From an optimization exercise on the open Yosys and OpenROAD flow, aimed at small area; shortcuts taken in it are not production practice.
Function was checked by simulation only, so behaviour that the tests miss may differ from the original.
The series may have gaps, and a smaller design here may also do less where the tests do not look.
No driver is modelled on the clock port, so clocking that relies on it looks cheaper here than on a real chip.
No activity file was given, so power comes from the tool's default toggle rates.

`flow/run.sh`:
```
#!/bin/bash
# synth_recipe.tcl (not shown) runs the flow's synth.tcl, then flattens the netlist and writes it again
# the make line also repeats each setting of config.mk as NAME=value (left out here)
make -C /OpenROAD-flow-scripts/flow DESIGN_CONFIG=/design/flow/config.mk WORK_HOME=/design/flow/orfs CLKGATE_MAP_FILE= SYNTH_SCRIPT=/design/flow/synth_recipe.tcl finish
```
`flow/config.mk`:
```
export PLATFORM = sky130hd
export DESIGN_NAME = VGA
export DESIGN_NICKNAME = VGA
export VERILOG_FILES = /design/flow/design.v
export SDC_FILE = /design/flow/constraint.sdc
export NUM_CORES = 4
export LEC_CHECK = 0
export CAP_MARGIN = 20
export CORE_MARGIN = 2
export CORE_UTILIZATION = 40
export CTS_BUF_LIST = sky130_fd_sc_hd__clkbuf_8
export SLEW_MARGIN = 20
```
`flow/constraint.sdc`:
```
create_clock -name core_clock -period 10.0 [get_ports {CLOCK_50}]
set_input_delay 2.0000 -clock core_clock [delete_from_list [all_inputs] [get_ports {CLOCK_50}]]
set_output_delay 2.0000 -clock core_clock [all_outputs]
set_load 0.01 [all_outputs]
```
`flow/design.v`:
```
module VGA(CLOCK_50, reset, VGA_R, VGA_G, VGA_B, VGA_HS, VGA_VS, SW, PaddleBtn, PauseBtn, HEX0_D, HEX1_D, HEX2_D, LEDG);
input		wire				CLOCK_50;
input		wire				reset;
input 	wire	[9:0]		SW;
input		wire	[1:0]		PaddleBtn;
input		wire				PauseBtn;
output 	wire 	[2:0]		LEDG;
output 	wire 	[6:0]		HEX0_D;
output 	wire 	[6:0]		HEX1_D;
output 	wire 	[6:0]		HEX2_D;
output	wire	[3:0]		VGA_R;
output	wire	[3:0]		VGA_G;
output	wire	[3:0]		VGA_B;
output	wire	[0:0]		VGA_HS;
output	wire	[0:0]		VGA_VS;
function [10:0] add;
	input [10:0] a;
	input [10:0] b;
	input        ci;
	integer i;
	reg c;
	begin
		c = ci;
		for (i = 0; i < 11; i = i + 1) begin
			add[i] = a[i] ^ b[i] ^ c;
			c = (a[i] & b[i]) | (c & (a[i] ^ b[i]));
		end
	end
endfunction
function [9:0] updn;
	input [9:0] q;
	input       en;
	input       dn;
	integer i;
	reg c;
	begin
		c = en;
		for (i = 0; i < 10; i = i + 1) begin
			updn[i] = q[i] ^ c;
			c = c & (q[i] ^ dn);
		end
	end
endfunction
function ltu;
	input [10:0] a;
	input [10:0] b;
	integer i;
	reg lt;
	begin
		lt = 1'b0;
		for (i = 0; i < 11; i = i + 1)
			lt = (~a[i] & b[i]) | (~(a[i] ^ b[i]) & lt);
		ltu = lt;
	end
endfunction
reg [9:0] hx;
reg [9:0] vy;
reg       hs_r;
reg       vs_r;
wire      hend = (hx == 10'd640);
wire [9:0] hx_i = updn(hx, 1'b1, 1'b0);
wire [9:0] vy_i = updn(vy, 1'b1, 1'b0);
always @(posedge CLOCK_50) begin
	if (reset) begin
		hx <= 10'd864;
		vy <= 10'd979;
	end else if (hend) begin
		hx <= 10'd865;
		vy <= (vy == 10'd480) ? 10'd980 : vy_i;
	end else
		hx <= hx_i;
end
always @(posedge CLOCK_50) begin
	if (reset)               hs_r <= 1'b1;
	else if (hx == 10'd880)  hs_r <= 1'b0;
	else if (hx == 10'd976)  hs_r <= 1'b1;
end
always @(posedge CLOCK_50) begin
	if (reset)               vs_r <= 1'b1;
	else if (vy == 10'd989)  vs_r <= 1'b0;
	else if (vy == 10'd991)  vs_r <= 1'b1;
end
assign VGA_HS = hs_r;
assign VGA_VS = vs_r;
reg [9:0] bx;         
reg [9:0] by;         
reg       vr;         
reg       vu;         
reg       vd;         
reg [3:0] s1;         
reg [3:0] s2;         
reg [8:0] p1;         
reg [8:0] p2m;        
reg [8:0] p2a;        
reg       pause;
wire [8:0] p2 = SW[8] ? p2a : p2m;
reg [8:0]  c20;
reg        c20h;
reg [7:0]  c30;
reg [11:0] tlo;
reg [9:0]  thi;
reg        clk_q;
wire dclr  = reset | SW[9];
wire c20_z = (c20 == 9'd0);
wire c20_l = (c20 == 9'd333);
wire c30_z = (c30 == 8'd0);
wire c30_l = (c30 == 8'd165);
always @(posedge CLOCK_50) begin
	if (dclr || c20_l) c20 <= 9'd0; else c20 <= {c20[7:0], ~(c20[8] ^ c20[4])};
	if (dclr) c20h <= 1'b0; else c20h <= c20h ^ c20_l;
	if (dclr || c30_l) c30 <= 8'd0; else c30 <= {c30[6:0], ~(c30[7] ^ c30[5] ^ c30[4] ^ c30[3])};
end
wire bx0   = (bx == 10'd0);
wire bx640 = (bx == 10'd640);
wire score = bx0 | bx640;
wire tlo_l = (tlo == 12'd2048);
wire [9:0] thi_i = updn(thi, tlo_l, 1'b0);
always @(posedge CLOCK_50) begin
	if (reset || score) begin
		tlo <= 12'd0;
		thi <= 10'd0;
	end else begin
		tlo <= {tlo[10:0], ~(tlo[11] ^ tlo[5] ^ tlo[3] ^ tlo[0]) ^ (&tlo[10:0])};
		thi <= thi_i;
	end
end
wire clk20 = c20_z;
wire clk10 = c20_z & ~c20h;
wire clk30 = c30_z;
wire gclk = ltu({1'b0, thi}, 11'd30) ? clk10 : ltu({1'b0, thi}, 11'd60) ? clk20 : clk30;
always @(posedge CLOCK_50) clk_q <= reset | gclk;
wire tick = gclk & ~clk_q;
always @(posedge CLOCK_50) begin
	if (reset) pause <= 1'b0;
	else if (tick) begin
		if (score) pause <= 1'b1;
		else if (!PauseBtn) pause <= 1'b0;
	end
end
assign LEDG = {2'b00, pause};
wire [10:0] e1 = add({1'b0, by}, ~{2'b00, p1}, 1'b1) ^ 11'h400;
wire [10:0] e2 = add({1'b0, by}, ~{2'b00, p2}, 1'b1) ^ 11'h400;
wire play  = tick & ~pause;
wire p1_up = ltu({2'b00, p1}, 11'd420);
wire p1_dn = |p1;
wire p1_en = play & ~SW[0] & (~PaddleBtn[0] ? p1_up : ~PaddleBtn[1] & p1_dn);
wire [9:0] p1_n = updn({1'b0, p1}, p1_en, PaddleBtn[0]);
wire p2_up = ltu({2'b00, p2m}, 11'd420);
wire p2_dn = |p2m;
wire p2_en = play & SW[0] & ~SW[8] & (~PaddleBtn[0] ? p2_up : ~PaddleBtn[1] & p2_dn);
wire [9:0] p2m_n = updn({1'b0, p2m}, p2_en, PaddleBtn[0]);
wire by_ai  = ~ltu({1'b0, by}, 11'd30) & ltu({1'b0, by}, 11'd451);
wire ai_dec = ltu(e2, (11'h400 + (-9)));
wire ai_inc = ~ltu(e2, (11'h400 + (61)));
wire ai_en  = tick & SW[8] & by_ai & (ai_dec | ai_inc);
wire [9:0] p2a_n = updn({1'b0, p2a}, ai_en, ai_dec);
always @(posedge CLOCK_50) begin
	if (reset) begin
		p1  <= 9'd210;
		p2m <= 9'd210;
		p2a <= 9'd210;
	end else begin
		p1  <= p1_n[8:0];
		p2m <= p2m_n[8:0];
		p2a <= p2a_n[8:0];
	end
end
wire hit1  = ~ltu({2'b00, p1}, 11'd9) & ~ltu(e1, (11'h400 + (-9))) & ltu(e1, (11'h400 + (61)));
wire sec1a = ltu(e1, (11'h400 + (15)));
wire sec1b = ltu(e1, (11'h400 + (37)));
wire hit2  = ~ltu({2'b00, p2}, 11'd9) & ~ai_dec & ~ai_inc;
wire sec2a = ltu(e2, (11'h400 + (15)));
wire sec2b = ltu(e2, (11'h400 + (37)));
reg       nr, nu, nd;
reg [3:0] ns1, ns2;
always @(*) begin
	nr = vr; nu = vu; nd = vd;
	ns1 = s1; ns2 = s2;
	if (by == 10'd0) begin
		nr = vr & vu; nu = 1'b0; nd = 1'b1;
	end else if (by == 10'd470) begin
		nr = vr & vd; nu = 1'b1; nd = 1'b0;
	end
	if (bx == 10'd9) begin
		if (hit1) begin
			nr = 1'b1; nu = sec1a; nd = ~sec1b;
		end
	end else if (bx == 10'd621) begin
		if (hit2) begin
			nr = 1'b0; nu = sec2a; nd = ~sec2b;
		end
	end
	if (bx0) begin
		nr = 1'b0; nu = 1'b0; nd = 1'b0;
		ns2 = (s2 == 4'd9) ? 4'd0 : s2 + 4'd1;
	end else if (bx640) begin
		nr = 1'b1; nu = 1'b0; nd = 1'b0;
		ns1 = (s1 == 4'd9) ? 4'd0 : s1 + 4'd1;
	end
end
wire [9:0] bx_n = updn(bx, play, ~nr);
wire [9:0] by_n = updn(by, play & (nu | nd), nu);
always @(posedge CLOCK_50) begin
	if (reset) begin
		bx <= 10'd320; by <= 10'd235;
		vr <= 1'b1; vu <= 1'b0; vd <= 1'b0;
		s1 <= 4'd0; s2 <= 4'd0;
	end else if (play & score) begin
		bx <= bx640 ? 10'd321 : 10'd319; by <= 10'd235;
		vr <= nr; vu <= nu; vd <= nd;
		s1 <= ns1; s2 <= ns2;
	end else begin
		bx <= bx_n; by <= by_n;
		if (play) begin
			vr <= nr; vu <= nu; vd <= nd;
		end
	end
end
function [6:0] seg;
	input [3:0] v;
	begin
		seg[0] = ~(v[3] | v[1] | v[2] & v[0] | ~v[2] & ~v[0]);
		seg[1] = ~(~v[2] | ~v[1] & ~v[0] | v[1] & v[0]);
		seg[2] = ~(v[2] | ~v[1] | v[0]);
		seg[3] = ~(~v[2] & ~v[0] | v[1] & ~v[0] | v[2] & ~v[1] & v[0] | ~v[2] & v[1] | v[3]);
		seg[4] = ~(~v[2] & ~v[0] | v[1] & ~v[0]);
		seg[5] = ~(v[3] | ~v[1] & ~v[0] | v[2] & ~v[1] | v[2] & ~v[0]);
		seg[6] = ~(v[3] | v[2] & ~v[1] | ~v[2] & v[1] | v[1] & ~v[0]);
	end
endfunction
assign HEX0_D = seg(s2);
assign HEX2_D = seg(s1);
assign HEX1_D = 7'b0111111;
wire [8:0]  pv  = hx[9] ? p2 : p1;
wire [10:0] dpy = add({2'b00, vy[8:0]}, ~{2'b00, pv}, 1'b0);
wire [10:0] dbx = add({1'b0, hx}, ~{1'b0, bx}, 1'b0);
wire [10:0] dby = add({2'b00, vy[8:0]}, ~{2'b00, by[8:0]}, 1'b0);
wire in_px   = (~hx[9] & ~hx[8] & ~hx[7] & ~hx[6] & ~hx[5] & ~hx[4] & (hx[3:0] != 4'd0) & ltu({7'd0, hx[3:0]}, 11'd10))
             | (hx[9] & ~hx[8] & hx[6] & hx[5] & hx[4] & (hx[3] | (hx[2] & hx[1] & hx[0])));
wire in_py   = ~dpy[10] & ltu(dpy, 11'd59);
wire in_bx   = ~dbx[10] & (dbx[9:4] == 6'd0) & ~(dbx[3] & (dbx[2:0] != 3'd0));
wire in_by   = ~by[9] & ~dby[10] & (dby[9:4] == 6'd0) & ~(dby[3] & (dby[2:0] != 3'd0));
wire in_line = ((hx == 10'd325) || (hx == 10'd326)) && (vy[3:0] != 4'd0) && ltu({7'd0, vy[3:0]}, 11'd13);
wire vis = ~ltu({1'b0, hx}, 11'd1) & ltu({1'b0, hx}, 11'd641) & ltu({1'b0, vy}, 11'd480);
reg pix0, pix1, pix2;
always @(posedge CLOCK_50) begin
	pix0 <= (in_px & in_py) | (in_bx & in_by) | in_line;
	pix1 <= pix0;
	pix2 <= ~reset & vis & pix1;
end
assign VGA_R = {4{pix2}};
assign VGA_G = {4{pix2}};
assign VGA_B = {4{pix2}};
endmodule
```
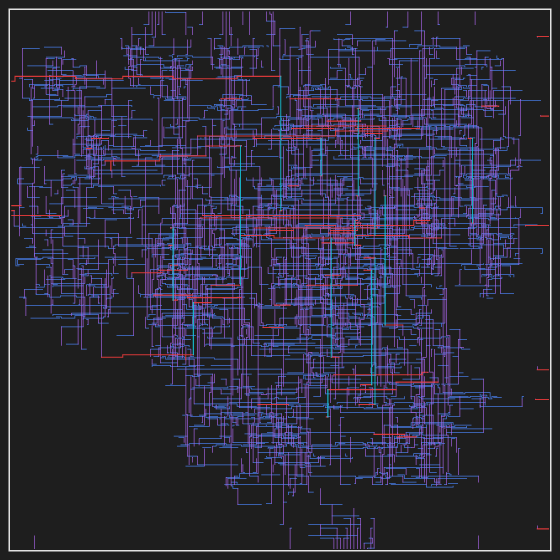
**Above:** run 1 (signal wires by layer).
Red shows metal 3, wire length 782 um. Purple shows metal 2, wire length 8750 um. Blue shows metal 1, wire length 8880 um. Cyan shows metal 4, wire length 346 um.
DR vias: 6603
final WL: 18800 um
All-Layer GR Usage: 0.181
WL/cell: 15.4 um

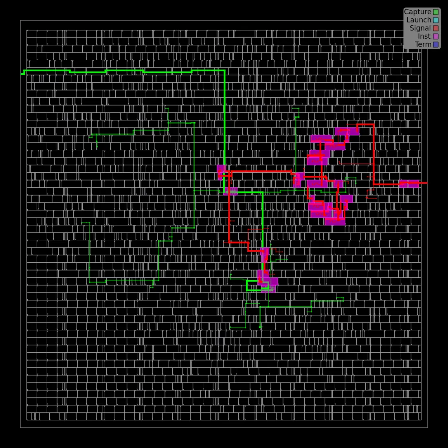
**Above:** run 1 (worst path highlighted).
Core Util, Final: 0.449
TNS Setup: 0 ns

==> flow_summary.yaml, run 1 <==
power:
  comb_power_uw: 52.3
  switchingPower_uw: 296
  seqPwrFrac: 0.503
  internal_power_uw: 711
  clk-power_uw: 448
  ir_worst_vdd_mv: 0.0932
  p_clk_frac: 0.445
  p_sw_frac: 0.294
clock_network:
  path_clk_slew_ns: 0.09
  hold_buffers: 0
  cts_tree: "yes"
yosys:
  yosys.area_share.simple: 0.248
  synth-main-ff-cell: "dfxtp_1"
  yosysTopAreaCell: "dfxtp_1"
  muxShareOfSynthArea: 0.0264
  synthXorXnorAreaFrac: 0.0658
  yosysSeqAreaShare: 0.303
finish:
  n_clock_buffer: 17
  layout.nonclk_buf_frac: 0.0449
  regMostFlops: "tlo"
  final_cell_mix: "125 x dfxtp_1, 70 x nor2_1, 52 x inv_1, 45 x and2_1"
  diodes: 0
  inv_count: 52
  drive_above_1_share: 0.0665
critical_path:
  cpMostUsedCell: "fa_1"
  worstPathRequired_ns: 10.36
  r2r_slack_ns: 2.80
  critical_path.max_fanout: 11
  worstSetupStartpoint: "SW[8]"
grt:
  grt_max_degree: 69
  grtUsageMet1: 0.243
  met2_usage: 0.290
  first_global_vias: 6394
  grt_pass1_wl_um: 31900
hold_path:
  min_delay_worst_endpoint: "pix1"
  hold_depth: 0
  hold_start: "pix0"
status:
  status: "timing/DRC/antenna clean"
sta:
  tightest_slew_ns: 0.881
  setup_viol: 0
floorplan:
  coreArea_um2: 20200
  num_io_pins: 53
  num_rows: 52
  die_x_um: 148
  start_util: 0.408
drt:
  drt-met1-wl_um: 8880
  drc: 0
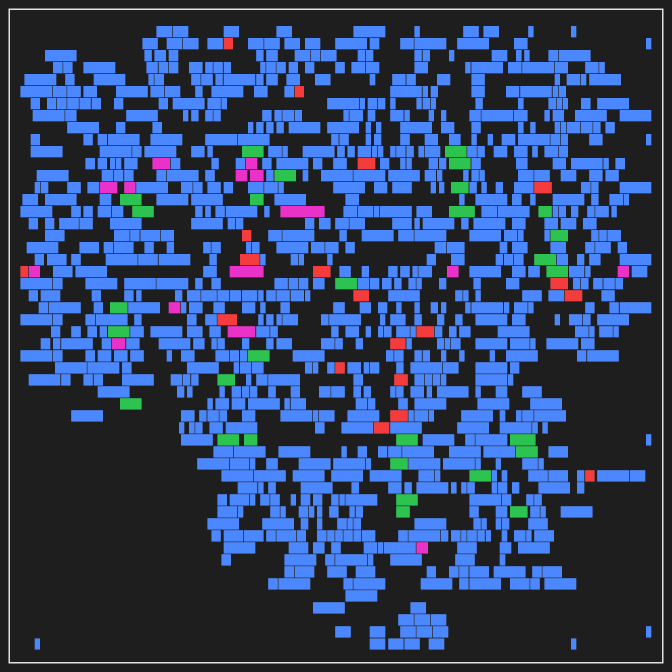
**Above:** run 1 (drive-strength map).
Blue shows _0 and _1 cells, cells 885, most used dfxtp_1. Magenta shows _3 and _4 cells, cells 15, most used buf_4. Red shows _2 cells, cells 19, most used mux2_2. Green shows _6 and larger, cells 29, most used clkbuf_8.
P&R area growth vs syn: 9.92%
Setup WS post-layout: 1.50 ns
design area: 9080 um^2
nonclk buf count: 43

==> run 2, diff against run 1 <==
--- a/flow/config.mk
+++ b/flow/config.mk
@@ -10,3 +10,5 @@
 export CORE_UTILIZATION = 40
 export CTS_BUF_LIST = sky130_fd_sc_hd__clkbuf_8
+export CTS_CLUSTER_DIAMETER = 100
+export CTS_CLUSTER_SIZE = 30
 export SLEW_MARGIN = 20
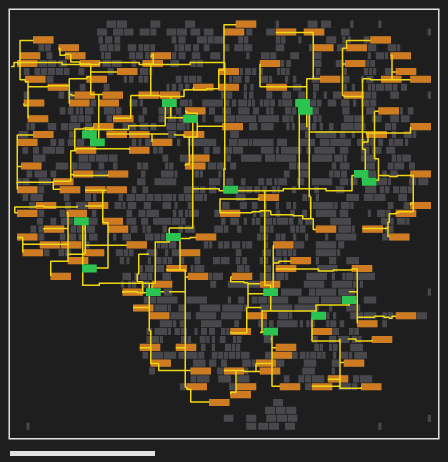
**Above:** run 2 (routed clock nets over the placement).
Scale bar: 50 um.
Green shows clock drivers, count 17. Orange shows flip-flops, count 125. Yellow shows clock wires, length 1910 um.
Position of the flops: widely spread.
Clock Skew: 0.0162 ns
clock group share of total power: 0.445
P_clk: 448 uW
clk latency of the worst-skew pair: 0.48 ns

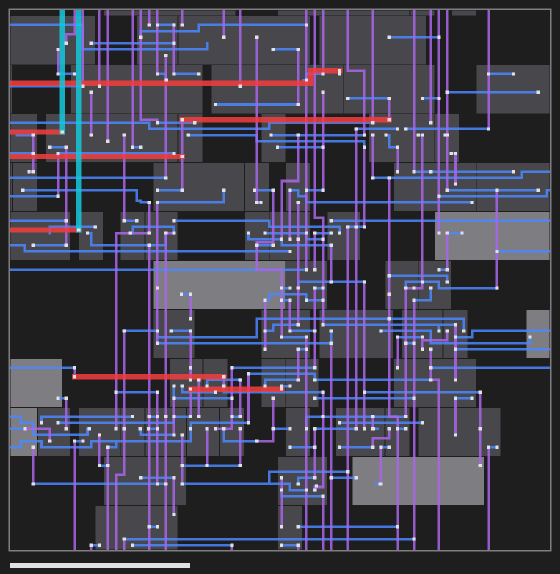
**Above:** run 2 (a small window of the routed layout).
Scale bar: 10 um. Window x 96 to 126, y 22 to 52 um. Cells in grey, sequential cells in the stronger grey; small squares are vias.
Cyan shows metal 4. Blue shows metal 1. Purple shows metal 2. Red shows metal 3.
Sequential cells in the window: 3. Most frequent: nor2_1 (8), inv_1 (7), ha_1 (7). Netlist names of flops here include vy (3). 55 logic cells have their middle in the window.

==> run 2 against run 1 <==
  * Combinational power hardly changed
  * Clock skew did not move
  * Critical path depth unchanged
  * Non-clock buffer count stayed put
  * Cell area did not move
  * Sequential power about the same
  * Cell count did not move
  * Clock power is essentially flat
  * Die area unchanged
  * Core utilization unchanged
  * Count of clock-buffer cells in the layout stayed put
  * First-iteration DRC count unchanged
  * Critical path type unchanged
  * Largest power group unchanged
==> flow_summary.yaml, run 2 <==
power:
  comb_power_uw: 52.3
  switchingPower_uw: 296
  p_total_mw: 1.01
  pg_seq_uw: 507
  seqPwrFrac: 0.503
  top_power_group: "registers"
  p_sw_frac: 0.294
  power_frac_comb: 0.052
  ir_worst_vdd_mv: 0.0932
  internal_power_uw: 711
clock_network:
  htreeDepth: 4
  path_clk_slew_ns: 0.09
  cts-root-buf: "clkbuf_8"
  cts_buffers: 17
  clock-sinks: 125
  cts_tree: "yes"
  hold_buffers: 0
drt:
  dr.max_layer_used: "met4"
  viasPerCell: 5.42
  drc: 0
  wire_per_inst_um: 15.4
  drt-met1-wl_um: 8880
  vias: 6603
  wirelength_um: 18800
status:
  status: "timing/DRC/antenna clean"
critical_path:
  crit-reg2reg-launch: "by[0]"
  critical_path.max_fanout: 11
  rr_worst_depth: 19
  cp.arrival_ns: 8.86
  cpLargestDelayFamily: "adder cells"
  r2r_slack_ns: 2.80
  worstPathRequired_ns: 10.36
  cpPeakStageDelay_ns: 0.71
  worstSetupStartpoint: "SW[8]"
  critPathCapture: "by[2]"
  path_depth: 26
  cpMostUsedCell: "fa_1"
  cp-end-kind: "flip-flop"
  r2r_end: "by[7]"
grt:
  grtUsageMet1: 0.243
  first_global_vias: 6394
  grt_max_degree: 69
  gr-total-overflow: 0
  grt_pass1_wl_um: 31900
  track_usage: 0.181
  met2_usage: 0.290
finish:
  nNetsFinal: 1028
  n_clock_buffer: 17
  inv_count: 52
  diodes: 0
  area_share_clock_buf_inv: 0.0434
  nNonClkBuffers: 43
  largestClassByArea: "multi-input combinational cells"
  area_growth_pct: 9.92
  final_cell_mix: "125 x dfxtp_1, 70 x nor2_1, 52 x inv_1, 45 x and2_1"
  drive_above_1_share: 0.0665
  layout.nonclk_buf_frac: 0.0449
  regMostFlops: "tlo"
  fin_area_um2: 9080
  utilization: 0.449
yosys:
  synth-main-ff-cell: "dfxtp_1"
  yosysSeqAreaShare: 0.303
  synthXorXnorAreaFrac: 0.0658
  yosysTopAreaCell: "dfxtp_1"
  avgSynthCellArea_um2: 8.86
  muxShareOfSynthArea: 0.0264
  synth_top_family_by_area: "simple AND/OR/NAND/NOR gates"
  synth_compound_area_frac: 0.135
  synth_seq_cells: 125
  ys_types: 81
  synthAdderAreaFrac: 0.155
  async_flop_share: 0
  yosys.area_share.simple: 0.248
placement:
  hpwl_um: 13700
  port_buffers: 36
  dp_cells: 1186
sta:
  fin_ws_ns: 1.50
  fmax_mhz: 118
  tightest_slew_ns: 0.881
  drv_slew: 0
  hold_viol_final: 0
  post-route-period-util: 0.850
  final.setup.tns_ns: 0
  setup_viol: 0
floorplan:
  die_area_um2: 21800
  die_x_um: 148
  coreArea_um2: 20200
  start_util: 0.408
  num_io_pins: 53
  num_rows: 52
hold_path:
  hold_depth: 0
  hold_start: "pix0"
  min_delay_worst_endpoint: "pix1"
  min_path_type: "reg -> reg"
==> run 3, diff against run 2 <==
--- a/flow/config.mk
+++ b/flow/config.mk
@@ -8,7 +8,5 @@
 export CAP_MARGIN = 20
 export CORE_MARGIN = 2
-export CORE_UTILIZATION = 40
+export CORE_UTILIZATION = 70
 export CTS_BUF_LIST = sky130_fd_sc_hd__clkbuf_8
-export CTS_CLUSTER_DIAMETER = 100
-export CTS_CLUSTER_SIZE = 30
 export SLEW_MARGIN = 20
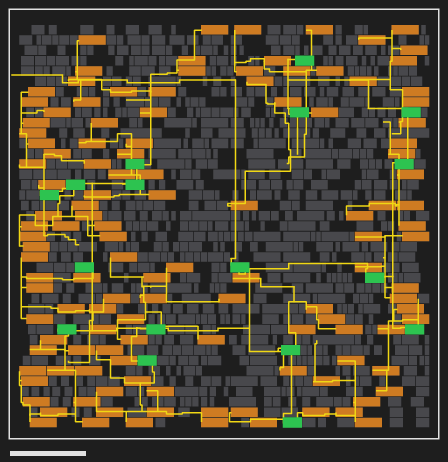
**Above:** run 3 (routed clock nets over the placement).
Scale bar: 20 um.
Green shows clock drivers, count 17. Yellow shows clock wires, length 1680 um. Orange shows flip-flops, count 125.
Position of the flops: widely spread. There are 18 routed clock nets.
P_clk: 512 uW
clk latency of the worst-skew pair: 0.47 ns

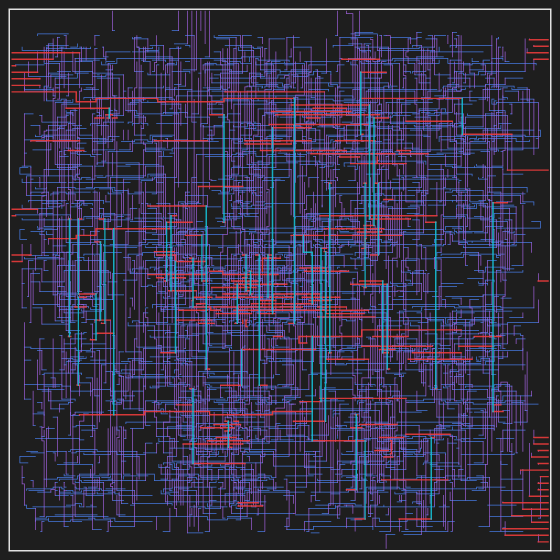
**Above:** run 3 (signal wires by layer).
Red shows metal 3, wire length 1330 um. Blue shows metal 1, wire length 7870 um. Purple shows metal 2, wire length 9800 um. Cyan shows metal 4, wire length 844 um.
DR vias: 7000
WL/cell: 18.3 um
All-Layer GR Usage: 0.326

==> run 3 against run 2 <==
  * Combinational power is 1% higher
  * Cell area is 1.4% lower
  * Worst setup slack lost 0.44 ns
  * Largest cell class unchanged
  * Maximum frequency shrank 4.9%
  * Clock skew fell by 0.0054 ns
  * Still clean
  * Synthesized cell count did not move
  * Sequential share of layout area grew 0.38 points
==> flow_summary.yaml, run 3 <==
yosys:
  avgSynthCellArea_um2: 8.86
  yosys.area_share.simple: 0.248
  ys_types: 81
  synth_seq_cells: 125
  synthAdderAreaFrac: 0.155
  yosysTopAreaCell: "dfxtp_1"
  synth-main-ff-cell: "dfxtp_1"
  synth_top_family_by_area: "simple AND/OR/NAND/NOR gates"
  yosysSeqAreaShare: 0.303
finish:
  diodes: 0
  regMostFlops: "tlo"
  largestClassByArea: "multi-input combinational cells"
  n_clock_buffer: 20
  layout.nonclk_buf_frac: 0.0422
  area_share_clock_buf_inv: 0.0510
grt:
  gr-total-overflow: 0
  grt_pass1_wl_um: 33700
  first_global_vias: 7163
  grtUsageMet1: 0.391
placement:
  dp_cells: 1055
power:
  internal_power_uw: 816
  p_total_mw: 1.07
  p_clk_frac: 0.478
  seqPwrFrac: 0.473
  power_frac_comb: 0.049
  comb_power_uw: 52.9
  ir_worst_vdd_mv: 0.190
  pg_seq_uw: 507
critical_path:
  cpPeakStageDelay_ns: 0.84
  cpMostUsedCell: "fa_1"
  cp-end-kind: "flip-flop"
  cp.arrival_ns: 9.30
  path_depth: 24
  cpLargestDelayFamily: "adder cells"
  r2r_slack_ns: 2.77
  r2r_end: "by[2]"
  rr_worst_depth: 21
  worstPathRequired_ns: 10.36
drt:
  viasPerCell: 6.44
  wirelength_um: 19800
  drt-met1-wl_um: 7870
  drc: 0
sta:
  tightest_slew_ns: 0.872
  hold_viol_final: 0
  finClkSkew_ns: 0.0108
  post-route-period-util: 0.894
  fmax_mhz: 112
  final.setup.tns_ns: 0
hold_path:
  min_delay_worst_endpoint: "pix1"
  hold_depth: 0
clock_network:
  clock-sinks: 125
  hold_buffers: 0
  cts-root-buf: "clkbuf_8"
  path_clk_slew_ns: 0.08
status:
  status: "timing/DRC/antenna clean"
floorplan:
  num_io_pins: 53
  num_rows: 39
  die_x_um: 113
  coreArea_um2: 11500
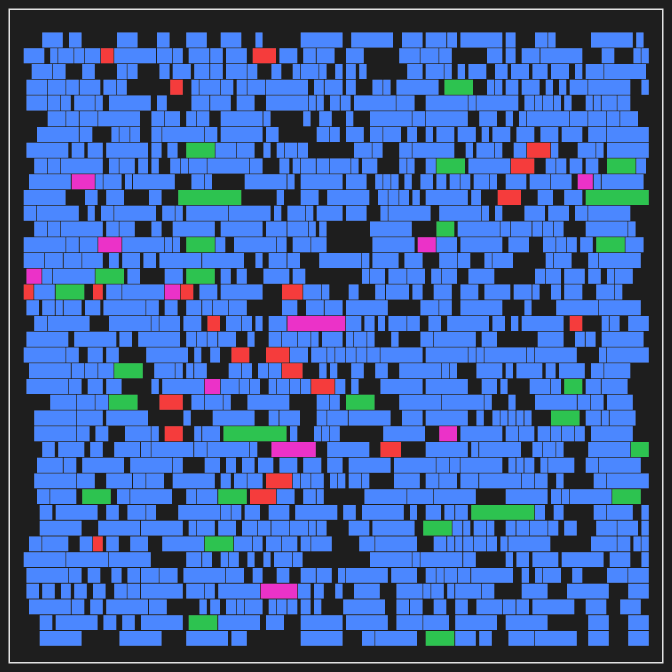
**Above:** run 3 (drive-strength map).
Green shows _6 and larger, cells 27, most used clkbuf_8. Magenta shows _3 and _4 cells, cells 11, most used buf_4. Blue shows _0 and _1 cells, cells 884, most used dfxtp_1. Red shows _2 cells, cells 22, most used mux2_2.
Setup WS post-layout: 1.06 ns
design area: 8950 um^2
P&R area growth vs syn: 8.44%
nonclk buf count: 39

**Run 3: worst path highlighted**

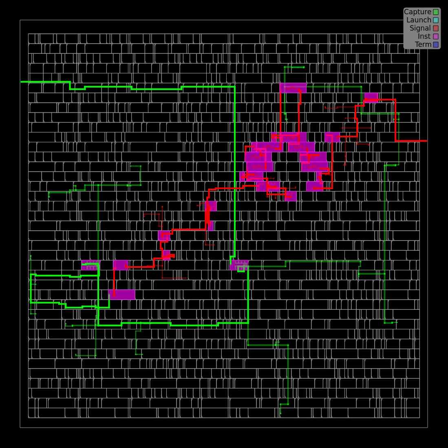

==> run 4, diff against run 3 <==
--- a/flow/design.v
+++ b/flow/design.v
@@ -56,5 +56,4 @@
 reg [9:0] hx;
 reg [9:0] vy;
-reg       hs_r;
 reg       vs_r;
 wire      hend = (hx == 10'd640);
@@ -72,14 +71,9 @@
 end
 always @(posedge CLOCK_50) begin
-	if (reset)               hs_r <= 1'b1;
-	else if (hx == 10'd880)  hs_r <= 1'b0;
-	else if (hx == 10'd976)  hs_r <= 1'b1;
-end
-always @(posedge CLOCK_50) begin
 	if (reset)               vs_r <= 1'b1;
 	else if (vy == 10'd989)  vs_r <= 1'b0;
 	else if (vy == 10'd991)  vs_r <= 1'b1;
 end
-assign VGA_HS = hs_r;
+assign VGA_HS = ~(~ltu({1'b0, hx}, 11'd881) & ltu({1'b0, hx}, 11'd977));
 assign VGA_VS = vs_r;
 reg [9:0] bx;         
==> flow/flow/run.sh (new file) <==
#!/bin/bash
# Own layout flow: the standard synthesis, then an area-oriented re-mapping
# of the combinational logic (registers, adders and tie cells kept as they
# are), then the standard ORFS layout with small port buffers and a lighter
# clock tree.  Each tool writes its full output to a log_*.txt file here.
set -euo pipefail
W="$(cd "$(dirname "${BASH_SOURCE[0]}")/.." && pwd)"
cd "$W"
R="$W/orfs/results/${FLOW_PLATFORM:-sky130hd}/VGA/base"
LIB="$FLOW_HOME/platforms/sky130hd/lib/sky130_fd_sc_hd__tt_025C_1v80.lib"

# 1. standard synthesis
bash standard.sh synth > log_1_synth.txt 2>&1
cp "$R/1_2_yosys.v" "$W/standard_1_2_yosys.v"

# 2. re-map the combinational logic for area
DU=""
for c in $(sed -n '/^export DONT_USE_CELLS/,/^#/p' "$FLOW_HOME/platforms/sky130hd/config.mk" | grep -o 'sky130_fd_sc_hd__[a-z0-9_]*'); do
	DU="$DU -dont_use $c"
done
cat > "$W/resyn.ys" <<EOY
read_liberty -ignore_miss_func $LIB
blackbox sky130_fd_sc_hd__dfxtp_1 sky130_fd_sc_hd__conb_1 sky130_fd_sc_hd__fa_1 sky130_fd_sc_hd__ha_1
read_verilog $W/standard_1_2_yosys.v
hierarchy -top VGA
flatten
opt_clean -purge
abc -liberty $LIB $DU -script $W/flow/area.abc
opt_clean -purge
hilomap -singleton -hicell sky130_fd_sc_hd__conb_1 HI -locell sky130_fd_sc_hd__conb_1 LO
insbuf -buf sky130_fd_sc_hd__buf_4 A X
splitnets
opt_clean -purge
check -assert
tee -o $W/resyn_stat.txt stat -liberty $LIB
write_verilog -noattr -nohex -nodec $R/1_2_yosys.v
EOY
yosys -c /dev/null -s "$W/resyn.ys" > log_2_resyn.txt 2>&1

# 3. rebuild the synthesis database from the new netlist
bash standard.sh do-1_synth > log_3_synth_odb.txt 2>&1

# 4. the rest of the standard layout
bash standard.sh finish \
	"BUFFER_PORTS_ARGS=-buffer_cell sky130_fd_sc_hd__buf_1" \
	> log_4_layout.txt 2>&1
==> flow/flow/area.abc (new file) <==
strash
balance; rewrite; refactor; balance; rewrite; rewrite -z; balance; refactor -z; rewrite -z; balance
dch -f
amap
strash
balance; rewrite; refactor; balance; rewrite; rewrite -z; balance; refactor -z; rewrite -z; balance
dch -f
amap
topo
==> flow/standard.sh (new file) <==
#!/bin/bash
# synth_recipe.tcl (not shown) runs the flow's synth.tcl, then flattens the netlist and writes it again
# the make line also repeats each setting of config.mk as NAME=value (left out here)
make -C /OpenROAD-flow-scripts/flow DESIGN_CONFIG=/design/flow/config.mk WORK_HOME=/design/flow/orfs CLKGATE_MAP_FILE= SYNTH_SCRIPT=/design/flow/synth_recipe.tcl "${@:-finish}"
--- a/flow/config.mk
+++ b/flow/config.mk
@@ -8,5 +8,4 @@
 export CAP_MARGIN = 20
 export CORE_MARGIN = 2
-export CORE_UTILIZATION = 70
-export CTS_BUF_LIST = sky130_fd_sc_hd__clkbuf_8
+export CORE_UTILIZATION = 40
 export SLEW_MARGIN = 20
removed: flow/run.sh
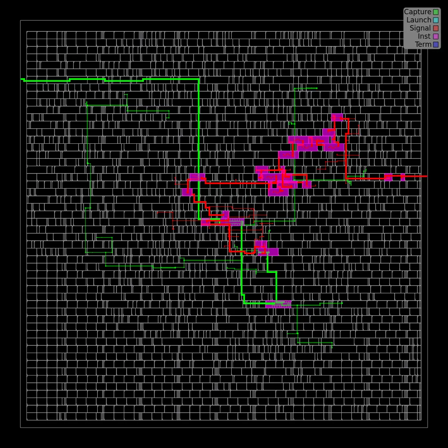
**Above:** run 4 (worst path highlighted).
Non-Filler Instances: 1218
fin crit period: 8.01 ns
Core Util, Final: 0.449

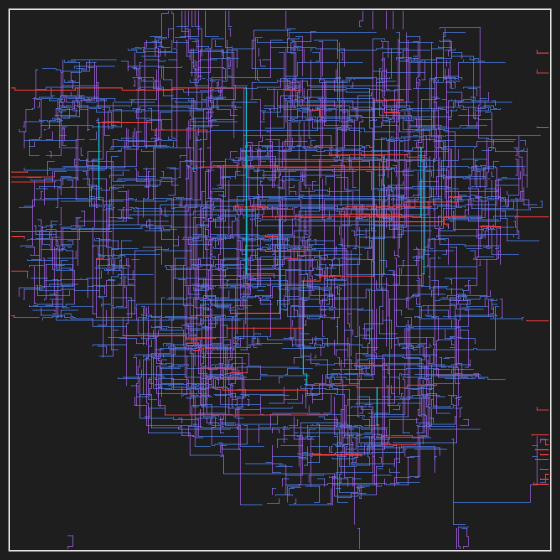
**Above:** run 4 (signal wires by layer).
Blue shows metal 1, wire length 8990 um. Cyan shows metal 4, wire length 268 um. Red shows metal 3, wire length 907 um. Purple shows metal 2, wire length 8730 um.

==> run 4 against run 3 <==
  * Still clean
  * Worst setup slack improved by 0.93 ns
  * Largest power group unchanged
  * Sequential share of layout area decreased by 0.71 points
  * Maximum frequency increased by 12%
==> flow_summary.yaml, run 4 <==
power:
  pg_seq_uw: 506
  p_total_mw: 1.20
  clk-power_uw: 637
  comb_power_uw: 59.1
  power_frac_comb: 0.049
  ir_worst_vdd_mv: 0.101
finish:
  regMostFlops: "tlo"
  largestClassByArea: "multi-input combinational cells"
  area_share_clock_buf_inv: 0.0659
  layout.nonclk_buf_frac: 0.0191
  nNonClkBuffers: 41
  area_growth_pct: 9.60
  fin_area_um2: 9110
status:
  status: "timing/DRC/antenna clean"
floorplan:
  num_rows: 52
  num_io_pins: 53
yosys:
  ys_types: 86
  synth-main-ff-cell: "dfxtp_1"
  synth_seq_cells: 124
  synthAdderAreaFrac: 0.154
  avgSynthCellArea_um2: 8.91
  synth_top_family_by_area: "simple AND/OR/NAND/NOR gates"
hold_path:
  min_delay_worst_endpoint: "pix1"
  hold_depth: 0
critical_path:
  path_depth: 25
  cp-end-kind: "flip-flop"
  rr_worst_depth: 19
  cpLargestDelayFamily: "adder cells"
  r2r_end: "bx[6]"
  cpMostUsedCell: "fa_1"
  worstPathRequired_ns: 10.28
  cp.arrival_ns: 8.29
clock_network:
  cts-root-buf: "clkbuf_16"
  hold_buffers: 0
placement:
  dp_cells: 1186
sta:
  final.setup.tns_ns: 0
  post-route-period-util: 0.801
  hold_viol_final: 0
  finClkSkew_ns: 0.0129
  tightest_slew_ns: 0.944
  fin_ws_ns: 1.99
drt:
  wirelength_um: 18900
  wire_per_inst_um: 15.5
  drc: 0
grt:
  grtUsageMet1: 0.248
  track_usage: 0.182
  gr-total-overflow: 0
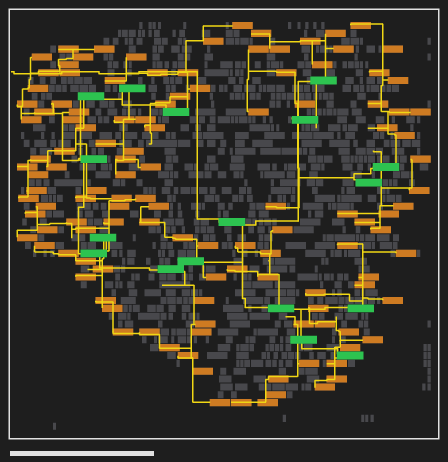
**Above:** run 4 (routed clock nets over the placement).
Scale bar: 50 um.
Yellow shows clock wires, length 1890 um. Orange shows flip-flops, count 124. Green shows clock drivers, count 17.
Position of the flops: widely spread. There are 18 routed clock nets.
clk latency of the worst-skew pair: 0.43 ns
clock group share of total power: 0.530

**Run 4: a small window of the routed layout**

Scale bar: 10 um. Window x 96 to 126, y 22 to 52 um. Cells in grey, sequential cells in the stronger grey; small squares are vias.
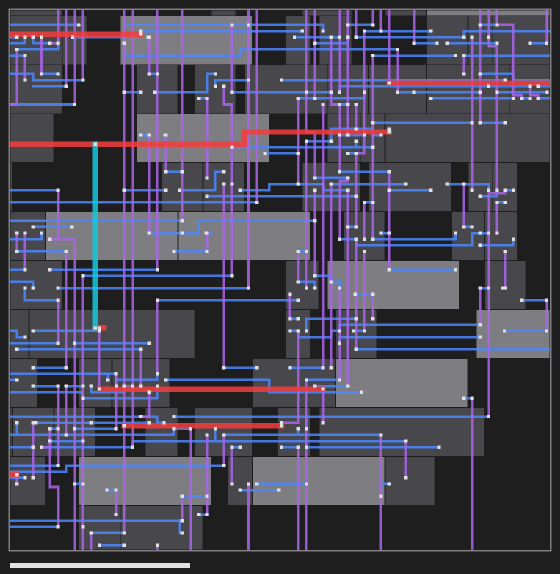

==> run 5, diff against run 4 <==
--- a/flow/flow/run.sh
+++ b/flow/flow/run.sh
@@ -27,4 +27,5 @@
 opt_clean -purge
 abc -liberty $LIB $DU -script $W/flow/area.abc
+read_liberty -lib -overwrite -ignore_miss_func $LIB
 opt_clean -purge
 hilomap -singleton -hicell sky130_fd_sc_hd__conb_1 HI -locell sky130_fd_sc_hd__conb_1 LO
@@ -36,5 +37,5 @@
 write_verilog -noattr -nohex -nodec $R/1_2_yosys.v
 EOY
-yosys -c /dev/null -s "$W/resyn.ys" > log_2_resyn.txt 2>&1
+yosys -s "$W/resyn.ys" > log_2_resyn.txt 2>&1
 
 # 3. rebuild the synthesis database from the new netlist
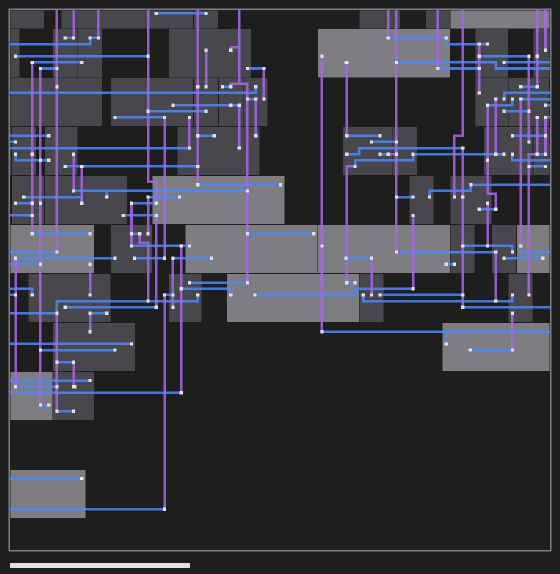
**Above:** run 5 (a small window of the routed layout).
Scale bar: 10 um. Window x 91 to 121, y 20 to 50 um. Cells in grey, sequential cells in the stronger grey; small squares are vias.
Blue shows metal 1. Purple shows metal 2.
Netlist names of flops here include c20 (4), hx (4). Sequential cells in the window: 8. 39 logic cells have their middle in the window. Most frequent: dfxtp_1 (8), nor2_1 (7).

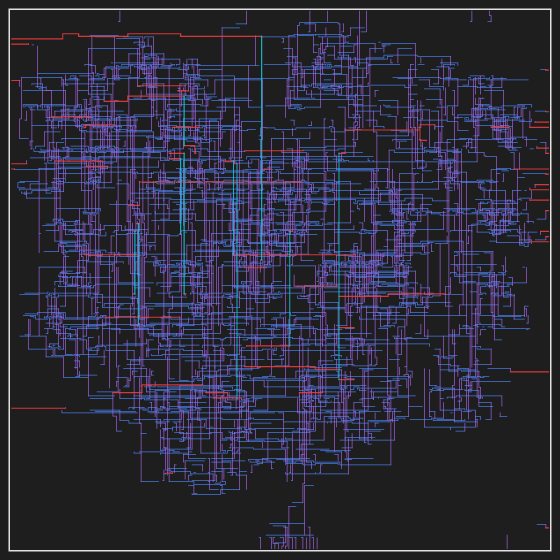
**Above:** run 5 (signal wires by layer).
Blue shows metal 1, wire length 8430 um. Red shows metal 3, wire length 547 um. Purple shows metal 2, wire length 7840 um. Cyan shows metal 4, wire length 345 um.

==> run 5 against run 4 <==
  * Register-to-register slack got worse by 0.65 ns
  * Sequential share of layout area rose by 2.6 points
  * Still clean on timing, DRC and antenna
  * Clock skew fell by 0.0056 ns
  * Highest routed layer unchanged
  * Largest cell class unchanged
==> flow_summary.yaml, run 5 <==
power:
  p_sw_frac: 0.242
  leakage_nw: 2.93
  power_frac_comb: 0.060
  clk-power_uw: 583
  top_power_group: "the clock network"
  comb_power_uw: 70.1
  seqPwrFrac: 0.436
  internal_power_uw: 878
  pg_seq_uw: 506
  p_clk_frac: 0.503
  ir_worst_vdd_mv: 0.123
  p_total_mw: 1.16
critical_path:
  worstSetupStartpointType: "input port"
  path_depth: 34
  r2r_end: "bx[8]"
  worstPathRequired_ns: 10.34
  cp-end-kind: "flip-flop"
  cpLargestDelayFamily: "adder cells"
  cp.arrival_ns: 9.24
  worstSetupPathType: "in -> reg"
  worst-path-buf-inv: 10
  critPathCapture: "bx[8]"
  rr_worst_depth: 29
drt:
  drt-met1-wl_um: 8430
  drc: 0
  wire_per_inst_um: 14.3
  wirelength_um: 17200
  met3_length_um: 547
floorplan:
  die_x_um: 141
  num_io_pins: 53
  num_rows: 50
finish:
  largestClassByArea: "multi-input combinational cells"
  fillers: 1899
  final_common_cell: "clkinv_1"
  largest_reg_flops: 12
  nNonClkBuffers: 43
  nNetsFinal: 1051
  fin_area_um2: 8320
  final_cell_mix: "159 x clkinv_1, 131 x nor2_1, 124 x dfxtp_1, 52 x o21ai_0, 44 x a21oi_1"
  nMultiInputCombCells: 613
  final-seq-area_um2: 2480
  drive_above_1_share: 0.0371
  area_growth_pct: 10.5
  regMostFlops: "tlo"
  layout.nonclk_buf_frac: 0.0227
  seq_cell_count: 124
  area_share_clock_buf_inv: 0.0666
status:
  status: "timing/DRC/antenna clean"
sta:
  tightest_slew_ns: 0.912
  setup_viol: 0
  grt_setup_unrepaired: "false"
  post-route-period-util: 0.890
  hold_viol_final: 0
  hold_slack_ns: 0.336
  final.setup.tns_ns: 0
  finClkSkew_ns: 0.00730
yosys:
  synth_area_um2: 7530
  syn_inst: 925
  avgSynthCellArea_um2: 8.14
hold_path:
  min_delay_worst_endpoint: "pix1"
  hold_start: "pix0"
  hold_depth: 0
grt:
  gr-total-overflow: 0
  track_usage: 0.183
  grtUsageMet1: 0.247
  grt-busiest-layer: "met2"
  first_global_vias: 6045
clock_network:
  clk_path_buf_depth: 2
  htreeDepth: 4
  cts-root-buf: "clkbuf_16"
  cts_setup_buffers: 0
  clk_latency_ns: 0.42
  hold_buffers: 0
placement:
  port_buffers: 36
  dp_slack_ns: 0.711
  hpwl_um: 13000
  dp_cells: 1173
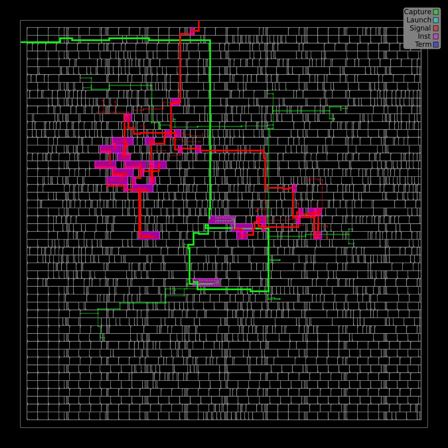
**Above:** run 5 (worst path highlighted).
Setup WS post-layout: 1.10 ns
Non-Filler Instances: 1204
fin crit period: 8.90 ns
Core Util, Final: 0.448

**Run 5: drive-strength map**

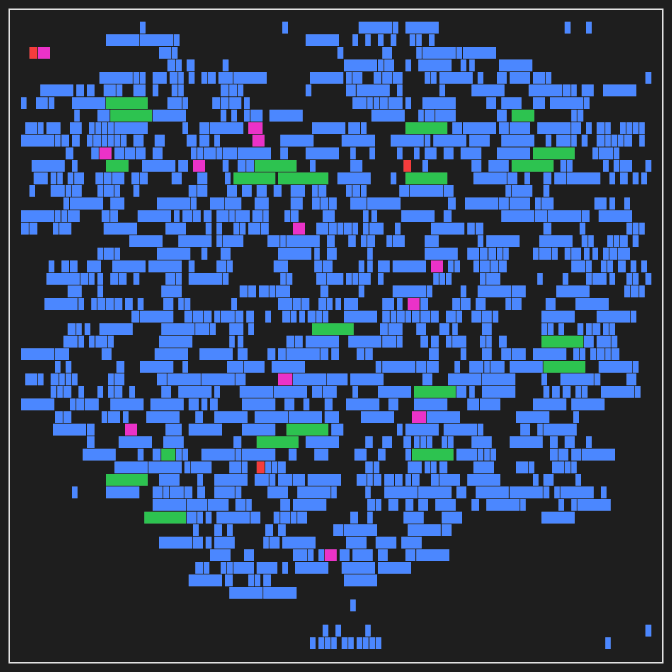

==> run 6, diff against run 5 <==
--- a/flow/flow/run.sh
+++ b/flow/flow/run.sh
@@ -45,3 +45,4 @@
 bash standard.sh finish \
 	"BUFFER_PORTS_ARGS=-buffer_cell sky130_fd_sc_hd__buf_1" \
+	"CTS_ARGS=-sink_clustering_enable -repair_clock_nets -buf_list sky130_fd_sc_hd__clkbuf_8 -dont_use_dummy_load" \
 	> log_4_layout.txt 2>&1
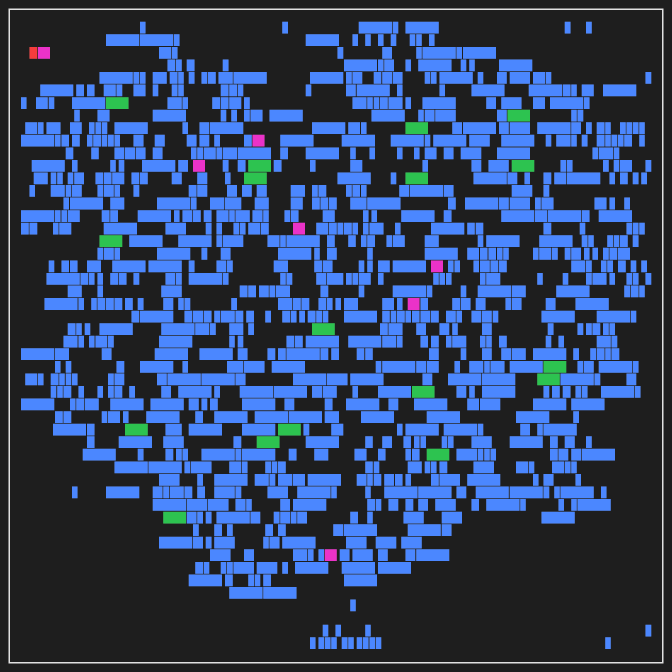
**Above:** run 6 (drive-strength map).
Magenta shows _3 and _4 cells, cells 7, most used buf_4. Red shows _2 cells, cells 1, most used clkbuf_2. Blue shows _0 and _1 cells, cells 931, most used clkinv_1. Green shows _6 and larger, cells 17, most used clkbuf_8.

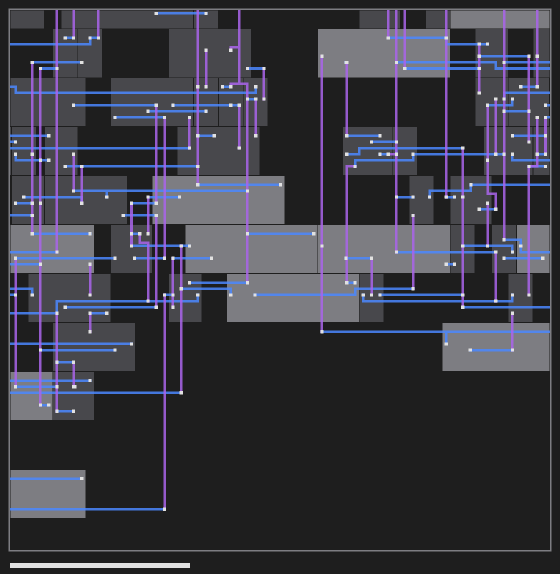
**Above:** run 6 (a small window of the routed layout).
Scale bar: 10 um. Window x 91 to 121, y 20 to 50 um. Cells in grey, sequential cells in the stronger grey; small squares are vias.
Blue shows metal 1. Purple shows metal 2.
Netlist names of flops here include c20 (4), hx (4). Most frequent: dfxtp_1 (8), nor2_1 (7). Sequential cells in the window: 8. 39 logic cells have their middle in the window.

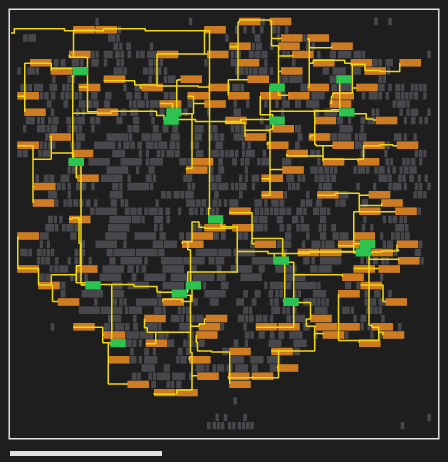
**Above:** run 6 (routed clock nets over the placement).
Scale bar: 50 um.
Yellow shows clock wires, length 1770 um. Orange shows flip-flops, count 124. Green shows clock drivers, count 17.
There are 18 routed clock nets. Position of the flops: widely spread.
Clock Skew: 0.0250 ns
clock group share of total power: 0.359
clk latency of the worst-skew pair: 0.44 ns
P_clk: 322 uW

==> run 6 against run 5 <==
  * Still clean
  * Total power decreased by 23%
  * Sequential power about the same
  * Flip-flop and latch count stayed put
  * Highest routed layer unchanged
  * Combinational power about the same
==> flow_summary.yaml, run 6 <==
hold_path:
  min_delay_worst_endpoint: "pix1"
  hold_start: "pix0"
  hold_depth: 0
floorplan:
  num_io_pins: 53
  die_h_um: 141
  tap-cell-count: 234
  num_rows: 50
  start_util: 0.405
  coreArea_um2: 18600
  die_x_um: 141
finish:
  multi_input_area_um2: 4200
  final-seq-area_um2: 2480
  largestClassByArea: "multi-input combinational cells"
  final_cell_mix: "159 x clkinv_1, 131 x nor2_1, 124 x dfxtp_1, 52 x o21ai_0, 44 x a21oi_1"
  seq_area_frac: 0.310
  nNonClkBuffers: 43
  seq_cell_count: 124
  fillers: 1949
  largest_reg_flops: 12
  nNetsFinal: 1051
  area_growth_pct: 6.27
  n_clock_buffer: 17
  final_common_cell: "clkinv_1"
  utilization: 0.431
  fin_area_um2: 8000
  final_cells: 1190
  regMostFlops: "tlo"
  layout.nonclk_buf_frac: 0.0236
  multi_input_area_share: 0.526
  nMultiInputCombCells: 613
  area_share_clock_buf_inv: 0.0293
  drive_above_1_share: 0.0262
clock_network:
  clk_path_buf_depth: 2
  clock-sinks: 124
  cts_setup_buffers: 0
  hold_buffers: 0
  cts-root-buf: "clkbuf_8"
  cts.repair.resized: 0
  htreeDepth: 4
  path_clk_slew_ns: 0.07
  cts_buffers: 17
placement:
  dp_slack_ns: 0.711
  hpwl_um: 13000
  place_area_um2: 7760
  dp_cells: 1173
  port_buffers: 36
drt:
  viasPerCell: 5.34
  wirelength_um: 17000
  vias: 6360
  drc: 0
  wire_per_inst_um: 14.3
  met3_length_um: 615
  dr.max_layer_used: "met4"
  dr_wl_met2_um: 7670
  drt-met1-wl_um: 8280
  firstDrtPassIters: 5
  ant_nets: 0
power:
  pg_seq_uw: 505
  internal_power_uw: 673
  top_power_group: "registers"
  ir_worst_vdd_mv: 0.0801
  leakage_nw: 2.78
  comb_power_uw: 69.9
  power_density_nw_per_um2: 112
  seqPwrFrac: 0.563
  power_frac_comb: 0.078
  p_total_uw: 897
  p_sw_frac: 0.250
grt:
  gr-total-overflow: 0
  grt_pass1_wl_um: 29200
  track_usage: 0.183
  first_global_vias: 5997
  grtUsageMet1: 0.244
  gr-usage-met3: 0.0414
  grt_max_degree: 48
  antenna_found_initial: 0
  grt-busiest-layer: "met2"
sta:
  tightest_slew_ns: 0.912
  post-route-period-util: 0.887
  setup_viol: 0
  fin_ws_ns: 1.13
  period_minus_slack_ns: 8.87
  hold_viol_final: 0
  final.setup.tns_ns: 0
  grt_setup_unrepaired: "false"
  fmax_mhz: 113
  hold_slack_ns: 0.337
  slew_headroom: 0.388
critical_path:
  cpPeakStageDelay_ns: 0.45
  worstSetupPathType: "in -> reg"
  cpLargestDelayFamily: "adder cells"
  worstSetupStartpointType: "input port"
  critPathCapture: "bx[8]"
  worstPathRequired_ns: 10.36
  cp.arrival_ns: 9.23
  cp-end-kind: "flip-flop"
  worst-path-buf-inv: 10
  rr_worst_depth: 29
  path_depth: 34
  r2r_end: "bx[8]"
  critical_path.max_fanout: 11
  r2r_slack_ns: 2.32
yosys:
  syn_inst: 925
  ys_warn_count: 1
  synth_area_um2: 7530
  avgSynthCellArea_um2: 8.14
flow_run:
  drv_cap: 0
status:
  status: "timing/DRC/antenna clean"
**Run 6: signal wires by layer**

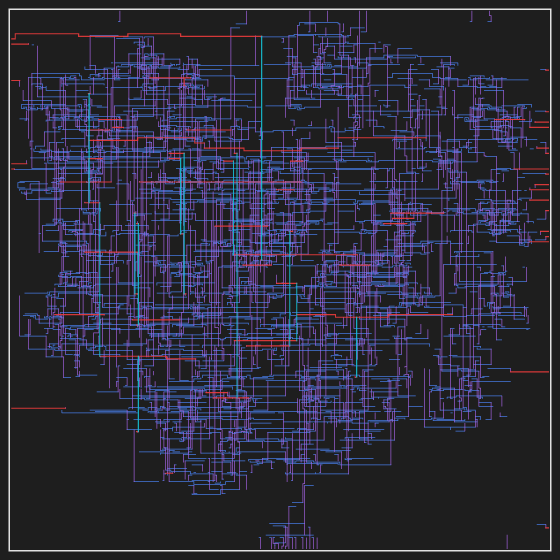

==> run 7, diff against run 6 <==
--- a/flow/flow/run.sh
+++ b/flow/flow/run.sh
@@ -1,5 +1,5 @@
 #!/bin/bash
 # Own layout flow: the standard synthesis, then an area-oriented re-mapping
-# of the combinational logic (registers, adders and tie cells kept as they
+# of the combinational logic (registers, full adders and tie cells kept as they
 # are), then the standard ORFS layout with small port buffers and a lighter
 # clock tree.  Each tool writes its full output to a log_*.txt file here.
@@ -21,5 +21,5 @@
 cat > "$W/resyn.ys" <<EOY
 read_liberty -ignore_miss_func $LIB
-blackbox sky130_fd_sc_hd__dfxtp_1 sky130_fd_sc_hd__conb_1 sky130_fd_sc_hd__fa_1 sky130_fd_sc_hd__ha_1
+blackbox sky130_fd_sc_hd__dfxtp_1 sky130_fd_sc_hd__conb_1 sky130_fd_sc_hd__fa_1
 read_verilog $W/standard_1_2_yosys.v
 hierarchy -top VGA
==> flow/flow/area.abc (replaced) <==
strash
&get -n
&st
&deepsyn -T 30
&put
dch -f
amap
topo
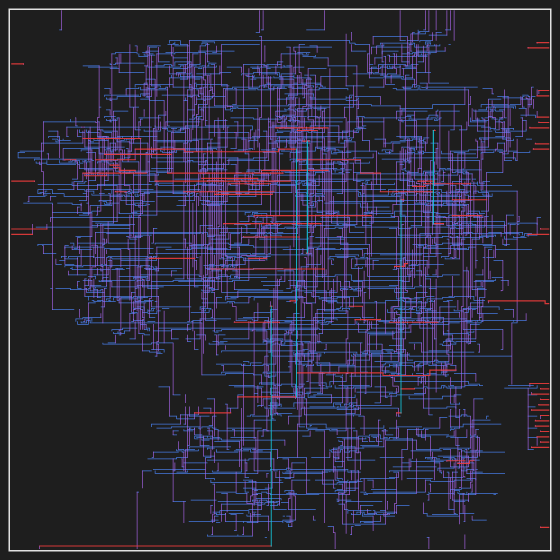
**Above:** run 7 (signal wires by layer).
Blue shows metal 1, wire length 8220 um. Red shows metal 3, wire length 772 um. Cyan shows metal 4, wire length 231 um. Purple shows metal 2, wire length 7280 um.

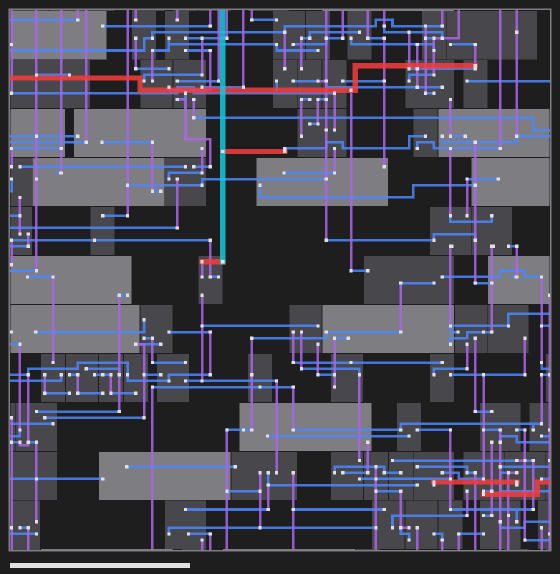
**Above:** run 7 (a small window of the routed layout).
Scale bar: 10 um. Window x 88 to 118, y 19 to 49 um. Cells in grey, sequential cells in the stronger grey; small squares are vias.
Cyan shows metal 4. Purple shows metal 2. Red shows metal 3. Blue shows metal 1.
Most frequent: dfxtp_1 (11), nor2_1 (10), clkinv_1 (8). 67 logic cells have their middle in the window. Netlist names of flops here include hx (3), thi (3), tlo (3). Sequential cells in the window: 11.

==> run 7 against run 6 <==
  * Worst hold slack lost 0.0061 ns
  * Area after synthesis shrank 4.8%
  * Clock skew grew 0.015 ns
  * Die area shrank 4.7%
  * Worst setup slack gained 0.078 ns
  * Critical path depth shrank 3
  * Sequential power shrank 0.8%
  * Sequential share of layout area grew 1.6 points
  * First-iteration DRC count shrank 1.3%
  * Clock power shrank 1%
  * Synthesized cell count shrank 0.43%
  * Flip-flop and latch count is the same
  * Critical endpoint is now by[8]
==> flow_summary.yaml, run 7 <==
grt:
  first_global_vias: 5527
  grt-busiest-layer: "met2"
power:
  pg_seq_uw: 501
  ir_worst_vdd_mv: 0.0754
  top_power_group: "registers"
  p_clk_frac: 0.363
  power_density_nw_per_um2: 115
  comb_power_uw: 56.4
finish:
  final-seq-area_um2: 2480
  multi_input_area_share: 0.513
  seq_cell_count: 124
  final_cell_mix: "146 x nor2_1, 144 x clkinv_1, 124 x dfxtp_1, 65 x o21ai_0, 58 x nand2_1"
  seq_area_frac: 0.327
  area_share_clock_buf_inv: 0.0308
  final_common_cell: "nor2_1"
  area_growth_pct: 6.01
floorplan:
  tap-cell-count: 225
  start_util: 0.411
  num_rows: 48
  coreArea_um2: 17400
  num_io_pins: 53
status:
  status: "timing/DRC/antenna clean"
clock_network:
  cts_buffers: 17
  path_clk_slew_ns: 0.07
  cts-root-buf: "clkbuf_8"
  cts_setup_buffers: 0
  clk_path_buf_depth: 2
critical_path:
  cp.arrival_ns: 9.15
  rr_worst_depth: 30
  path_depth: 31
  cpLargestDelayFamily: "adder cells"
  worstPathRequired_ns: 10.36
  r2r_end: "by[8]"
drt:
  firstDrtPassIters: 5
  wirelength_um: 16500
  dr.max_layer_used: "met4"
  drc: 0
sta:
  finClkSkew_ns: 0.0401
  setup_viol: 0
  hold_slack_ns: 0.331
yosys:
  synth_area_um2: 7170
flow_run:
  drv_cap: 0
hold_path:
  min_delay_worst_endpoint: "pix1"
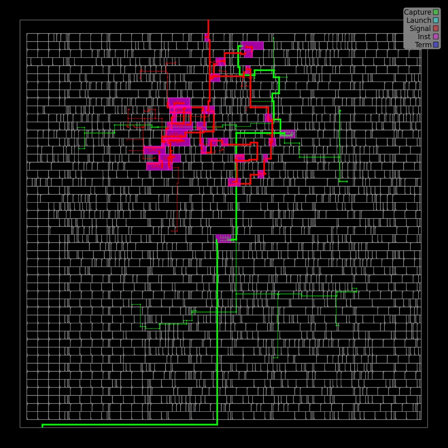
**Above:** run 7 (worst path highlighted).
fin crit period: 8.79 ns
Core Util, Final: 0.436

**Run 7: drive-strength map**

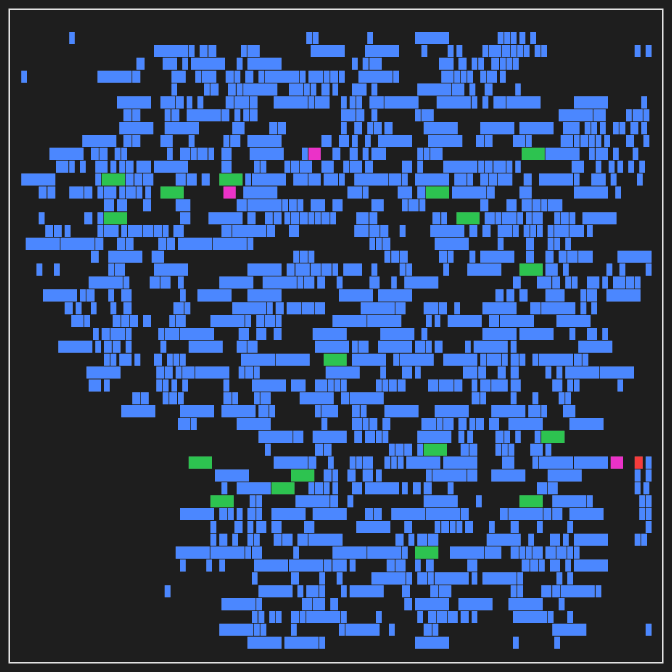

==> run 8, diff against run 7 <==
--- a/flow/design.v
+++ b/flow/design.v
@@ -214,11 +214,11 @@
 	input [3:0] v;
 	begin
-		seg[0] = ~(v[3] | v[1] | v[2] & v[0] | ~v[2] & ~v[0]);
-		seg[1] = ~(~v[2] | ~v[1] & ~v[0] | v[1] & v[0]);
-		seg[2] = ~(v[2] | ~v[1] | v[0]);
-		seg[3] = ~(~v[2] & ~v[0] | v[1] & ~v[0] | v[2] & ~v[1] & v[0] | ~v[2] & v[1] | v[3]);
-		seg[4] = ~(~v[2] & ~v[0] | v[1] & ~v[0]);
-		seg[5] = ~(v[3] | ~v[1] & ~v[0] | v[2] & ~v[1] | v[2] & ~v[0]);
-		seg[6] = ~(v[3] | v[2] & ~v[1] | ~v[2] & v[1] | v[1] & ~v[0]);
+		seg[0] = (~v[3] & ~v[2] & ~v[1] & v[0]) | (v[2] & ~v[1] & ~v[0]);
+		seg[1] = v[2] & (v[1] ^ v[0]);
+		seg[2] = ~v[2] & v[1] & ~v[0];
+		seg[3] = seg[0] | (v[2] & v[1] & v[0]);
+		seg[4] = (v[2] & ~v[1]) | v[0];
+		seg[5] = (~v[3] & ~v[2] & v[0]) | (~v[2] & v[1]) | (v[1] & v[0]);
+		seg[6] = (~v[3] & ~v[2] & ~v[1]) | (v[2] & v[1] & v[0]);
 	end
 endfunction
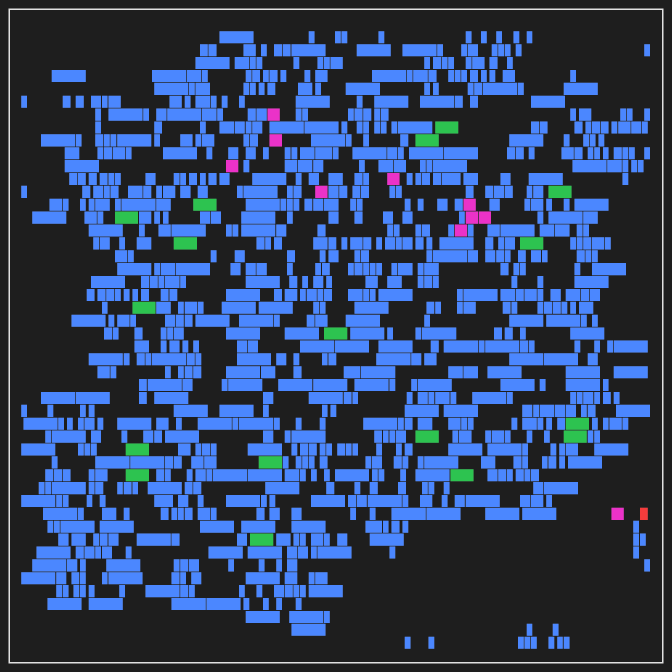
**Above:** run 8 (drive-strength map).
Blue shows _0 and _1 cells, cells 927, most used nor2_1. Green shows _6 and larger, cells 17, most used clkbuf_8. Magenta shows _3 and _4 cells, cells 10, most used buf_4. Red shows _2 cells, cells 1, most used clkbuf_2.
nonclk buf count: 46
P&R area growth vs syn: 6.76%
Setup WS post-layout: 0.854 ns
design area: 7630 um^2

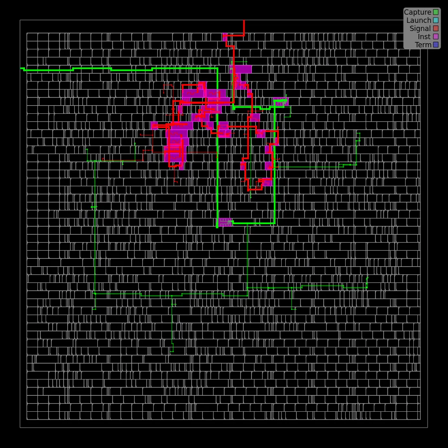
**Above:** run 8 (worst path highlighted).
Core Util, Final: 0.440
Non-Filler Instances: 1180

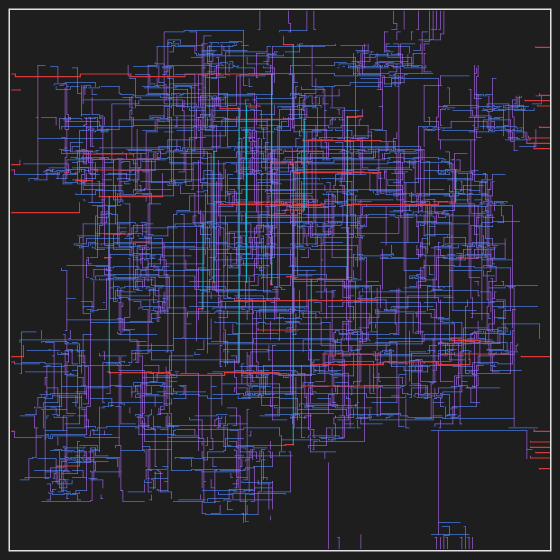
**Above:** run 8 (signal wires by layer).
Purple shows metal 2, wire length 7090 um. Blue shows metal 1, wire length 8180 um. Red shows metal 3, wire length 682 um. Cyan shows metal 4, wire length 450 um.
final WL: 16400 um
All-Layer GR Usage: 0.185
WL/cell: 13.9 um
DR vias: 6161

==> run 8 against run 7 <==
  * Critical path depth grew 4
  * Via count shrank 1.1%
  * Maximum frequency decreased by 3.9%
  * First-iteration DRC count grew 17%
  * Flip-flop and latch count stayed put
  * Core utilization grew 0.35 points
  * Wire length decreased by 0.63%
  * Area after synthesis decreased by 0.24%
  * Cell count rose by 0.60%
  * Critical path type unchanged
  * Highest routed layer unchanged
==> flow_summary.yaml, run 8 <==
clock_network:
  htreeDepth: 4
  hold_buffers: 0
  clk_path_buf_depth: 2
  cts_buffers: 17
  path_clk_slew_ns: 0.06
  cts-root-buf: "clkbuf_8"
  cts_tree: "yes"
  clock-sinks: 124
  cts.repair.resized: 0
  cts_setup_buffers: 0
finish:
  seq_cell_count: 124
  diodes: 0
  final_common_cell: "nor2_1"
  drive_above_1_share: 0.0293
  area_share_clock_buf_inv: 0.0307
  final_cell_mix: "165 x nor2_1, 150 x clkinv_1, 124 x dfxtp_1, 58 x nand2_1, 58 x o21ai_0"
  inv_count: 150
  nMultiInputCombCells: 618
  regMostFlops: "tlo"
  seq_area_frac: 0.325
  multi_input_area_um2: 3860
  final-seq-area_um2: 2480
  layout.nonclk_buf_frac: 0.0277
  multi_input_area_share: 0.506
  n_clock_buffer: 17
drt:
  viasPerCell: 5.22
  dr.max_layer_used: "met4"
  met3_length_um: 682
  drt-met1-wl_um: 8180
  firstDrtPassIters: 7
  dr_wl_met2_um: 7090
  drtIter0Drc: 359
  drc: 0
  ant_nets: 0
critical_path:
  cpLargestDelayFamily: "adder cells"
  cp-end-kind: "flip-flop"
  cp.arrival_ns: 9.47
  path_depth: 35
  r2r_end: "by[8]"
  critical_path.max_fanout: 9
  worst-path-buf-inv: 6
  worstSetupStartpoint: "SW[8]"
  worstPathRequired_ns: 10.33
  cpPeakStageDelay_ns: 0.40
  r2r_slack_ns: 2.04
  rr_worst_depth: 30
  cpMaxStageDelayCell: "fa_1"
  worstSetupStartpointType: "input port"
  crit-reg2reg-launch: "by[0]"
  cpMostUsedCell: "fa_1"
power:
  seqPwrFrac: 0.566
  top_power_group: "registers"
  leakage_nw: 2.57
  clk-power_uw: 319
  pg_seq_uw: 509
  p_sw_frac: 0.249
  ir_worst_vdd_mv: 0.0779
  internal_power_uw: 675
  p_total_uw: 899
  power_density_nw_per_um2: 118
  p_clk_frac: 0.355
  comb_power_uw: 70.9
  power_frac_comb: 0.079
  switchingPower_uw: 224
grt:
  grtUsageMet1: 0.257
  grt-busiest-layer: "met2"
  gr-usage-met3: 0.0401
  met2_usage: 0.277
  grt_pass1_wl_um: 27100
  first_global_vias: 5518
  gr-total-overflow: 0
  grt_max_degree: 46
floorplan:
  tap-cell-count: 225
  num_io_pins: 53
  start_util: 0.412
  coreArea_um2: 17400
  num_rows: 48
  die_area_um2: 19000
hold_path:
  hold_start: "pix0"
  hold_depth: 0
  min_path_type: "reg -> reg"
  min_delay_worst_endpoint: "pix1"
sta:
  finClkSkew_ns: 0.0302
  hold_slack_ns: 0.324
  grt_setup_unrepaired: "false"
  final.setup.tns_ns: 0
  period_minus_slack_ns: 9.15
  slew_headroom: 0.595
  setup_viol: 0
  hold_viol_final: 0
  tightest_slew_ns: 0.598
placement:
  port_buffers: 36
  dp_slack_ns: 0.484
  hpwl_um: 12600
  gp_congestion: 0.900
  dp_cells: 1163
status:
  status: "timing/DRC/antenna clean"
yosys:
  synth_area_um2: 7150
  syn_inst: 921
  ys_warn_count: 1
flow_run:
  drv_cap: 0
**Run 8: routed clock nets over the placement**

Scale bar: 50 um.
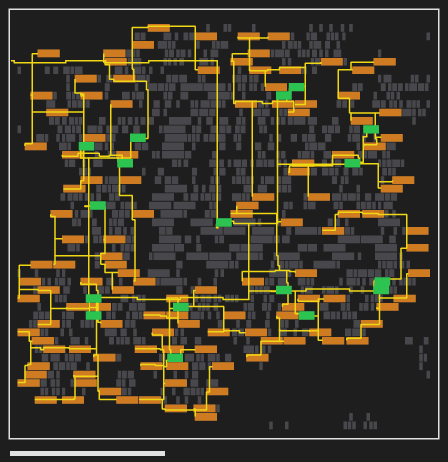

==> run 9, diff against run 8 <==
--- a/flow/flow/run.sh
+++ b/flow/flow/run.sh
@@ -19,5 +19,18 @@
 	DU="$DU -dont_use $c"
 done
-cat > "$W/resyn.ys" <<EOY
+# ABC's deepsyn is randomised: run it with four seeds in parallel and keep
+# the smallest netlist.
+for S in 1 2 3 4; do
+	cat > "$W/area_$S.abc" <<EOA
+strash
+&get -n
+&st
+&deepsyn -T 40 -S $S
+&put
+dch -f
+amap
+topo
+EOA
+	cat > "$W/resyn_$S.ys" <<EOY
 read_liberty -ignore_miss_func $LIB
 blackbox sky130_fd_sc_hd__dfxtp_1 sky130_fd_sc_hd__conb_1 sky130_fd_sc_hd__fa_1
@@ -26,16 +39,25 @@
 flatten
 opt_clean -purge
-abc -liberty $LIB $DU -script $W/flow/area.abc
+abc -liberty $LIB $DU -script $W/area_$S.abc
 read_liberty -lib -overwrite -ignore_miss_func $LIB
 opt_clean -purge
 hilomap -singleton -hicell sky130_fd_sc_hd__conb_1 HI -locell sky130_fd_sc_hd__conb_1 LO
-insbuf -buf sky130_fd_sc_hd__buf_4 A X
+insbuf -buf sky130_fd_sc_hd__buf_1 A X
 splitnets
 opt_clean -purge
 check -assert
-tee -o $W/resyn_stat.txt stat -liberty $LIB
-write_verilog -noattr -nohex -nodec $R/1_2_yosys.v
+tee -o $W/resyn_stat_$S.txt stat -liberty $LIB
+write_verilog -noattr -nohex -nodec $W/resyn_$S.v
 EOY
-yosys -s "$W/resyn.ys" > log_2_resyn.txt 2>&1
+	yosys -s "$W/resyn_$S.ys" > "log_2_resyn_$S.txt" 2>&1 &
+done
+wait
+best=$(for S in 1 2 3 4; do
+	a=$(grep "Chip area" "$W/resyn_stat_$S.txt" 2>/dev/null | awk '{print $NF}')
+	if [[ -n "$a" ]]; then echo "$a $S"; fi
+done | sort -g | head -n 1 | awk '{print $2}')
+best_area=$(grep "Chip area" "$W/resyn_stat_$best.txt" | awk '{print $NF}')
+echo "kept seed $best, area $best_area" > log_2_resyn_choice.txt
+cp "$W/resyn_$best.v" "$R/1_2_yosys.v"
 
 # 3. rebuild the synthesis database from the new netlist
@@ -45,4 +67,5 @@
 bash standard.sh finish \
 	"BUFFER_PORTS_ARGS=-buffer_cell sky130_fd_sc_hd__buf_1" \
+	"SKIP_REPAIR_TIE_FANOUT=1" \
 	"CTS_ARGS=-sink_clustering_enable -repair_clock_nets -buf_list sky130_fd_sc_hd__clkbuf_8 -dont_use_dummy_load" \
 	> log_4_layout.txt 2>&1
removed: flow/flow/area.abc
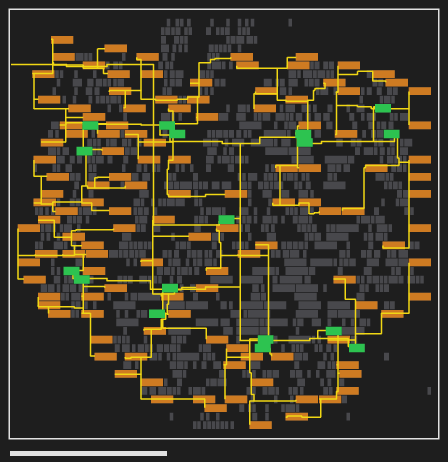
**Above:** run 9 (routed clock nets over the placement).
Scale bar: 50 um.
Green shows clock drivers, count 17. Orange shows flip-flops, count 124. Yellow shows clock wires, length 1710 um.
Position of the flops: widely spread.
clk latency of the worst-skew pair: 0.45 ns
P_clk: 320 uW

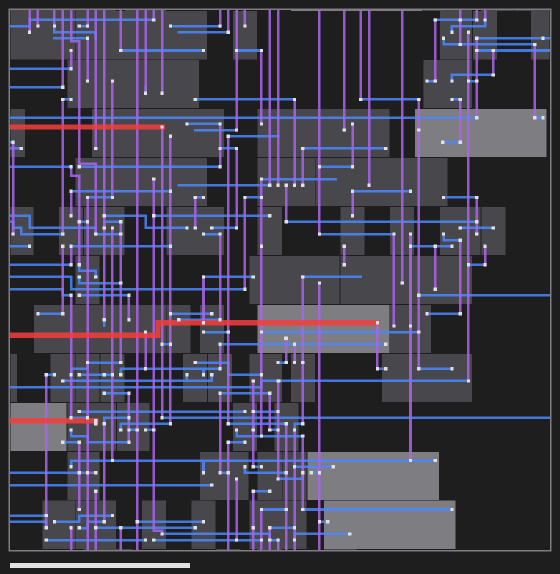
**Above:** run 9 (a small window of the routed layout).
Scale bar: 10 um. Window x 87 to 117, y 19 to 49 um. Cells in grey, sequential cells in the stronger grey; small squares are vias.
Purple shows metal 2. Red shows metal 3. Blue shows metal 1.
Sequential cells in the window: 4. Netlist names of flops here include vy (3), p1 (1). Most frequent: clkinv_1 (15), fa_1 (8), nor2_1 (5). 52 logic cells have their middle in the window.

==> run 9 against run 8 <==
  * Sequential power shrank 1%
  * Critical endpoint is now by[9]
  * Area after synthesis shrank 2.6%
  * Clock skew shrank 0.0028 ns
  * Wire length shrank 1.7%
  * Die area shrank 2.5%
  * Still clean
  * Combinational power shrank 16%
  * Via count shrank 1.4%
  * Largest power group unchanged
  * Worst setup slack gained 0.59 ns
==> flow_summary.yaml, run 9 <==
status:
  status: "timing/DRC/antenna clean"
critical_path:
  crit-reg2reg-launch: "by[0]"
  path_depth: 34
  r2r_end: "by[9]"
  cpMaxStageDelayCell: "fa_1"
  worst-path-buf-inv: 8
  cpLargestDelayFamily: "adder cells"
  worstSetupStartpoint: "SW[8]"
  worstSetupStartpointType: "input port"
  cpPeakStageDelay_ns: 0.47
  cp-end-kind: "flip-flop"
  cpMostUsedCell: "fa_1"
  critical_path.max_fanout: 8
clock_network:
  htreeDepth: 4
  path_clk_slew_ns: 0.06
  cts_setup_buffers: 0
  cts.repair.resized: 0
  clk_path_buf_depth: 2
  cts_tree: "yes"
  clock-sinks: 124
  hold_buffers: 0
hold_path:
  min_delay_worst_endpoint: "pix1"
  hold_start: "pix0"
  hold_depth: 0
  min_path_type: "reg -> reg"
power:
  power_frac_comb: 0.067
  comb_power_uw: 59.5
  pg_seq_uw: 503
  p_clk_frac: 0.362
  internal_power_uw: 668
  seqPwrFrac: 0.570
  p_total_uw: 883
  top_power_group: "registers"
  ir_worst_vdd_mv: 0.0750
  power_density_nw_per_um2: 118
  leakage_nw: 2.44
  switchingPower_uw: 215
drt:
  viasPerCell: 5.24
  firstDrtPassIters: 7
  drc: 0
  met3_length_um: 610
  ant_nets: 0
  wirelength_um: 16100
  vias: 6076
  drtIter0Drc: 341
placement:
  port_buffers: 36
  hpwl_um: 12600
  dp_cells: 1142
finish:
  area_share_clock_buf_inv: 0.0312
  multi_input_area_um2: 3750
  final_cell_mix: "161 x nor2_1, 159 x clkinv_1, 124 x dfxtp_1, 58 x o21ai_0, 51 x nand2_1"
  layout.nonclk_buf_frac: 0.0222
  final_cells: 1159
  inv_count: 159
  seq_cell_count: 124
  drive_above_1_share: 0.0236
  nMultiInputCombCells: 594
  seq_area_frac: 0.331
  nNonClkBuffers: 40
  multi_input_area_share: 0.499
  fin_area_um2: 7510
sta:
  hold_slack_ns: 0.330
  tightest_slew_ns: 0.998
  fin_ws_ns: 1.44
  setup_viol: 0
  slew_headroom: 0.328
  final.setup.tns_ns: 0
  finClkSkew_ns: 0.0274
floorplan:
  tap-cell-count: 225
  die_area_um2: 18500
  start_util: 0.405
  coreArea_um2: 17200
grt:
  grt_max_degree: 36
  grt-busiest-layer: "met2"
  gr-total-overflow: 0
  grtUsageMet1: 0.252
  grt_pass1_wl_um: 27500
yosys:
  synth_area_um2: 6960
  syn_inst: 913
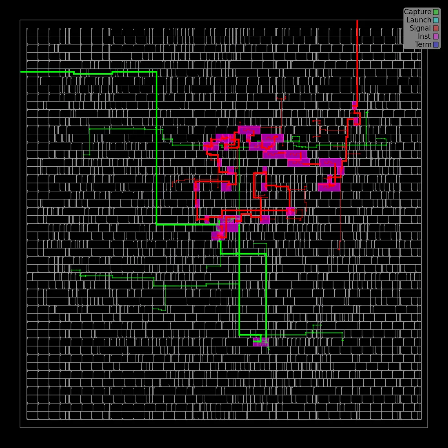
**Above:** run 9 (worst path highlighted).
fin crit period: 8.56 ns
Core Util, Final: 0.437

**Run 9: signal wires by layer**

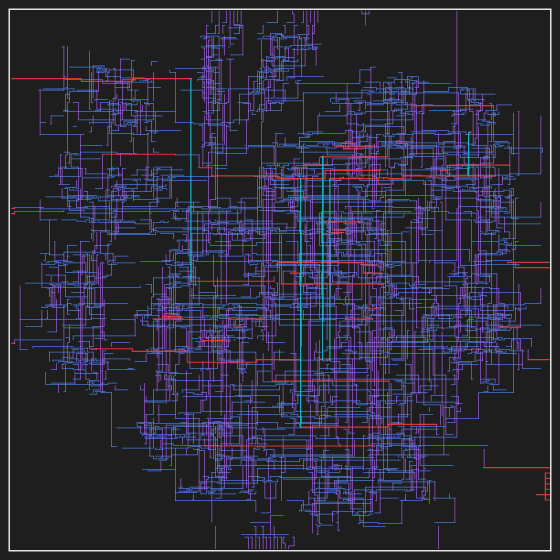

==> run 10, diff against run 9 <==
--- a/flow/flow/run.sh
+++ b/flow/flow/run.sh
@@ -43,5 +43,5 @@
 opt_clean -purge
 hilomap -singleton -hicell sky130_fd_sc_hd__conb_1 HI -locell sky130_fd_sc_hd__conb_1 LO
-insbuf -buf sky130_fd_sc_hd__buf_1 A X
+insbuf -buf sky130_fd_sc_hd__buf_4 A X
 splitnets
 opt_clean -purge
@@ -67,5 +67,4 @@
 bash standard.sh finish \
 	"BUFFER_PORTS_ARGS=-buffer_cell sky130_fd_sc_hd__buf_1" \
-	"SKIP_REPAIR_TIE_FANOUT=1" \
 	"CTS_ARGS=-sink_clustering_enable -repair_clock_nets -buf_list sky130_fd_sc_hd__clkbuf_8 -dont_use_dummy_load" \
 	> log_4_layout.txt 2>&1
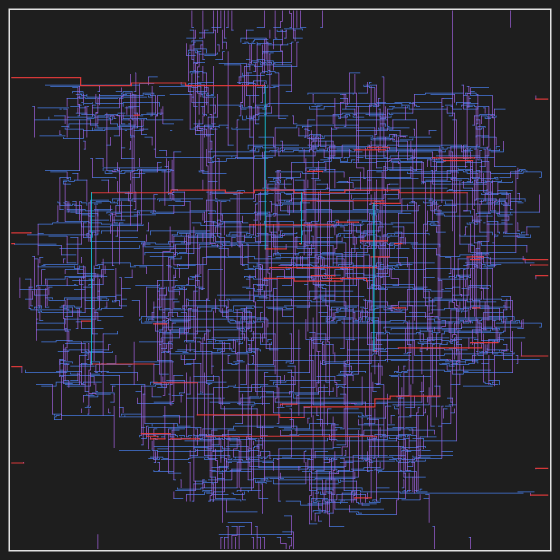
**Above:** run 10 (signal wires by layer).
Cyan shows metal 4, wire length 135 um. Purple shows metal 2, wire length 7180 um. Red shows metal 3, wire length 593 um. Blue shows metal 1, wire length 7930 um.
WL/cell: 13.6 um
final WL: 15800 um
All-Layer GR Usage: 0.179
DR vias: 6046

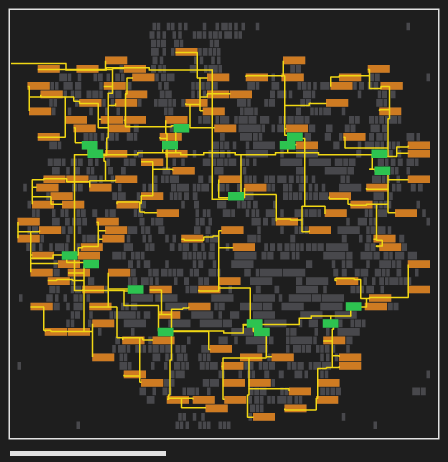
**Above:** run 10 (routed clock nets over the placement).
Scale bar: 50 um.
Green shows clock drivers, count 17. Orange shows flip-flops, count 124. Yellow shows clock wires, length 1680 um.
There are 18 routed clock nets.

==> run 10 against run 9 <==
  * Maximum frequency is 4.9% lower
  * Via count is 0.49% lower
  * Count of clock-buffer cells in the layout stayed put
  * Wire length is 1.8% lower
  * Non-clock buffer count is 1 lower
  * Critical endpoint is now by[8]
  * Critical path type unchanged
  * Largest cell class unchanged
  * Still clean on timing, DRC and antenna
==> flow_summary.yaml, run 10 <==
finish:
  final_cell_mix: "161 x nor2_1, 159 x clkinv_1, 124 x dfxtp_1, 58 x o21ai_0, 51 x nand2_1"
  utilization: 0.435
  seq_area_frac: 0.330
  nMultiInputCombCells: 601
  layout.nonclk_buf_frac: 0.0211
  inv_count: 159
  n_clock_buffer: 17
  multi_input_area_share: 0.501
  drive_above_1_share: 0.0223
  multi_input_area_um2: 3770
  area_share_clock_buf_inv: 0.0311
  seq_cell_count: 124
  final_cells: 1165
clock_network:
  cts.repair.resized: 0
  cts_tree: "yes"
  path_clk_slew_ns: 0.06
  hold_buffers: 0
  cts_setup_buffers: 0
  clk_path_buf_depth: 2
power:
  switchingPower_uw: 214
  power_density_nw_per_um2: 117
  ir_worst_vdd_mv: 0.0784
  top_power_group: "registers"
  comb_power_uw: 58.2
  pg_seq_uw: 503
  p_clk_frac: 0.363
  leakage_nw: 2.45
  clk-power_uw: 320
  internal_power_uw: 667
  p_total_uw: 881
sta:
  final.setup.tns_ns: 0
  hold_slack_ns: 0.328
  setup_viol: 0
  tightest_slew_ns: 0.958
  finClkSkew_ns: 0.0374
  slew_headroom: 0.356
  period_minus_slack_ns: 9.00
critical_path:
  cp-end-kind: "flip-flop"
  cpLargestDelayFamily: "adder cells"
  worstSetupStartpointType: "input port"
  cpMaxStageDelayCell: "fa_1"
  worst-path-buf-inv: 10
  worstSetupStartpoint: "SW[8]"
  r2r_end: "by[8]"
  cpPeakStageDelay_ns: 0.48
drt:
  ant_nets: 0
  firstDrtPassIters: 5
  drtIter0Drc: 321
  drc: 0
  met3_length_um: 592
status:
  status: "timing/DRC/antenna clean"
placement:
  dp_cells: 1148
  port_buffers: 36
  hpwl_um: 12400
hold_path:
  hold_depth: 0
  hold_start: "pix0"
  min_delay_worst_endpoint: "pix1"
  min_path_type: "reg -> reg"
grt:
  grtUsageMet1: 0.249
  grt_pass1_wl_um: 26500
  gr-total-overflow: 0
floorplan:
  start_util: 0.410
  die_area_um2: 18800
  coreArea_um2: 17300
  tap-cell-count: 225
yosys:
  syn_inst: 913
  synth_area_um2: 7100
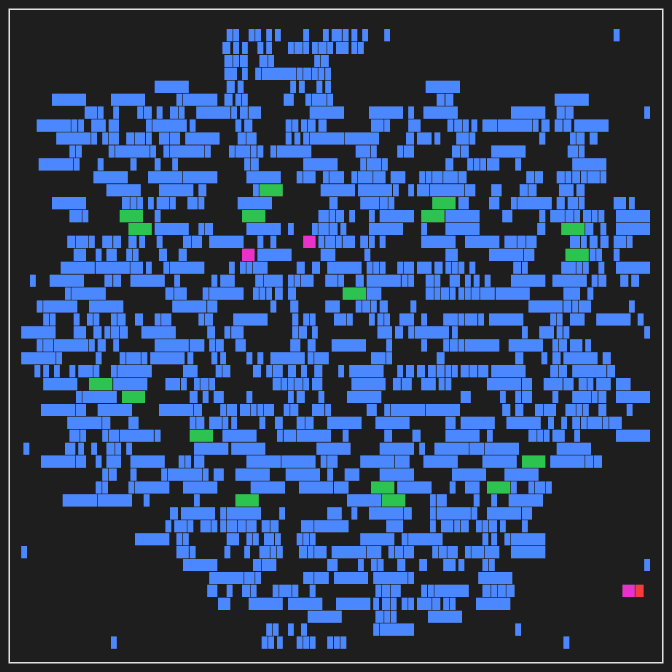
**Above:** run 10 (drive-strength map).
Blue shows _0 and _1 cells, cells 919, most used nor2_1. Magenta shows _3 and _4 cells, cells 3, most used buf_4. Green shows _6 and larger, cells 17, most used clkbuf_8. Red shows _2 cells, cells 1, most used clkbuf_2.
nonclk buf count: 39
design area: 7530 um^2
P&R area growth vs syn: 6.06%
Setup WS post-layout: 1.00 ns

**Run 10: worst path highlighted**

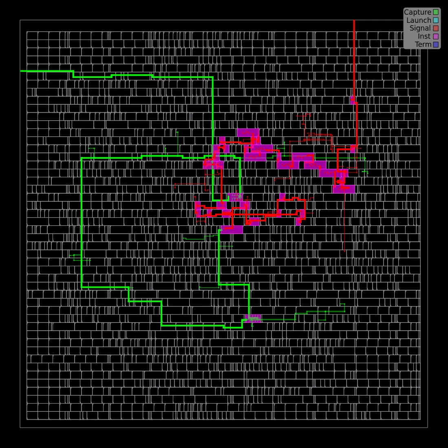

==> run 11, diff against run 10 <==
--- a/flow/flow/run.sh
+++ b/flow/flow/run.sh
@@ -2,6 +2,6 @@
 # Own layout flow: the standard synthesis, then an area-oriented re-mapping
 # of the combinational logic (registers, full adders and tie cells kept as they
-# are), then the standard ORFS layout with small port buffers and a lighter
-# clock tree.  Each tool writes its full output to a log_*.txt file here.
+# are), then the standard ORFS layout with small port buffers, one tie cell
+# per constant value and a lighter clock tree.  Each tool writes its full output to a log_*.txt file here.
 set -euo pipefail
 W="$(cd "$(dirname "${BASH_SOURCE[0]}")/.." && pwd)"
@@ -43,5 +43,5 @@
 opt_clean -purge
 hilomap -singleton -hicell sky130_fd_sc_hd__conb_1 HI -locell sky130_fd_sc_hd__conb_1 LO
-insbuf -buf sky130_fd_sc_hd__buf_4 A X
+insbuf -buf sky130_fd_sc_hd__buf_1 A X
 splitnets
 opt_clean -purge
@@ -67,4 +67,6 @@
 bash standard.sh finish \
 	"BUFFER_PORTS_ARGS=-buffer_cell sky130_fd_sc_hd__buf_1" \
+	"SKIP_REPAIR_TIE_FANOUT=1" \
+	"POST_CTS_TCL=$W/flow/post_cts.tcl" \
 	"CTS_ARGS=-sink_clustering_enable -repair_clock_nets -buf_list sky130_fd_sc_hd__clkbuf_8 -dont_use_dummy_load" \
 	> log_4_layout.txt 2>&1
==> flow/flow/post_cts.tcl (new file) <==
# After clock tree synthesis: leaf clock buffers that drive six flip-flops or
# fewer are swapped from clkbuf_8 to clkbuf_4 (smaller; their clock-pin slew
# stays well under the limit).
set n 0
foreach inst [get_cells clkbuf_*] {
  set m [get_property $inst ref_name]
  if {$m != "sky130_fd_sc_hd__clkbuf_8"} { continue }
  set out [get_pins -of_objects $inst -filter "direction == output"]
  set net [get_nets -of_objects $out]
  set loads [get_pins -of_objects $net -filter "direction == input"]
  set nff 0
  set nother 0
  foreach l $loads {
    if {[string match "*dfxtp*" [get_property [get_cells -of_objects $l] ref_name]]} { incr nff } else { incr nother }
  }
  if {$nother == 0 && $nff <= 6} {
    replace_cell $inst sky130_fd_sc_hd__clkbuf_4
    incr n
  }
}
puts "post_cts: resized $n leaf clock buffers"
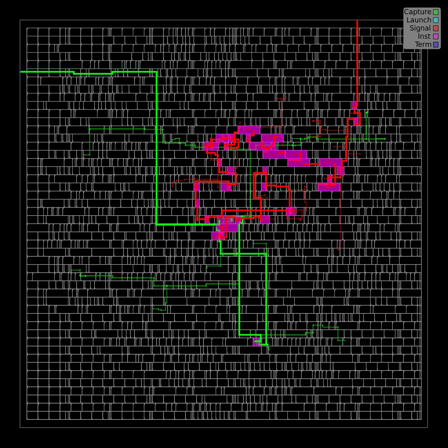
**Above:** run 11 (worst path highlighted).
Setup WS post-layout: 1.46 ns
Core Util, Final: 0.435

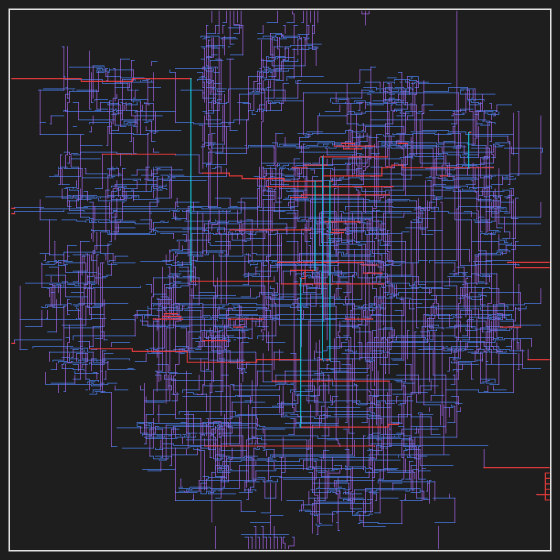
**Above:** run 11 (signal wires by layer).
Red shows metal 3, wire length 630 um. Purple shows metal 2, wire length 7430 um. Blue shows metal 1, wire length 7840 um. Cyan shows metal 4, wire length 216 um.
All-Layer GR Usage: 0.188
final WL: 16100 um
WL/cell: 13.9 um

==> run 11 against run 10 <==
  * Sequential share of layout area increased by 0.22 points
  * Core utilization barely moved
  * Register-to-register slack got worse by 0.14 ns
  * Highest routed layer unchanged
  * Wire length increased by 1.7%
  * Still clean
  * Largest power group unchanged
  * Via count grew 0.30%
  * Global-route usage rose by 0.84 points
  * Count of clock-buffer cells in the layout is the same
  * Critical endpoint is now by[9]
==> flow_summary.yaml, run 11 <==
power:
  leakage_nw: 2.42
  power_density_nw_per_um2: 115
  comb_power_uw: 59.5
  ir_worst_vdd_mv: 0.0751
  clk-power_uw: 297
  top_power_group: "registers"
finish:
  seq_cell_count: 124
  n_clock_buffer: 17
  multi_input_area_um2: 3750
  nMultiInputCombCells: 594
  seq_area_frac: 0.332
  fin_area_um2: 7480
  layout.nonclk_buf_frac: 0.0223
  final_cells: 1159
  multi_input_area_share: 0.501
grt:
  gr-total-overflow: 0
drt:
  vias: 6064
  met3_length_um: 630
  drc: 0
  ant_nets: 0
  firstDrtPassIters: 6
status:
  status: "timing/DRC/antenna clean"
hold_path:
  min_path_type: "reg -> reg"
  hold_start: "pix0"
  hold_depth: 0
critical_path:
  cpMaxStageDelayCell: "fa_1"
  cp-end-kind: "flip-flop"
  worstSetupStartpointType: "input port"
  cpPeakStageDelay_ns: 0.47
  worst-path-buf-inv: 8
  r2r_end: "by[9]"
floorplan:
  start_util: 0.405
  die_area_um2: 18500
  tap-cell-count: 225
yosys:
  synth_area_um2: 6960
clock_network:
  path_clk_slew_ns: 0.08
  cts_tree: "yes"
placement:
  hpwl_um: 12600
  port_buffers: 36
sta:
  final.setup.tns_ns: 0
  slew_headroom: 0.331
  period_minus_slack_ns: 8.54
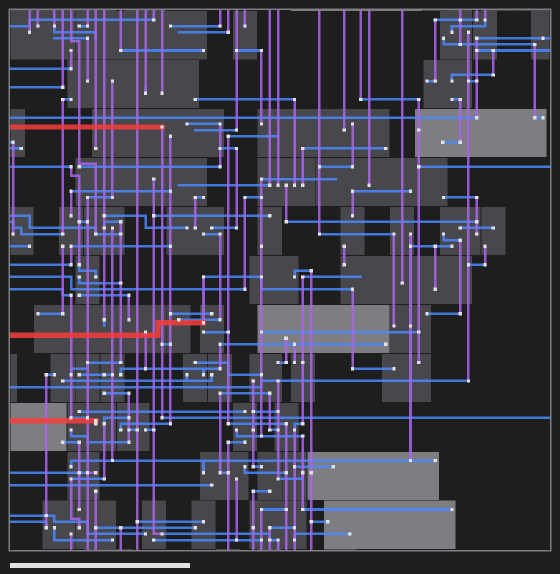
**Above:** run 11 (a small window of the routed layout).
Scale bar: 10 um. Window x 87 to 117, y 19 to 49 um. Cells in grey, sequential cells in the stronger grey; small squares are vias.
Purple shows metal 2. Red shows metal 3. Blue shows metal 1.
Most frequent: clkinv_1 (15), fa_1 (8), nor2_1 (5). 52 logic cells have their middle in the window. Netlist names of flops here include vy (3), p1 (1). Sequential cells in the window: 4.

**Run 11: routed clock nets over the placement**

Scale bar: 50 um.
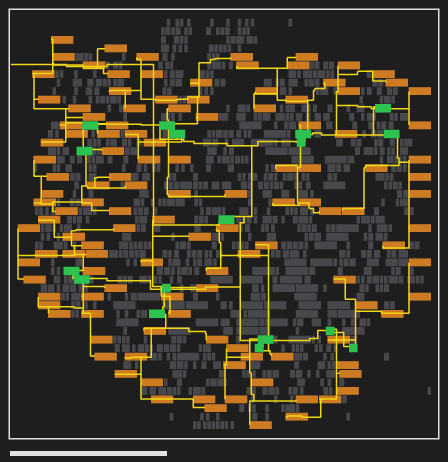

==> run 12, diff against run 11 <==
--- a/flow/flow/run.sh
+++ b/flow/flow/run.sh
@@ -3,5 +3,6 @@
 # of the combinational logic (registers, full adders and tie cells kept as they
 # are), then the standard ORFS layout with small port buffers, one tie cell
-# per constant value and a lighter clock tree.  Each tool writes its full output to a log_*.txt file here.
+# per constant value and a lighter clock tree.  Each tool writes its full
+# output to a log_*.txt file here.
 set -euo pipefail
 W="$(cd "$(dirname "${BASH_SOURCE[0]}")/.." && pwd)"
@@ -68,4 +69,5 @@
 	"BUFFER_PORTS_ARGS=-buffer_cell sky130_fd_sc_hd__buf_1" \
 	"SKIP_REPAIR_TIE_FANOUT=1" \
+	"GPL_TIMING_DRIVEN=0" \
 	"POST_CTS_TCL=$W/flow/post_cts.tcl" \
 	"CTS_ARGS=-sink_clustering_enable -repair_clock_nets -buf_list sky130_fd_sc_hd__clkbuf_8 -dont_use_dummy_load" \
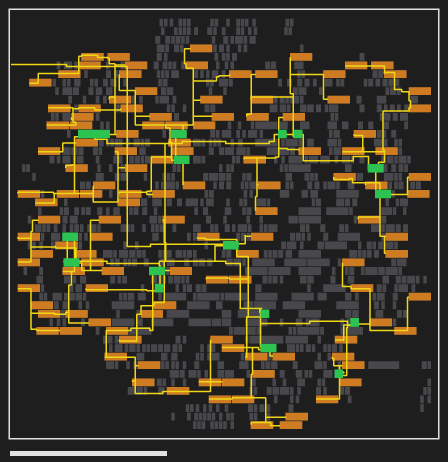
**Above:** run 12 (routed clock nets over the placement).
Scale bar: 50 um.
Orange shows flip-flops, count 124. Green shows clock drivers, count 17. Yellow shows clock wires, length 1740 um.
There are 18 routed clock nets. Position of the flops: widely spread.
clk latency of the worst-skew pair: 0.44 ns
Clock Skew: 0.0319 ns
P_clk: 294 uW
clock group share of total power: 0.343

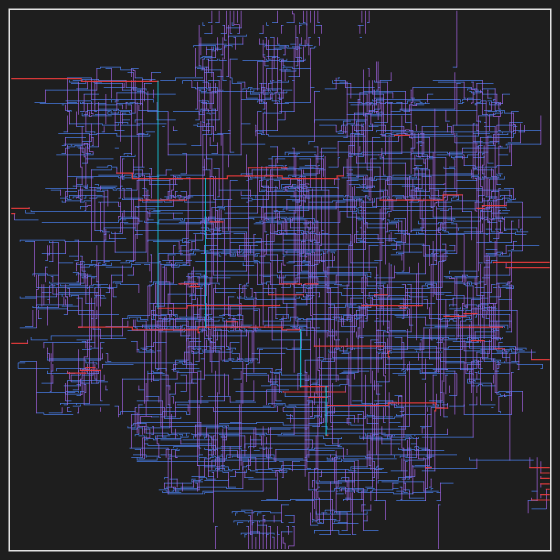
**Above:** run 12 (signal wires by layer).
Blue shows metal 1, wire length 8020 um. Purple shows metal 2, wire length 7590 um. Cyan shows metal 4, wire length 121 um. Red shows metal 3, wire length 468 um.
All-Layer GR Usage: 0.186
WL/cell: 13.6 um
final WL: 16200 um
DR vias: 6210

==> run 12 against run 11 <==
  * Worst setup slack worse by 0.61 ns
  * Critical path depth stayed put
  * Flip-flop and latch count stayed put
  * Global-route usage is 0.16 points lower
  * Wire length is 0.49% higher
  * Core utilization is 0.78 points higher
==> flow_summary.yaml, run 12 <==
finish:
  utilization: 0.443
  multi_input_area_um2: 3750
  final-seq-area_um2: 2480
  seq_area_frac: 0.326
  n_clock_buffer: 17
  final_cell_mix: "161 x nor2_1, 159 x clkinv_1, 124 x dfxtp_1, 70 x buf_1, 58 x o21ai_0"
  fin_area_um2: 7610
  nMultiInputCombCells: 594
  seq_cell_count: 124
  diodes: 0
  inv_count: 159
  nNonClkBuffers: 73
  largest_reg_flops: 12
  layout.nonclk_buf_frac: 0.0394
  largestClassByArea: "multi-input combinational cells"
  multi_input_area_share: 0.493
  drive_above_1_share: 0.0217
  regMostFlops: "tlo"
  fillers: 1784
  area_growth_pct: 9.33
  final_common_cell: "nor2_1"
  final_cells: 1192
sta:
  final.setup.tns_ns: 0
  post-route-period-util: 0.915
  slew_headroom: 0.319
  hold_slack_ns: 0.301
  setup_viol: 0
  fin_ws_ns: 0.855
  drv_slew: 0
  fmax_mhz: 109
  tightest_slew_ns: 1.01
  grt_setup_unrepaired: "false"
  hold_viol_final: 0
  period_minus_slack_ns: 9.15
grt:
  gr-usage-met3: 0.0406
  met2_usage: 0.309
  grt_pass1_wl_um: 27100
  first_global_vias: 5657
  gr-total-overflow: 0
  grtUsageMet1: 0.247
  grt_max_degree: 24
  antenna_found_initial: 0
  grt-busiest-layer: "met2"
yosys:
  syn_inst: 913
  ys_warn_count: 1
  avgSynthCellArea_um2: 7.63
  synth_area_um2: 6960
drt:
  viasPerCell: 5.21
  dr_wl_met2_um: 7590
  drc: 0
  drt-met1-wl_um: 8020
  dr.max_layer_used: "met4"
  ant_nets: 0
  met3_length_um: 467
  firstDrtPassIters: 4
  drtIter0Drc: 314
floorplan:
  die_x_um: 136
  num_io_pins: 53
  start_util: 0.405
  tap-cell-count: 225
  die_area_um2: 18500
  die_h_um: 136
  num_rows: 48
  coreArea_um2: 17200
critical_path:
  worst-path-buf-inv: 8
  worstSetupStartpointType: "input port"
  worstPathRequired_ns: 10.32
  critical_path.max_fanout: 14
  path_depth: 34
  r2r_end: "by[9]"
  critPathCapture: "by[9]"
  cpPeakStageDelay_ns: 0.49
  rr_worst_depth: 26
  r2r_slack_ns: 2.37
  worstSetupPathType: "in -> reg"
  crit-reg2reg-launch: "by[0]"
  cp-end-kind: "flip-flop"
  cpLargestDelayFamily: "adder cells"
  cp.arrival_ns: 9.47
  cpMaxStageDelayCell: "fa_1"
  cpMostUsedCell: "fa_1"
  worstSetupStartpoint: "SW[8]"
power:
  p_sw_frac: 0.249
  switchingPower_uw: 214
  p_total_uw: 857
  internal_power_uw: 644
  top_power_group: "registers"
  ir_worst_vdd_mv: 0.0894
  power_frac_comb: 0.071
  seqPwrFrac: 0.587
  comb_power_uw: 60.7
  pg_seq_uw: 503
  power_density_nw_per_um2: 113
  leakage_nw: 2.46
placement:
  hpwl_um: 12600
  gp_congestion: 0.850
  dp_cells: 1175
  dp_slack_ns: -0.0737
  port_buffers: 36
  place_area_um2: 7410
clock_network:
  cts_tree: "yes"
  path_clk_slew_ns: 0.09
  clock-sinks: 124
hold_path:
  hold_depth: 0
  min_delay_worst_endpoint: "pix1"
  min_path_type: "reg -> reg"
  hold_start: "pix0"
status:
  status: "timing/DRC/antenna clean"
flow_run:
  drv_cap: 0
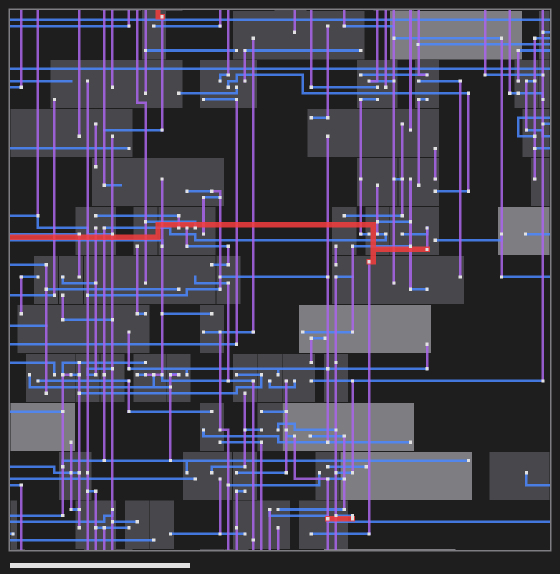
**Above:** run 12 (a small window of the routed layout).
Scale bar: 10 um. Window x 87 to 117, y 19 to 49 um. Cells in grey, sequential cells in the stronger grey; small squares are vias.
Blue shows metal 1. Red shows metal 3. Purple shows metal 2.
Netlist names of flops here include vy (3), p1 (1). 50 logic cells have their middle in the window. Sequential cells in the window: 4. Most frequent: clkinv_1 (13), fa_1 (8), nor2_1 (6).

**Run 12: worst path highlighted**

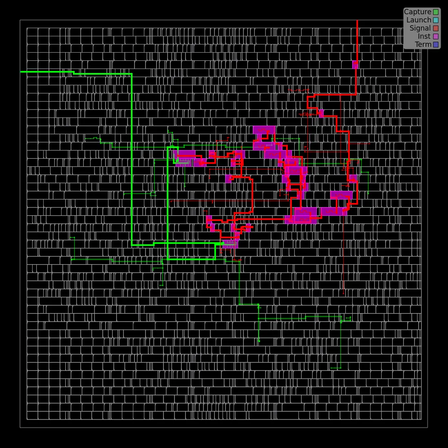

==> run 13, diff against run 12 <==
--- a/flow/flow/run.sh
+++ b/flow/flow/run.sh
@@ -69,5 +69,4 @@
 	"BUFFER_PORTS_ARGS=-buffer_cell sky130_fd_sc_hd__buf_1" \
 	"SKIP_REPAIR_TIE_FANOUT=1" \
-	"GPL_TIMING_DRIVEN=0" \
 	"POST_CTS_TCL=$W/flow/post_cts.tcl" \
 	"CTS_ARGS=-sink_clustering_enable -repair_clock_nets -buf_list sky130_fd_sc_hd__clkbuf_8 -dont_use_dummy_load" \
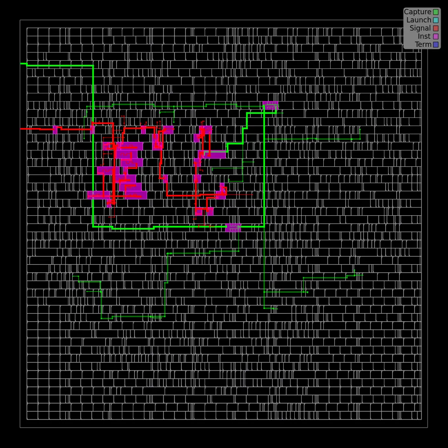
**Above:** run 13 (worst path highlighted).
Non-Filler Instances: 1154
fin crit period: 8.56 ns
Setup WS post-layout: 1.44 ns
Core Util, Final: 0.435

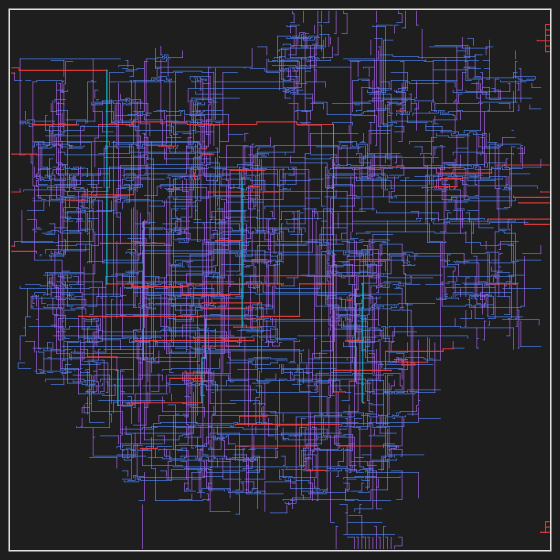
**Above:** run 13 (signal wires by layer).
Blue shows metal 1, wire length 8270 um. Cyan shows metal 4, wire length 277 um. Purple shows metal 2, wire length 7860 um. Red shows metal 3, wire length 796 um.
All-Layer GR Usage: 0.200
final WL: 17200 um
DR vias: 6245
WL/cell: 14.9 um

==> run 13 against run 12 <==
  * Synthesized cell count shrank 0.55%
  * Area after synthesis about the same
  * Via count is 0.56% higher
  * Worst setup slack improved by 0.58 ns
  * Highest routed layer unchanged
  * Non-clock buffer count decreased by 33
  * Count of clock-buffer cells in the layout did not move
  * Clock power grew 2%
  * Total power shrank 0.32%
  * Cell area decreased by 1.8%
  * Critical path type unchanged
  * Cell count is 3.2% lower
==> flow_summary.yaml, run 13 <==
grt:
  grt-busiest-layer: "met2"
  gr-total-overflow: 0
  gr-usage-met3: 0.0477
  first_global_vias: 5880
  grt_max_degree: 43
  met2_usage: 0.319
  grtUsageMet1: 0.270
  grt_pass1_wl_um: 29000
  antenna_found_initial: 0
drt:
  drt-met1-wl_um: 8270
  met3_length_um: 795
  viasPerCell: 5.41
  drc: 0
  drtIter0Drc: 440
  dr.max_layer_used: "met4"
  ant_nets: 0
  dr_wl_met2_um: 7860
clock_network:
  path_clk_slew_ns: 0.07
  cts_tree: "yes"
  clock-sinks: 124
  clk_latency_ns: 0.44
floorplan:
  num_io_pins: 53
  die_area_um2: 18500
  die_x_um: 136
  tap-cell-count: 225
  die_h_um: 136
  coreArea_um2: 17200
  num_rows: 48
  start_util: 0.405
sta:
  setup_viol: 0
  hold_slack_ns: 0.331
  post-route-period-util: 0.856
  finClkSkew_ns: 0.0276
  grt_setup_unrepaired: "false"
  drv_slew: 0
  fmax_mhz: 117
  final.setup.tns_ns: 0
  hold_viol_final: 0
  tightest_slew_ns: 0.703
  slew_headroom: 0.525
power:
  p_sw_frac: 0.246
  comb_power_uw: 55.1
  p_clk_frac: 0.350
  power_frac_comb: 0.064
  ir_worst_vdd_mv: 0.0902
  power_density_nw_per_um2: 114
  seqPwrFrac: 0.586
  internal_power_uw: 645
  p_total_uw: 855
  pg_seq_uw: 501
  leakage_nw: 2.41
  clk-power_uw: 299
  top_power_group: "registers"
  switchingPower_uw: 210
finish:
  drive_above_1_share: 0.0237
  nMultiInputCombCells: 610
  multi_input_area_share: 0.512
  n_clock_buffer: 17
  regMostFlops: "tlo"
  layout.nonclk_buf_frac: 0.0223
  largestClassByArea: "multi-input combinational cells"
  diodes: 0
  fillers: 1813
  seq_area_frac: 0.332
  seq_cell_count: 124
  final-seq-area_um2: 2480
  largest_reg_flops: 12
  multi_input_area_um2: 3820
  final_cell_mix: "164 x nor2_1, 138 x clkinv_1, 124 x dfxtp_1, 62 x o21ai_0, 46 x nor3_1"
  inv_count: 138
  final_common_cell: "nor2_1"
critical_path:
  cpPeakStageDelay_ns: 0.47
  worstSetupStartpoint: "SW[8]"
  critPathCapture: "by[8]"
  path_depth: 29
  cp.arrival_ns: 8.89
  worst-path-buf-inv: 7
  r2r_end: "by[8]"
  cpMostUsedCell: "fa_1"
  rr_worst_depth: 24
  r2r_slack_ns: 2.60
  worstSetupStartpointType: "input port"
  critical_path.max_fanout: 10
  crit-reg2reg-launch: "by[0]"
  cpMaxStageDelayCell: "fa_1"
  worstPathRequired_ns: 10.33
  cpLargestDelayFamily: "adder cells"
  cp-end-kind: "flip-flop"
  worstSetupPathType: "in -> reg"
placement:
  place_area_um2: 7270
  gp_congestion: 0.913
  hpwl_um: 12900
  port_buffers: 36
hold_path:
  hold_start: "pix0"
  min_path_type: "reg -> reg"
  min_delay_worst_endpoint: "pix1"
  hold_depth: 0
status:
  status: "timing/DRC/antenna clean"
yosys:
  ys_warn_count: 1
  syn_inst: 908
  avgSynthCellArea_um2: 7.67
  synth_area_um2: 6960
flow_run:
  drv_cap: 0
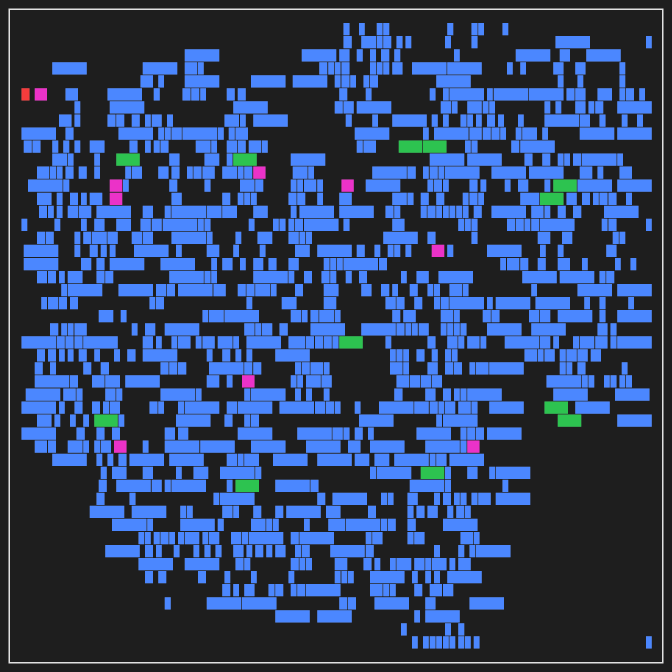
**Above:** run 13 (drive-strength map).
Blue shows _0 and _1 cells, cells 907, most used nor2_1. Red shows _2 cells, cells 1, most used clkbuf_2. Green shows _6 and larger, cells 12, most used clkbuf_8. Magenta shows _3 and _4 cells, cells 9, most used clkbuf_4.
P&R area growth vs syn: 7.41%
nonclk buf count: 40
design area: 7480 um^2

**Run 13: a small window of the routed layout**

Scale bar: 10 um. Window x 87 to 117, y 19 to 49 um. Cells in grey, sequential cells in the stronger grey; small squares are vias.
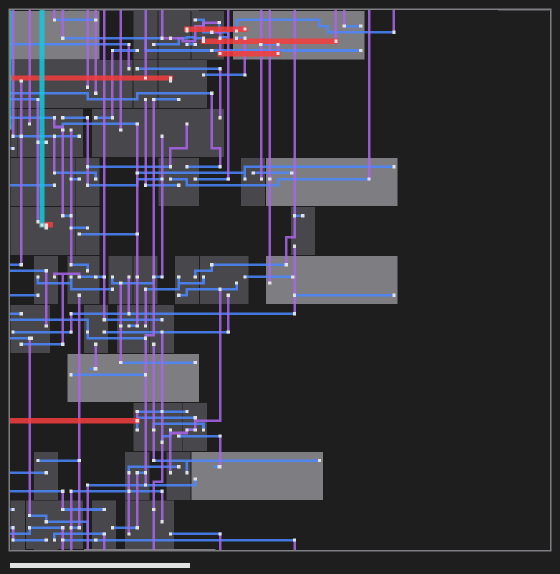

==> run 14, diff against run 13 <==
--- a/flow/flow/post_cts.tcl
+++ b/flow/flow/post_cts.tcl
@@ -1,3 +1,3 @@
-# After clock tree synthesis: leaf clock buffers that drive six flip-flops or
+# After clock tree synthesis: leaf clock buffers that drive nine flip-flops or
 # fewer are swapped from clkbuf_8 to clkbuf_4 (smaller; their clock-pin slew
 # stays well under the limit).
@@ -14,5 +14,5 @@
     if {[string match "*dfxtp*" [get_property [get_cells -of_objects $l] ref_name]]} { incr nff } else { incr nother }
   }
-  if {$nother == 0 && $nff <= 6} {
+  if {$nother == 0 && $nff <= 9} {
     replace_cell $inst sky130_fd_sc_hd__clkbuf_4
     incr n
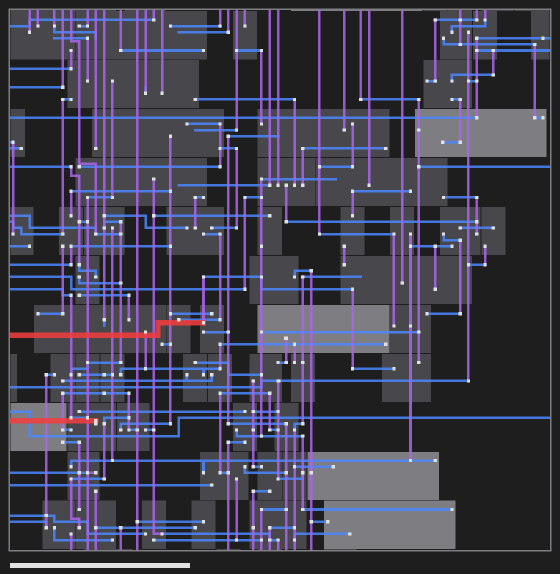
**Above:** run 14 (a small window of the routed layout).
Scale bar: 10 um. Window x 87 to 117, y 19 to 49 um. Cells in grey, sequential cells in the stronger grey; small squares are vias.
Purple shows metal 2. Blue shows metal 1. Red shows metal 3.
52 logic cells have their middle in the window. Most frequent: clkinv_1 (15), fa_1 (8), nor2_1 (5). Netlist names of flops here include vy (3), p1 (1). Sequential cells in the window: 4.

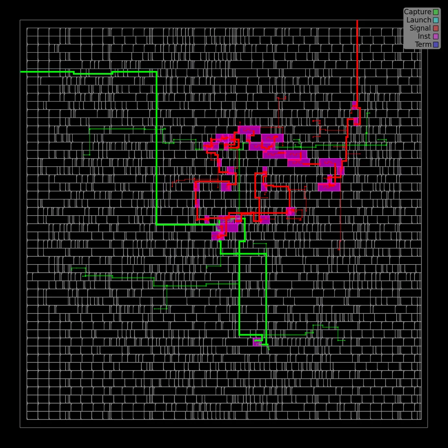
**Above:** run 14 (worst path highlighted).
Non-Filler Instances: 1159
Core Util, Final: 0.432
fin crit period: 8.54 ns
Setup WS post-layout: 1.46 ns

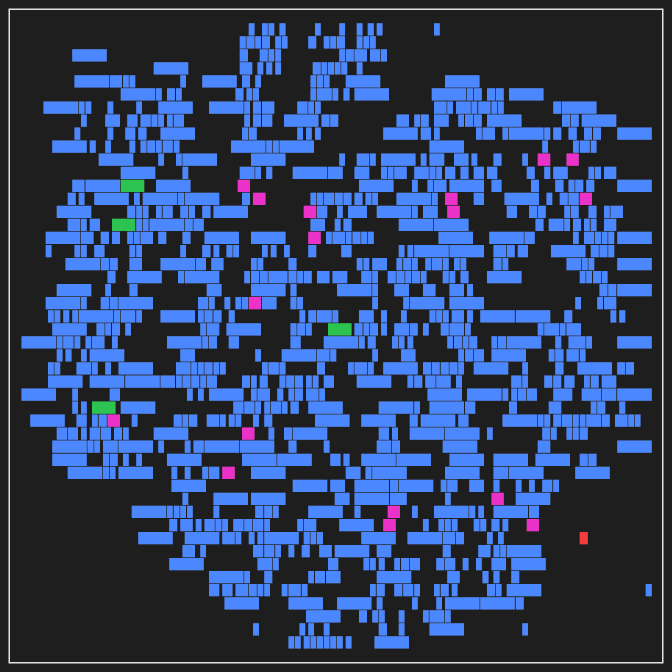
**Above:** run 14 (drive-strength map).
Magenta shows _3 and _4 cells, cells 17, most used clkbuf_4. Blue shows _0 and _1 cells, cells 912, most used nor2_1. Green shows _6 and larger, cells 4, most used clkbuf_8. Red shows _2 cells, cells 1, most used clkbuf_2.
design area: 7430 um^2
P&R area growth vs syn: 6.68%

==> run 14 against run 13 <==
  * Still clean on timing, DRC and antenna
  * Clock power down 14%
  * Critical path depth up 5
  * Non-clock buffer count unchanged
  * Worst setup slack better by 0.024 ns
  * Total power down 4.1%
  * Count of clock-buffer cells in the layout unchanged
  * First-iteration DRC count down 28%
  * Via count down 2.4%
  * Core utilization down 0.28 points
  * Critical endpoint is now by[9]
==> flow_summary.yaml, run 14 <==
finish:
  inv_count: 159
  multi_input_area_share: 0.505
  fillers: 1778
  layout.nonclk_buf_frac: 0.0224
  nMultiInputCombCells: 594
  n_clock_buffer: 17
  final_cell_mix: "161 x nor2_1, 159 x clkinv_1, 124 x dfxtp_1, 58 x o21ai_0, 51 x nand2_1"
  diodes: 0
  drive_above_1_share: 0.0236
  seq_cell_count: 124
  final_common_cell: "nor2_1"
  multi_input_area_um2: 3750
  regMostFlops: "tlo"
  largest_reg_flops: 12
  final-seq-area_um2: 2480
  seq_area_frac: 0.334
critical_path:
  cpLargestDelayFamily: "adder cells"
  crit-reg2reg-launch: "by[0]"
  worstSetupPathType: "in -> reg"
  r2r_end: "by[9]"
  cpMaxStageDelayCell: "fa_1"
  cp.arrival_ns: 8.86
  worstSetupStartpoint: "SW[8]"
  critical_path.max_fanout: 8
  worst-path-buf-inv: 8
  rr_worst_depth: 26
  r2r_slack_ns: 2.32
  cp-end-kind: "flip-flop"
  path_depth: 34
  worstPathRequired_ns: 10.32
yosys:
  synth_area_um2: 6960
  ys_warn_count: 1
  syn_inst: 913
floorplan:
  start_util: 0.405
  num_rows: 48
  die_x_um: 136
  die_area_um2: 18500
  die_h_um: 136
  tap-cell-count: 225
power:
  power_frac_comb: 0.072
  comb_power_uw: 59.4
  seqPwrFrac: 0.613
  p_sw_frac: 0.251
  top_power_group: "registers"
  p_total_uw: 820
  switchingPower_uw: 206
  internal_power_uw: 614
  p_clk_frac: 0.314
  ir_worst_vdd_mv: 0.0730
  pg_seq_uw: 503
sta:
  fmax_mhz: 117
  slew_headroom: 0.325
  final.setup.tns_ns: 0
  setup_viol: 0
  hold_slack_ns: 0.336
  finClkSkew_ns: 0.0301
  grt_setup_unrepaired: "false"
  post-route-period-util: 0.854
  hold_viol_final: 0
grt:
  first_global_vias: 5744
  track_usage: 0.188
  antenna_found_initial: 0
  met2_usage: 0.306
  gr-total-overflow: 0
  grt_pass1_wl_um: 27500
drt:
  wire_per_inst_um: 13.9
  dr_wl_met2_um: 7440
  vias: 6094
  met3_length_um: 678
  ant_nets: 0
  drc: 0
  drt-met1-wl_um: 7760
  dr.max_layer_used: "met4"
  drtIter0Drc: 317
  wirelength_um: 16100
placement:
  port_buffers: 36
  hpwl_um: 12600
  gp_congestion: 0.840
  place_area_um2: 7280
status:
  status: "timing/DRC/antenna clean"
hold_path:
  min_delay_worst_endpoint: "pix1"
  hold_start: "pix0"
  min_path_type: "reg -> reg"
clock_network:
  clock-sinks: 124
  path_clk_slew_ns: 0.08
  cts_tree: "yes"

==> screenshots <==
Drive-strength map.
image #1
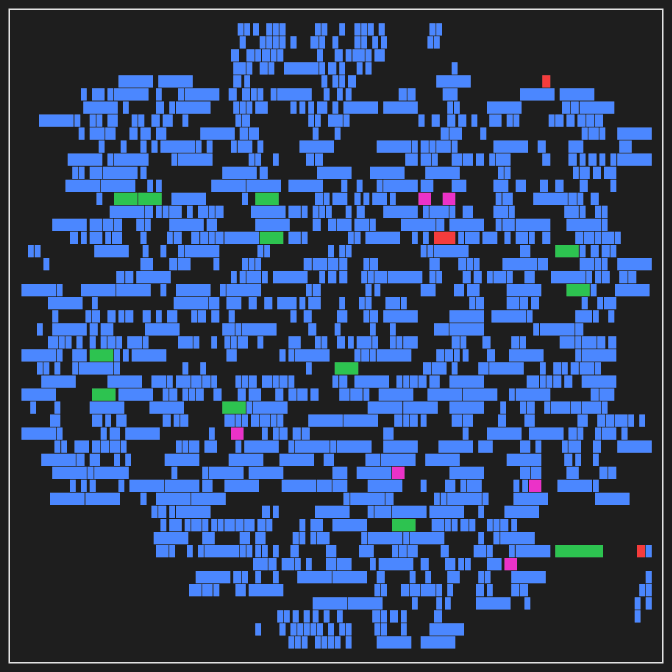
image #2
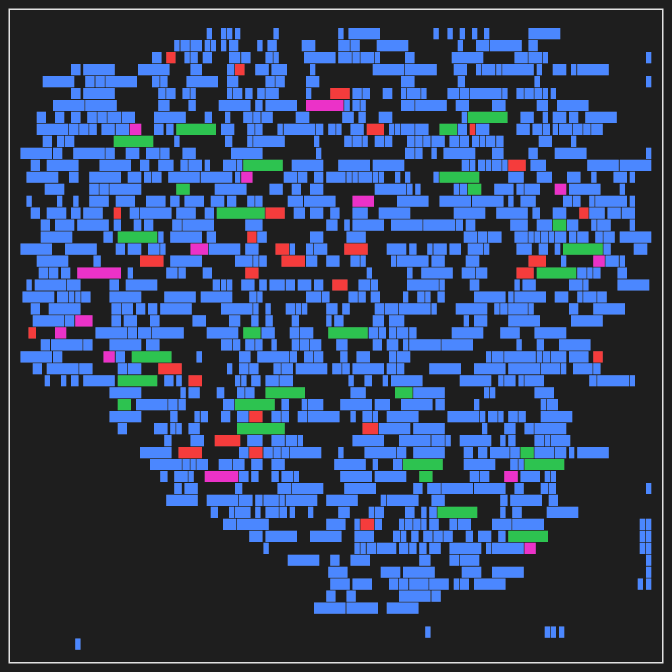
image #1 -> run 12
image #2 -> run 4

Key to image #1:
Red shows _2 cells, cells 3. Blue shows _0 and _1 cells, cells 946, most used nor2_1. Green shows _6 and larger, cells 12, most used clkbuf_8. Magenta shows _3 and _4 cells, cells 6, most used clkbuf_4.

## afterwards: timing with drivers on the ports
How much do the figures lean on ideal ports? The routed layouts below were timed once more, with nothing changed but the port constraints.
Step 1 (the two cells are an assumption about what drives the block):
set clk [get_ports {CLOCK_50}]
set_driving_cell -lib_cell sky130_fd_sc_hd__clkbuf_16 $clk
set_driving_cell -lib_cell sky130_fd_sc_hd__buf_2 [delete_from_list [all_inputs] $clk]
Step 2 adds t to the input delays and takes it off the output delays; t is the mean of the earliest and latest rising clock arrival at the registers after step 1. Input paths then give back, and output paths get back, about the clock's delay inside the block.
a / b / c = ideal / step 1 / step 2; a / b = the first two.
run	t (ns)	slack for setup (ns)	hold WS [ns]	worst setup path after step 2	latest minus earliest clock arrival (ns)
run 1	0.506	1.501 / 1.517 / 1.011	0.336 / 0.336 / 0.336	input to register	0.016 / 0.016
run 2	0.506	1.501 / 1.517 / 1.011	0.336 / 0.336 / 0.336	input to register	0.016 / 0.016
run 3	0.502	1.062 / 1.061 / 0.558	0.334 / 0.334 / 0.334	input to register	0.013 / 0.013
run 4	0.473	1.990 / 2.013 / 1.540	0.324 / 0.324 / 0.324	input to register	0.014 / 0.014
run 5	0.456	1.102 / 1.123 / 0.667	0.336 / 0.336 / 0.336	input to register	0.008 / 0.008
run 6	0.471	1.128 / 1.145 / 0.674	0.337 / 0.337 / 0.337	input to register	0.030 / 0.030
run 7	0.468	1.207 / 1.221 / 0.753	0.331 / 0.331 / 0.331	input to register	0.040 / 0.040
run 8	0.478	0.854 / 0.869 / 0.392	0.324 / 0.324 / 0.324	input to register	0.033 / 0.033
run 9	0.465	1.442 / 1.441 / 0.976	0.330 / 0.330 / 0.330	input to register	0.037 / 0.036
run 10	0.465	1.000 / 0.998 / 0.533	0.328 / 0.328 / 0.328	input to register	0.038 / 0.037
run 11	0.456	1.461 / 1.461 / 1.005	0.330 / 0.330 / 0.330	input to register	0.024 / 0.024
run 12	0.465	0.855 / 0.865 / 0.401	0.301 / 0.301 / 0.301	input to register	0.032 / 0.031
run 13	0.467	1.439 / 1.451 / 0.984	0.331 / 0.331 / 0.331	input to register	0.027 / 0.028
run 14	0.443	1.463 / 1.462 / 1.020	0.336 / 0.336 / 0.336	input to register	0.030 / 0.031
After both steps setup and hold are still met in every run listed. For run 3, which loses most, drivers alone change the setup slack by -0.001 ns; drivers and shift together by -0.504 ns.
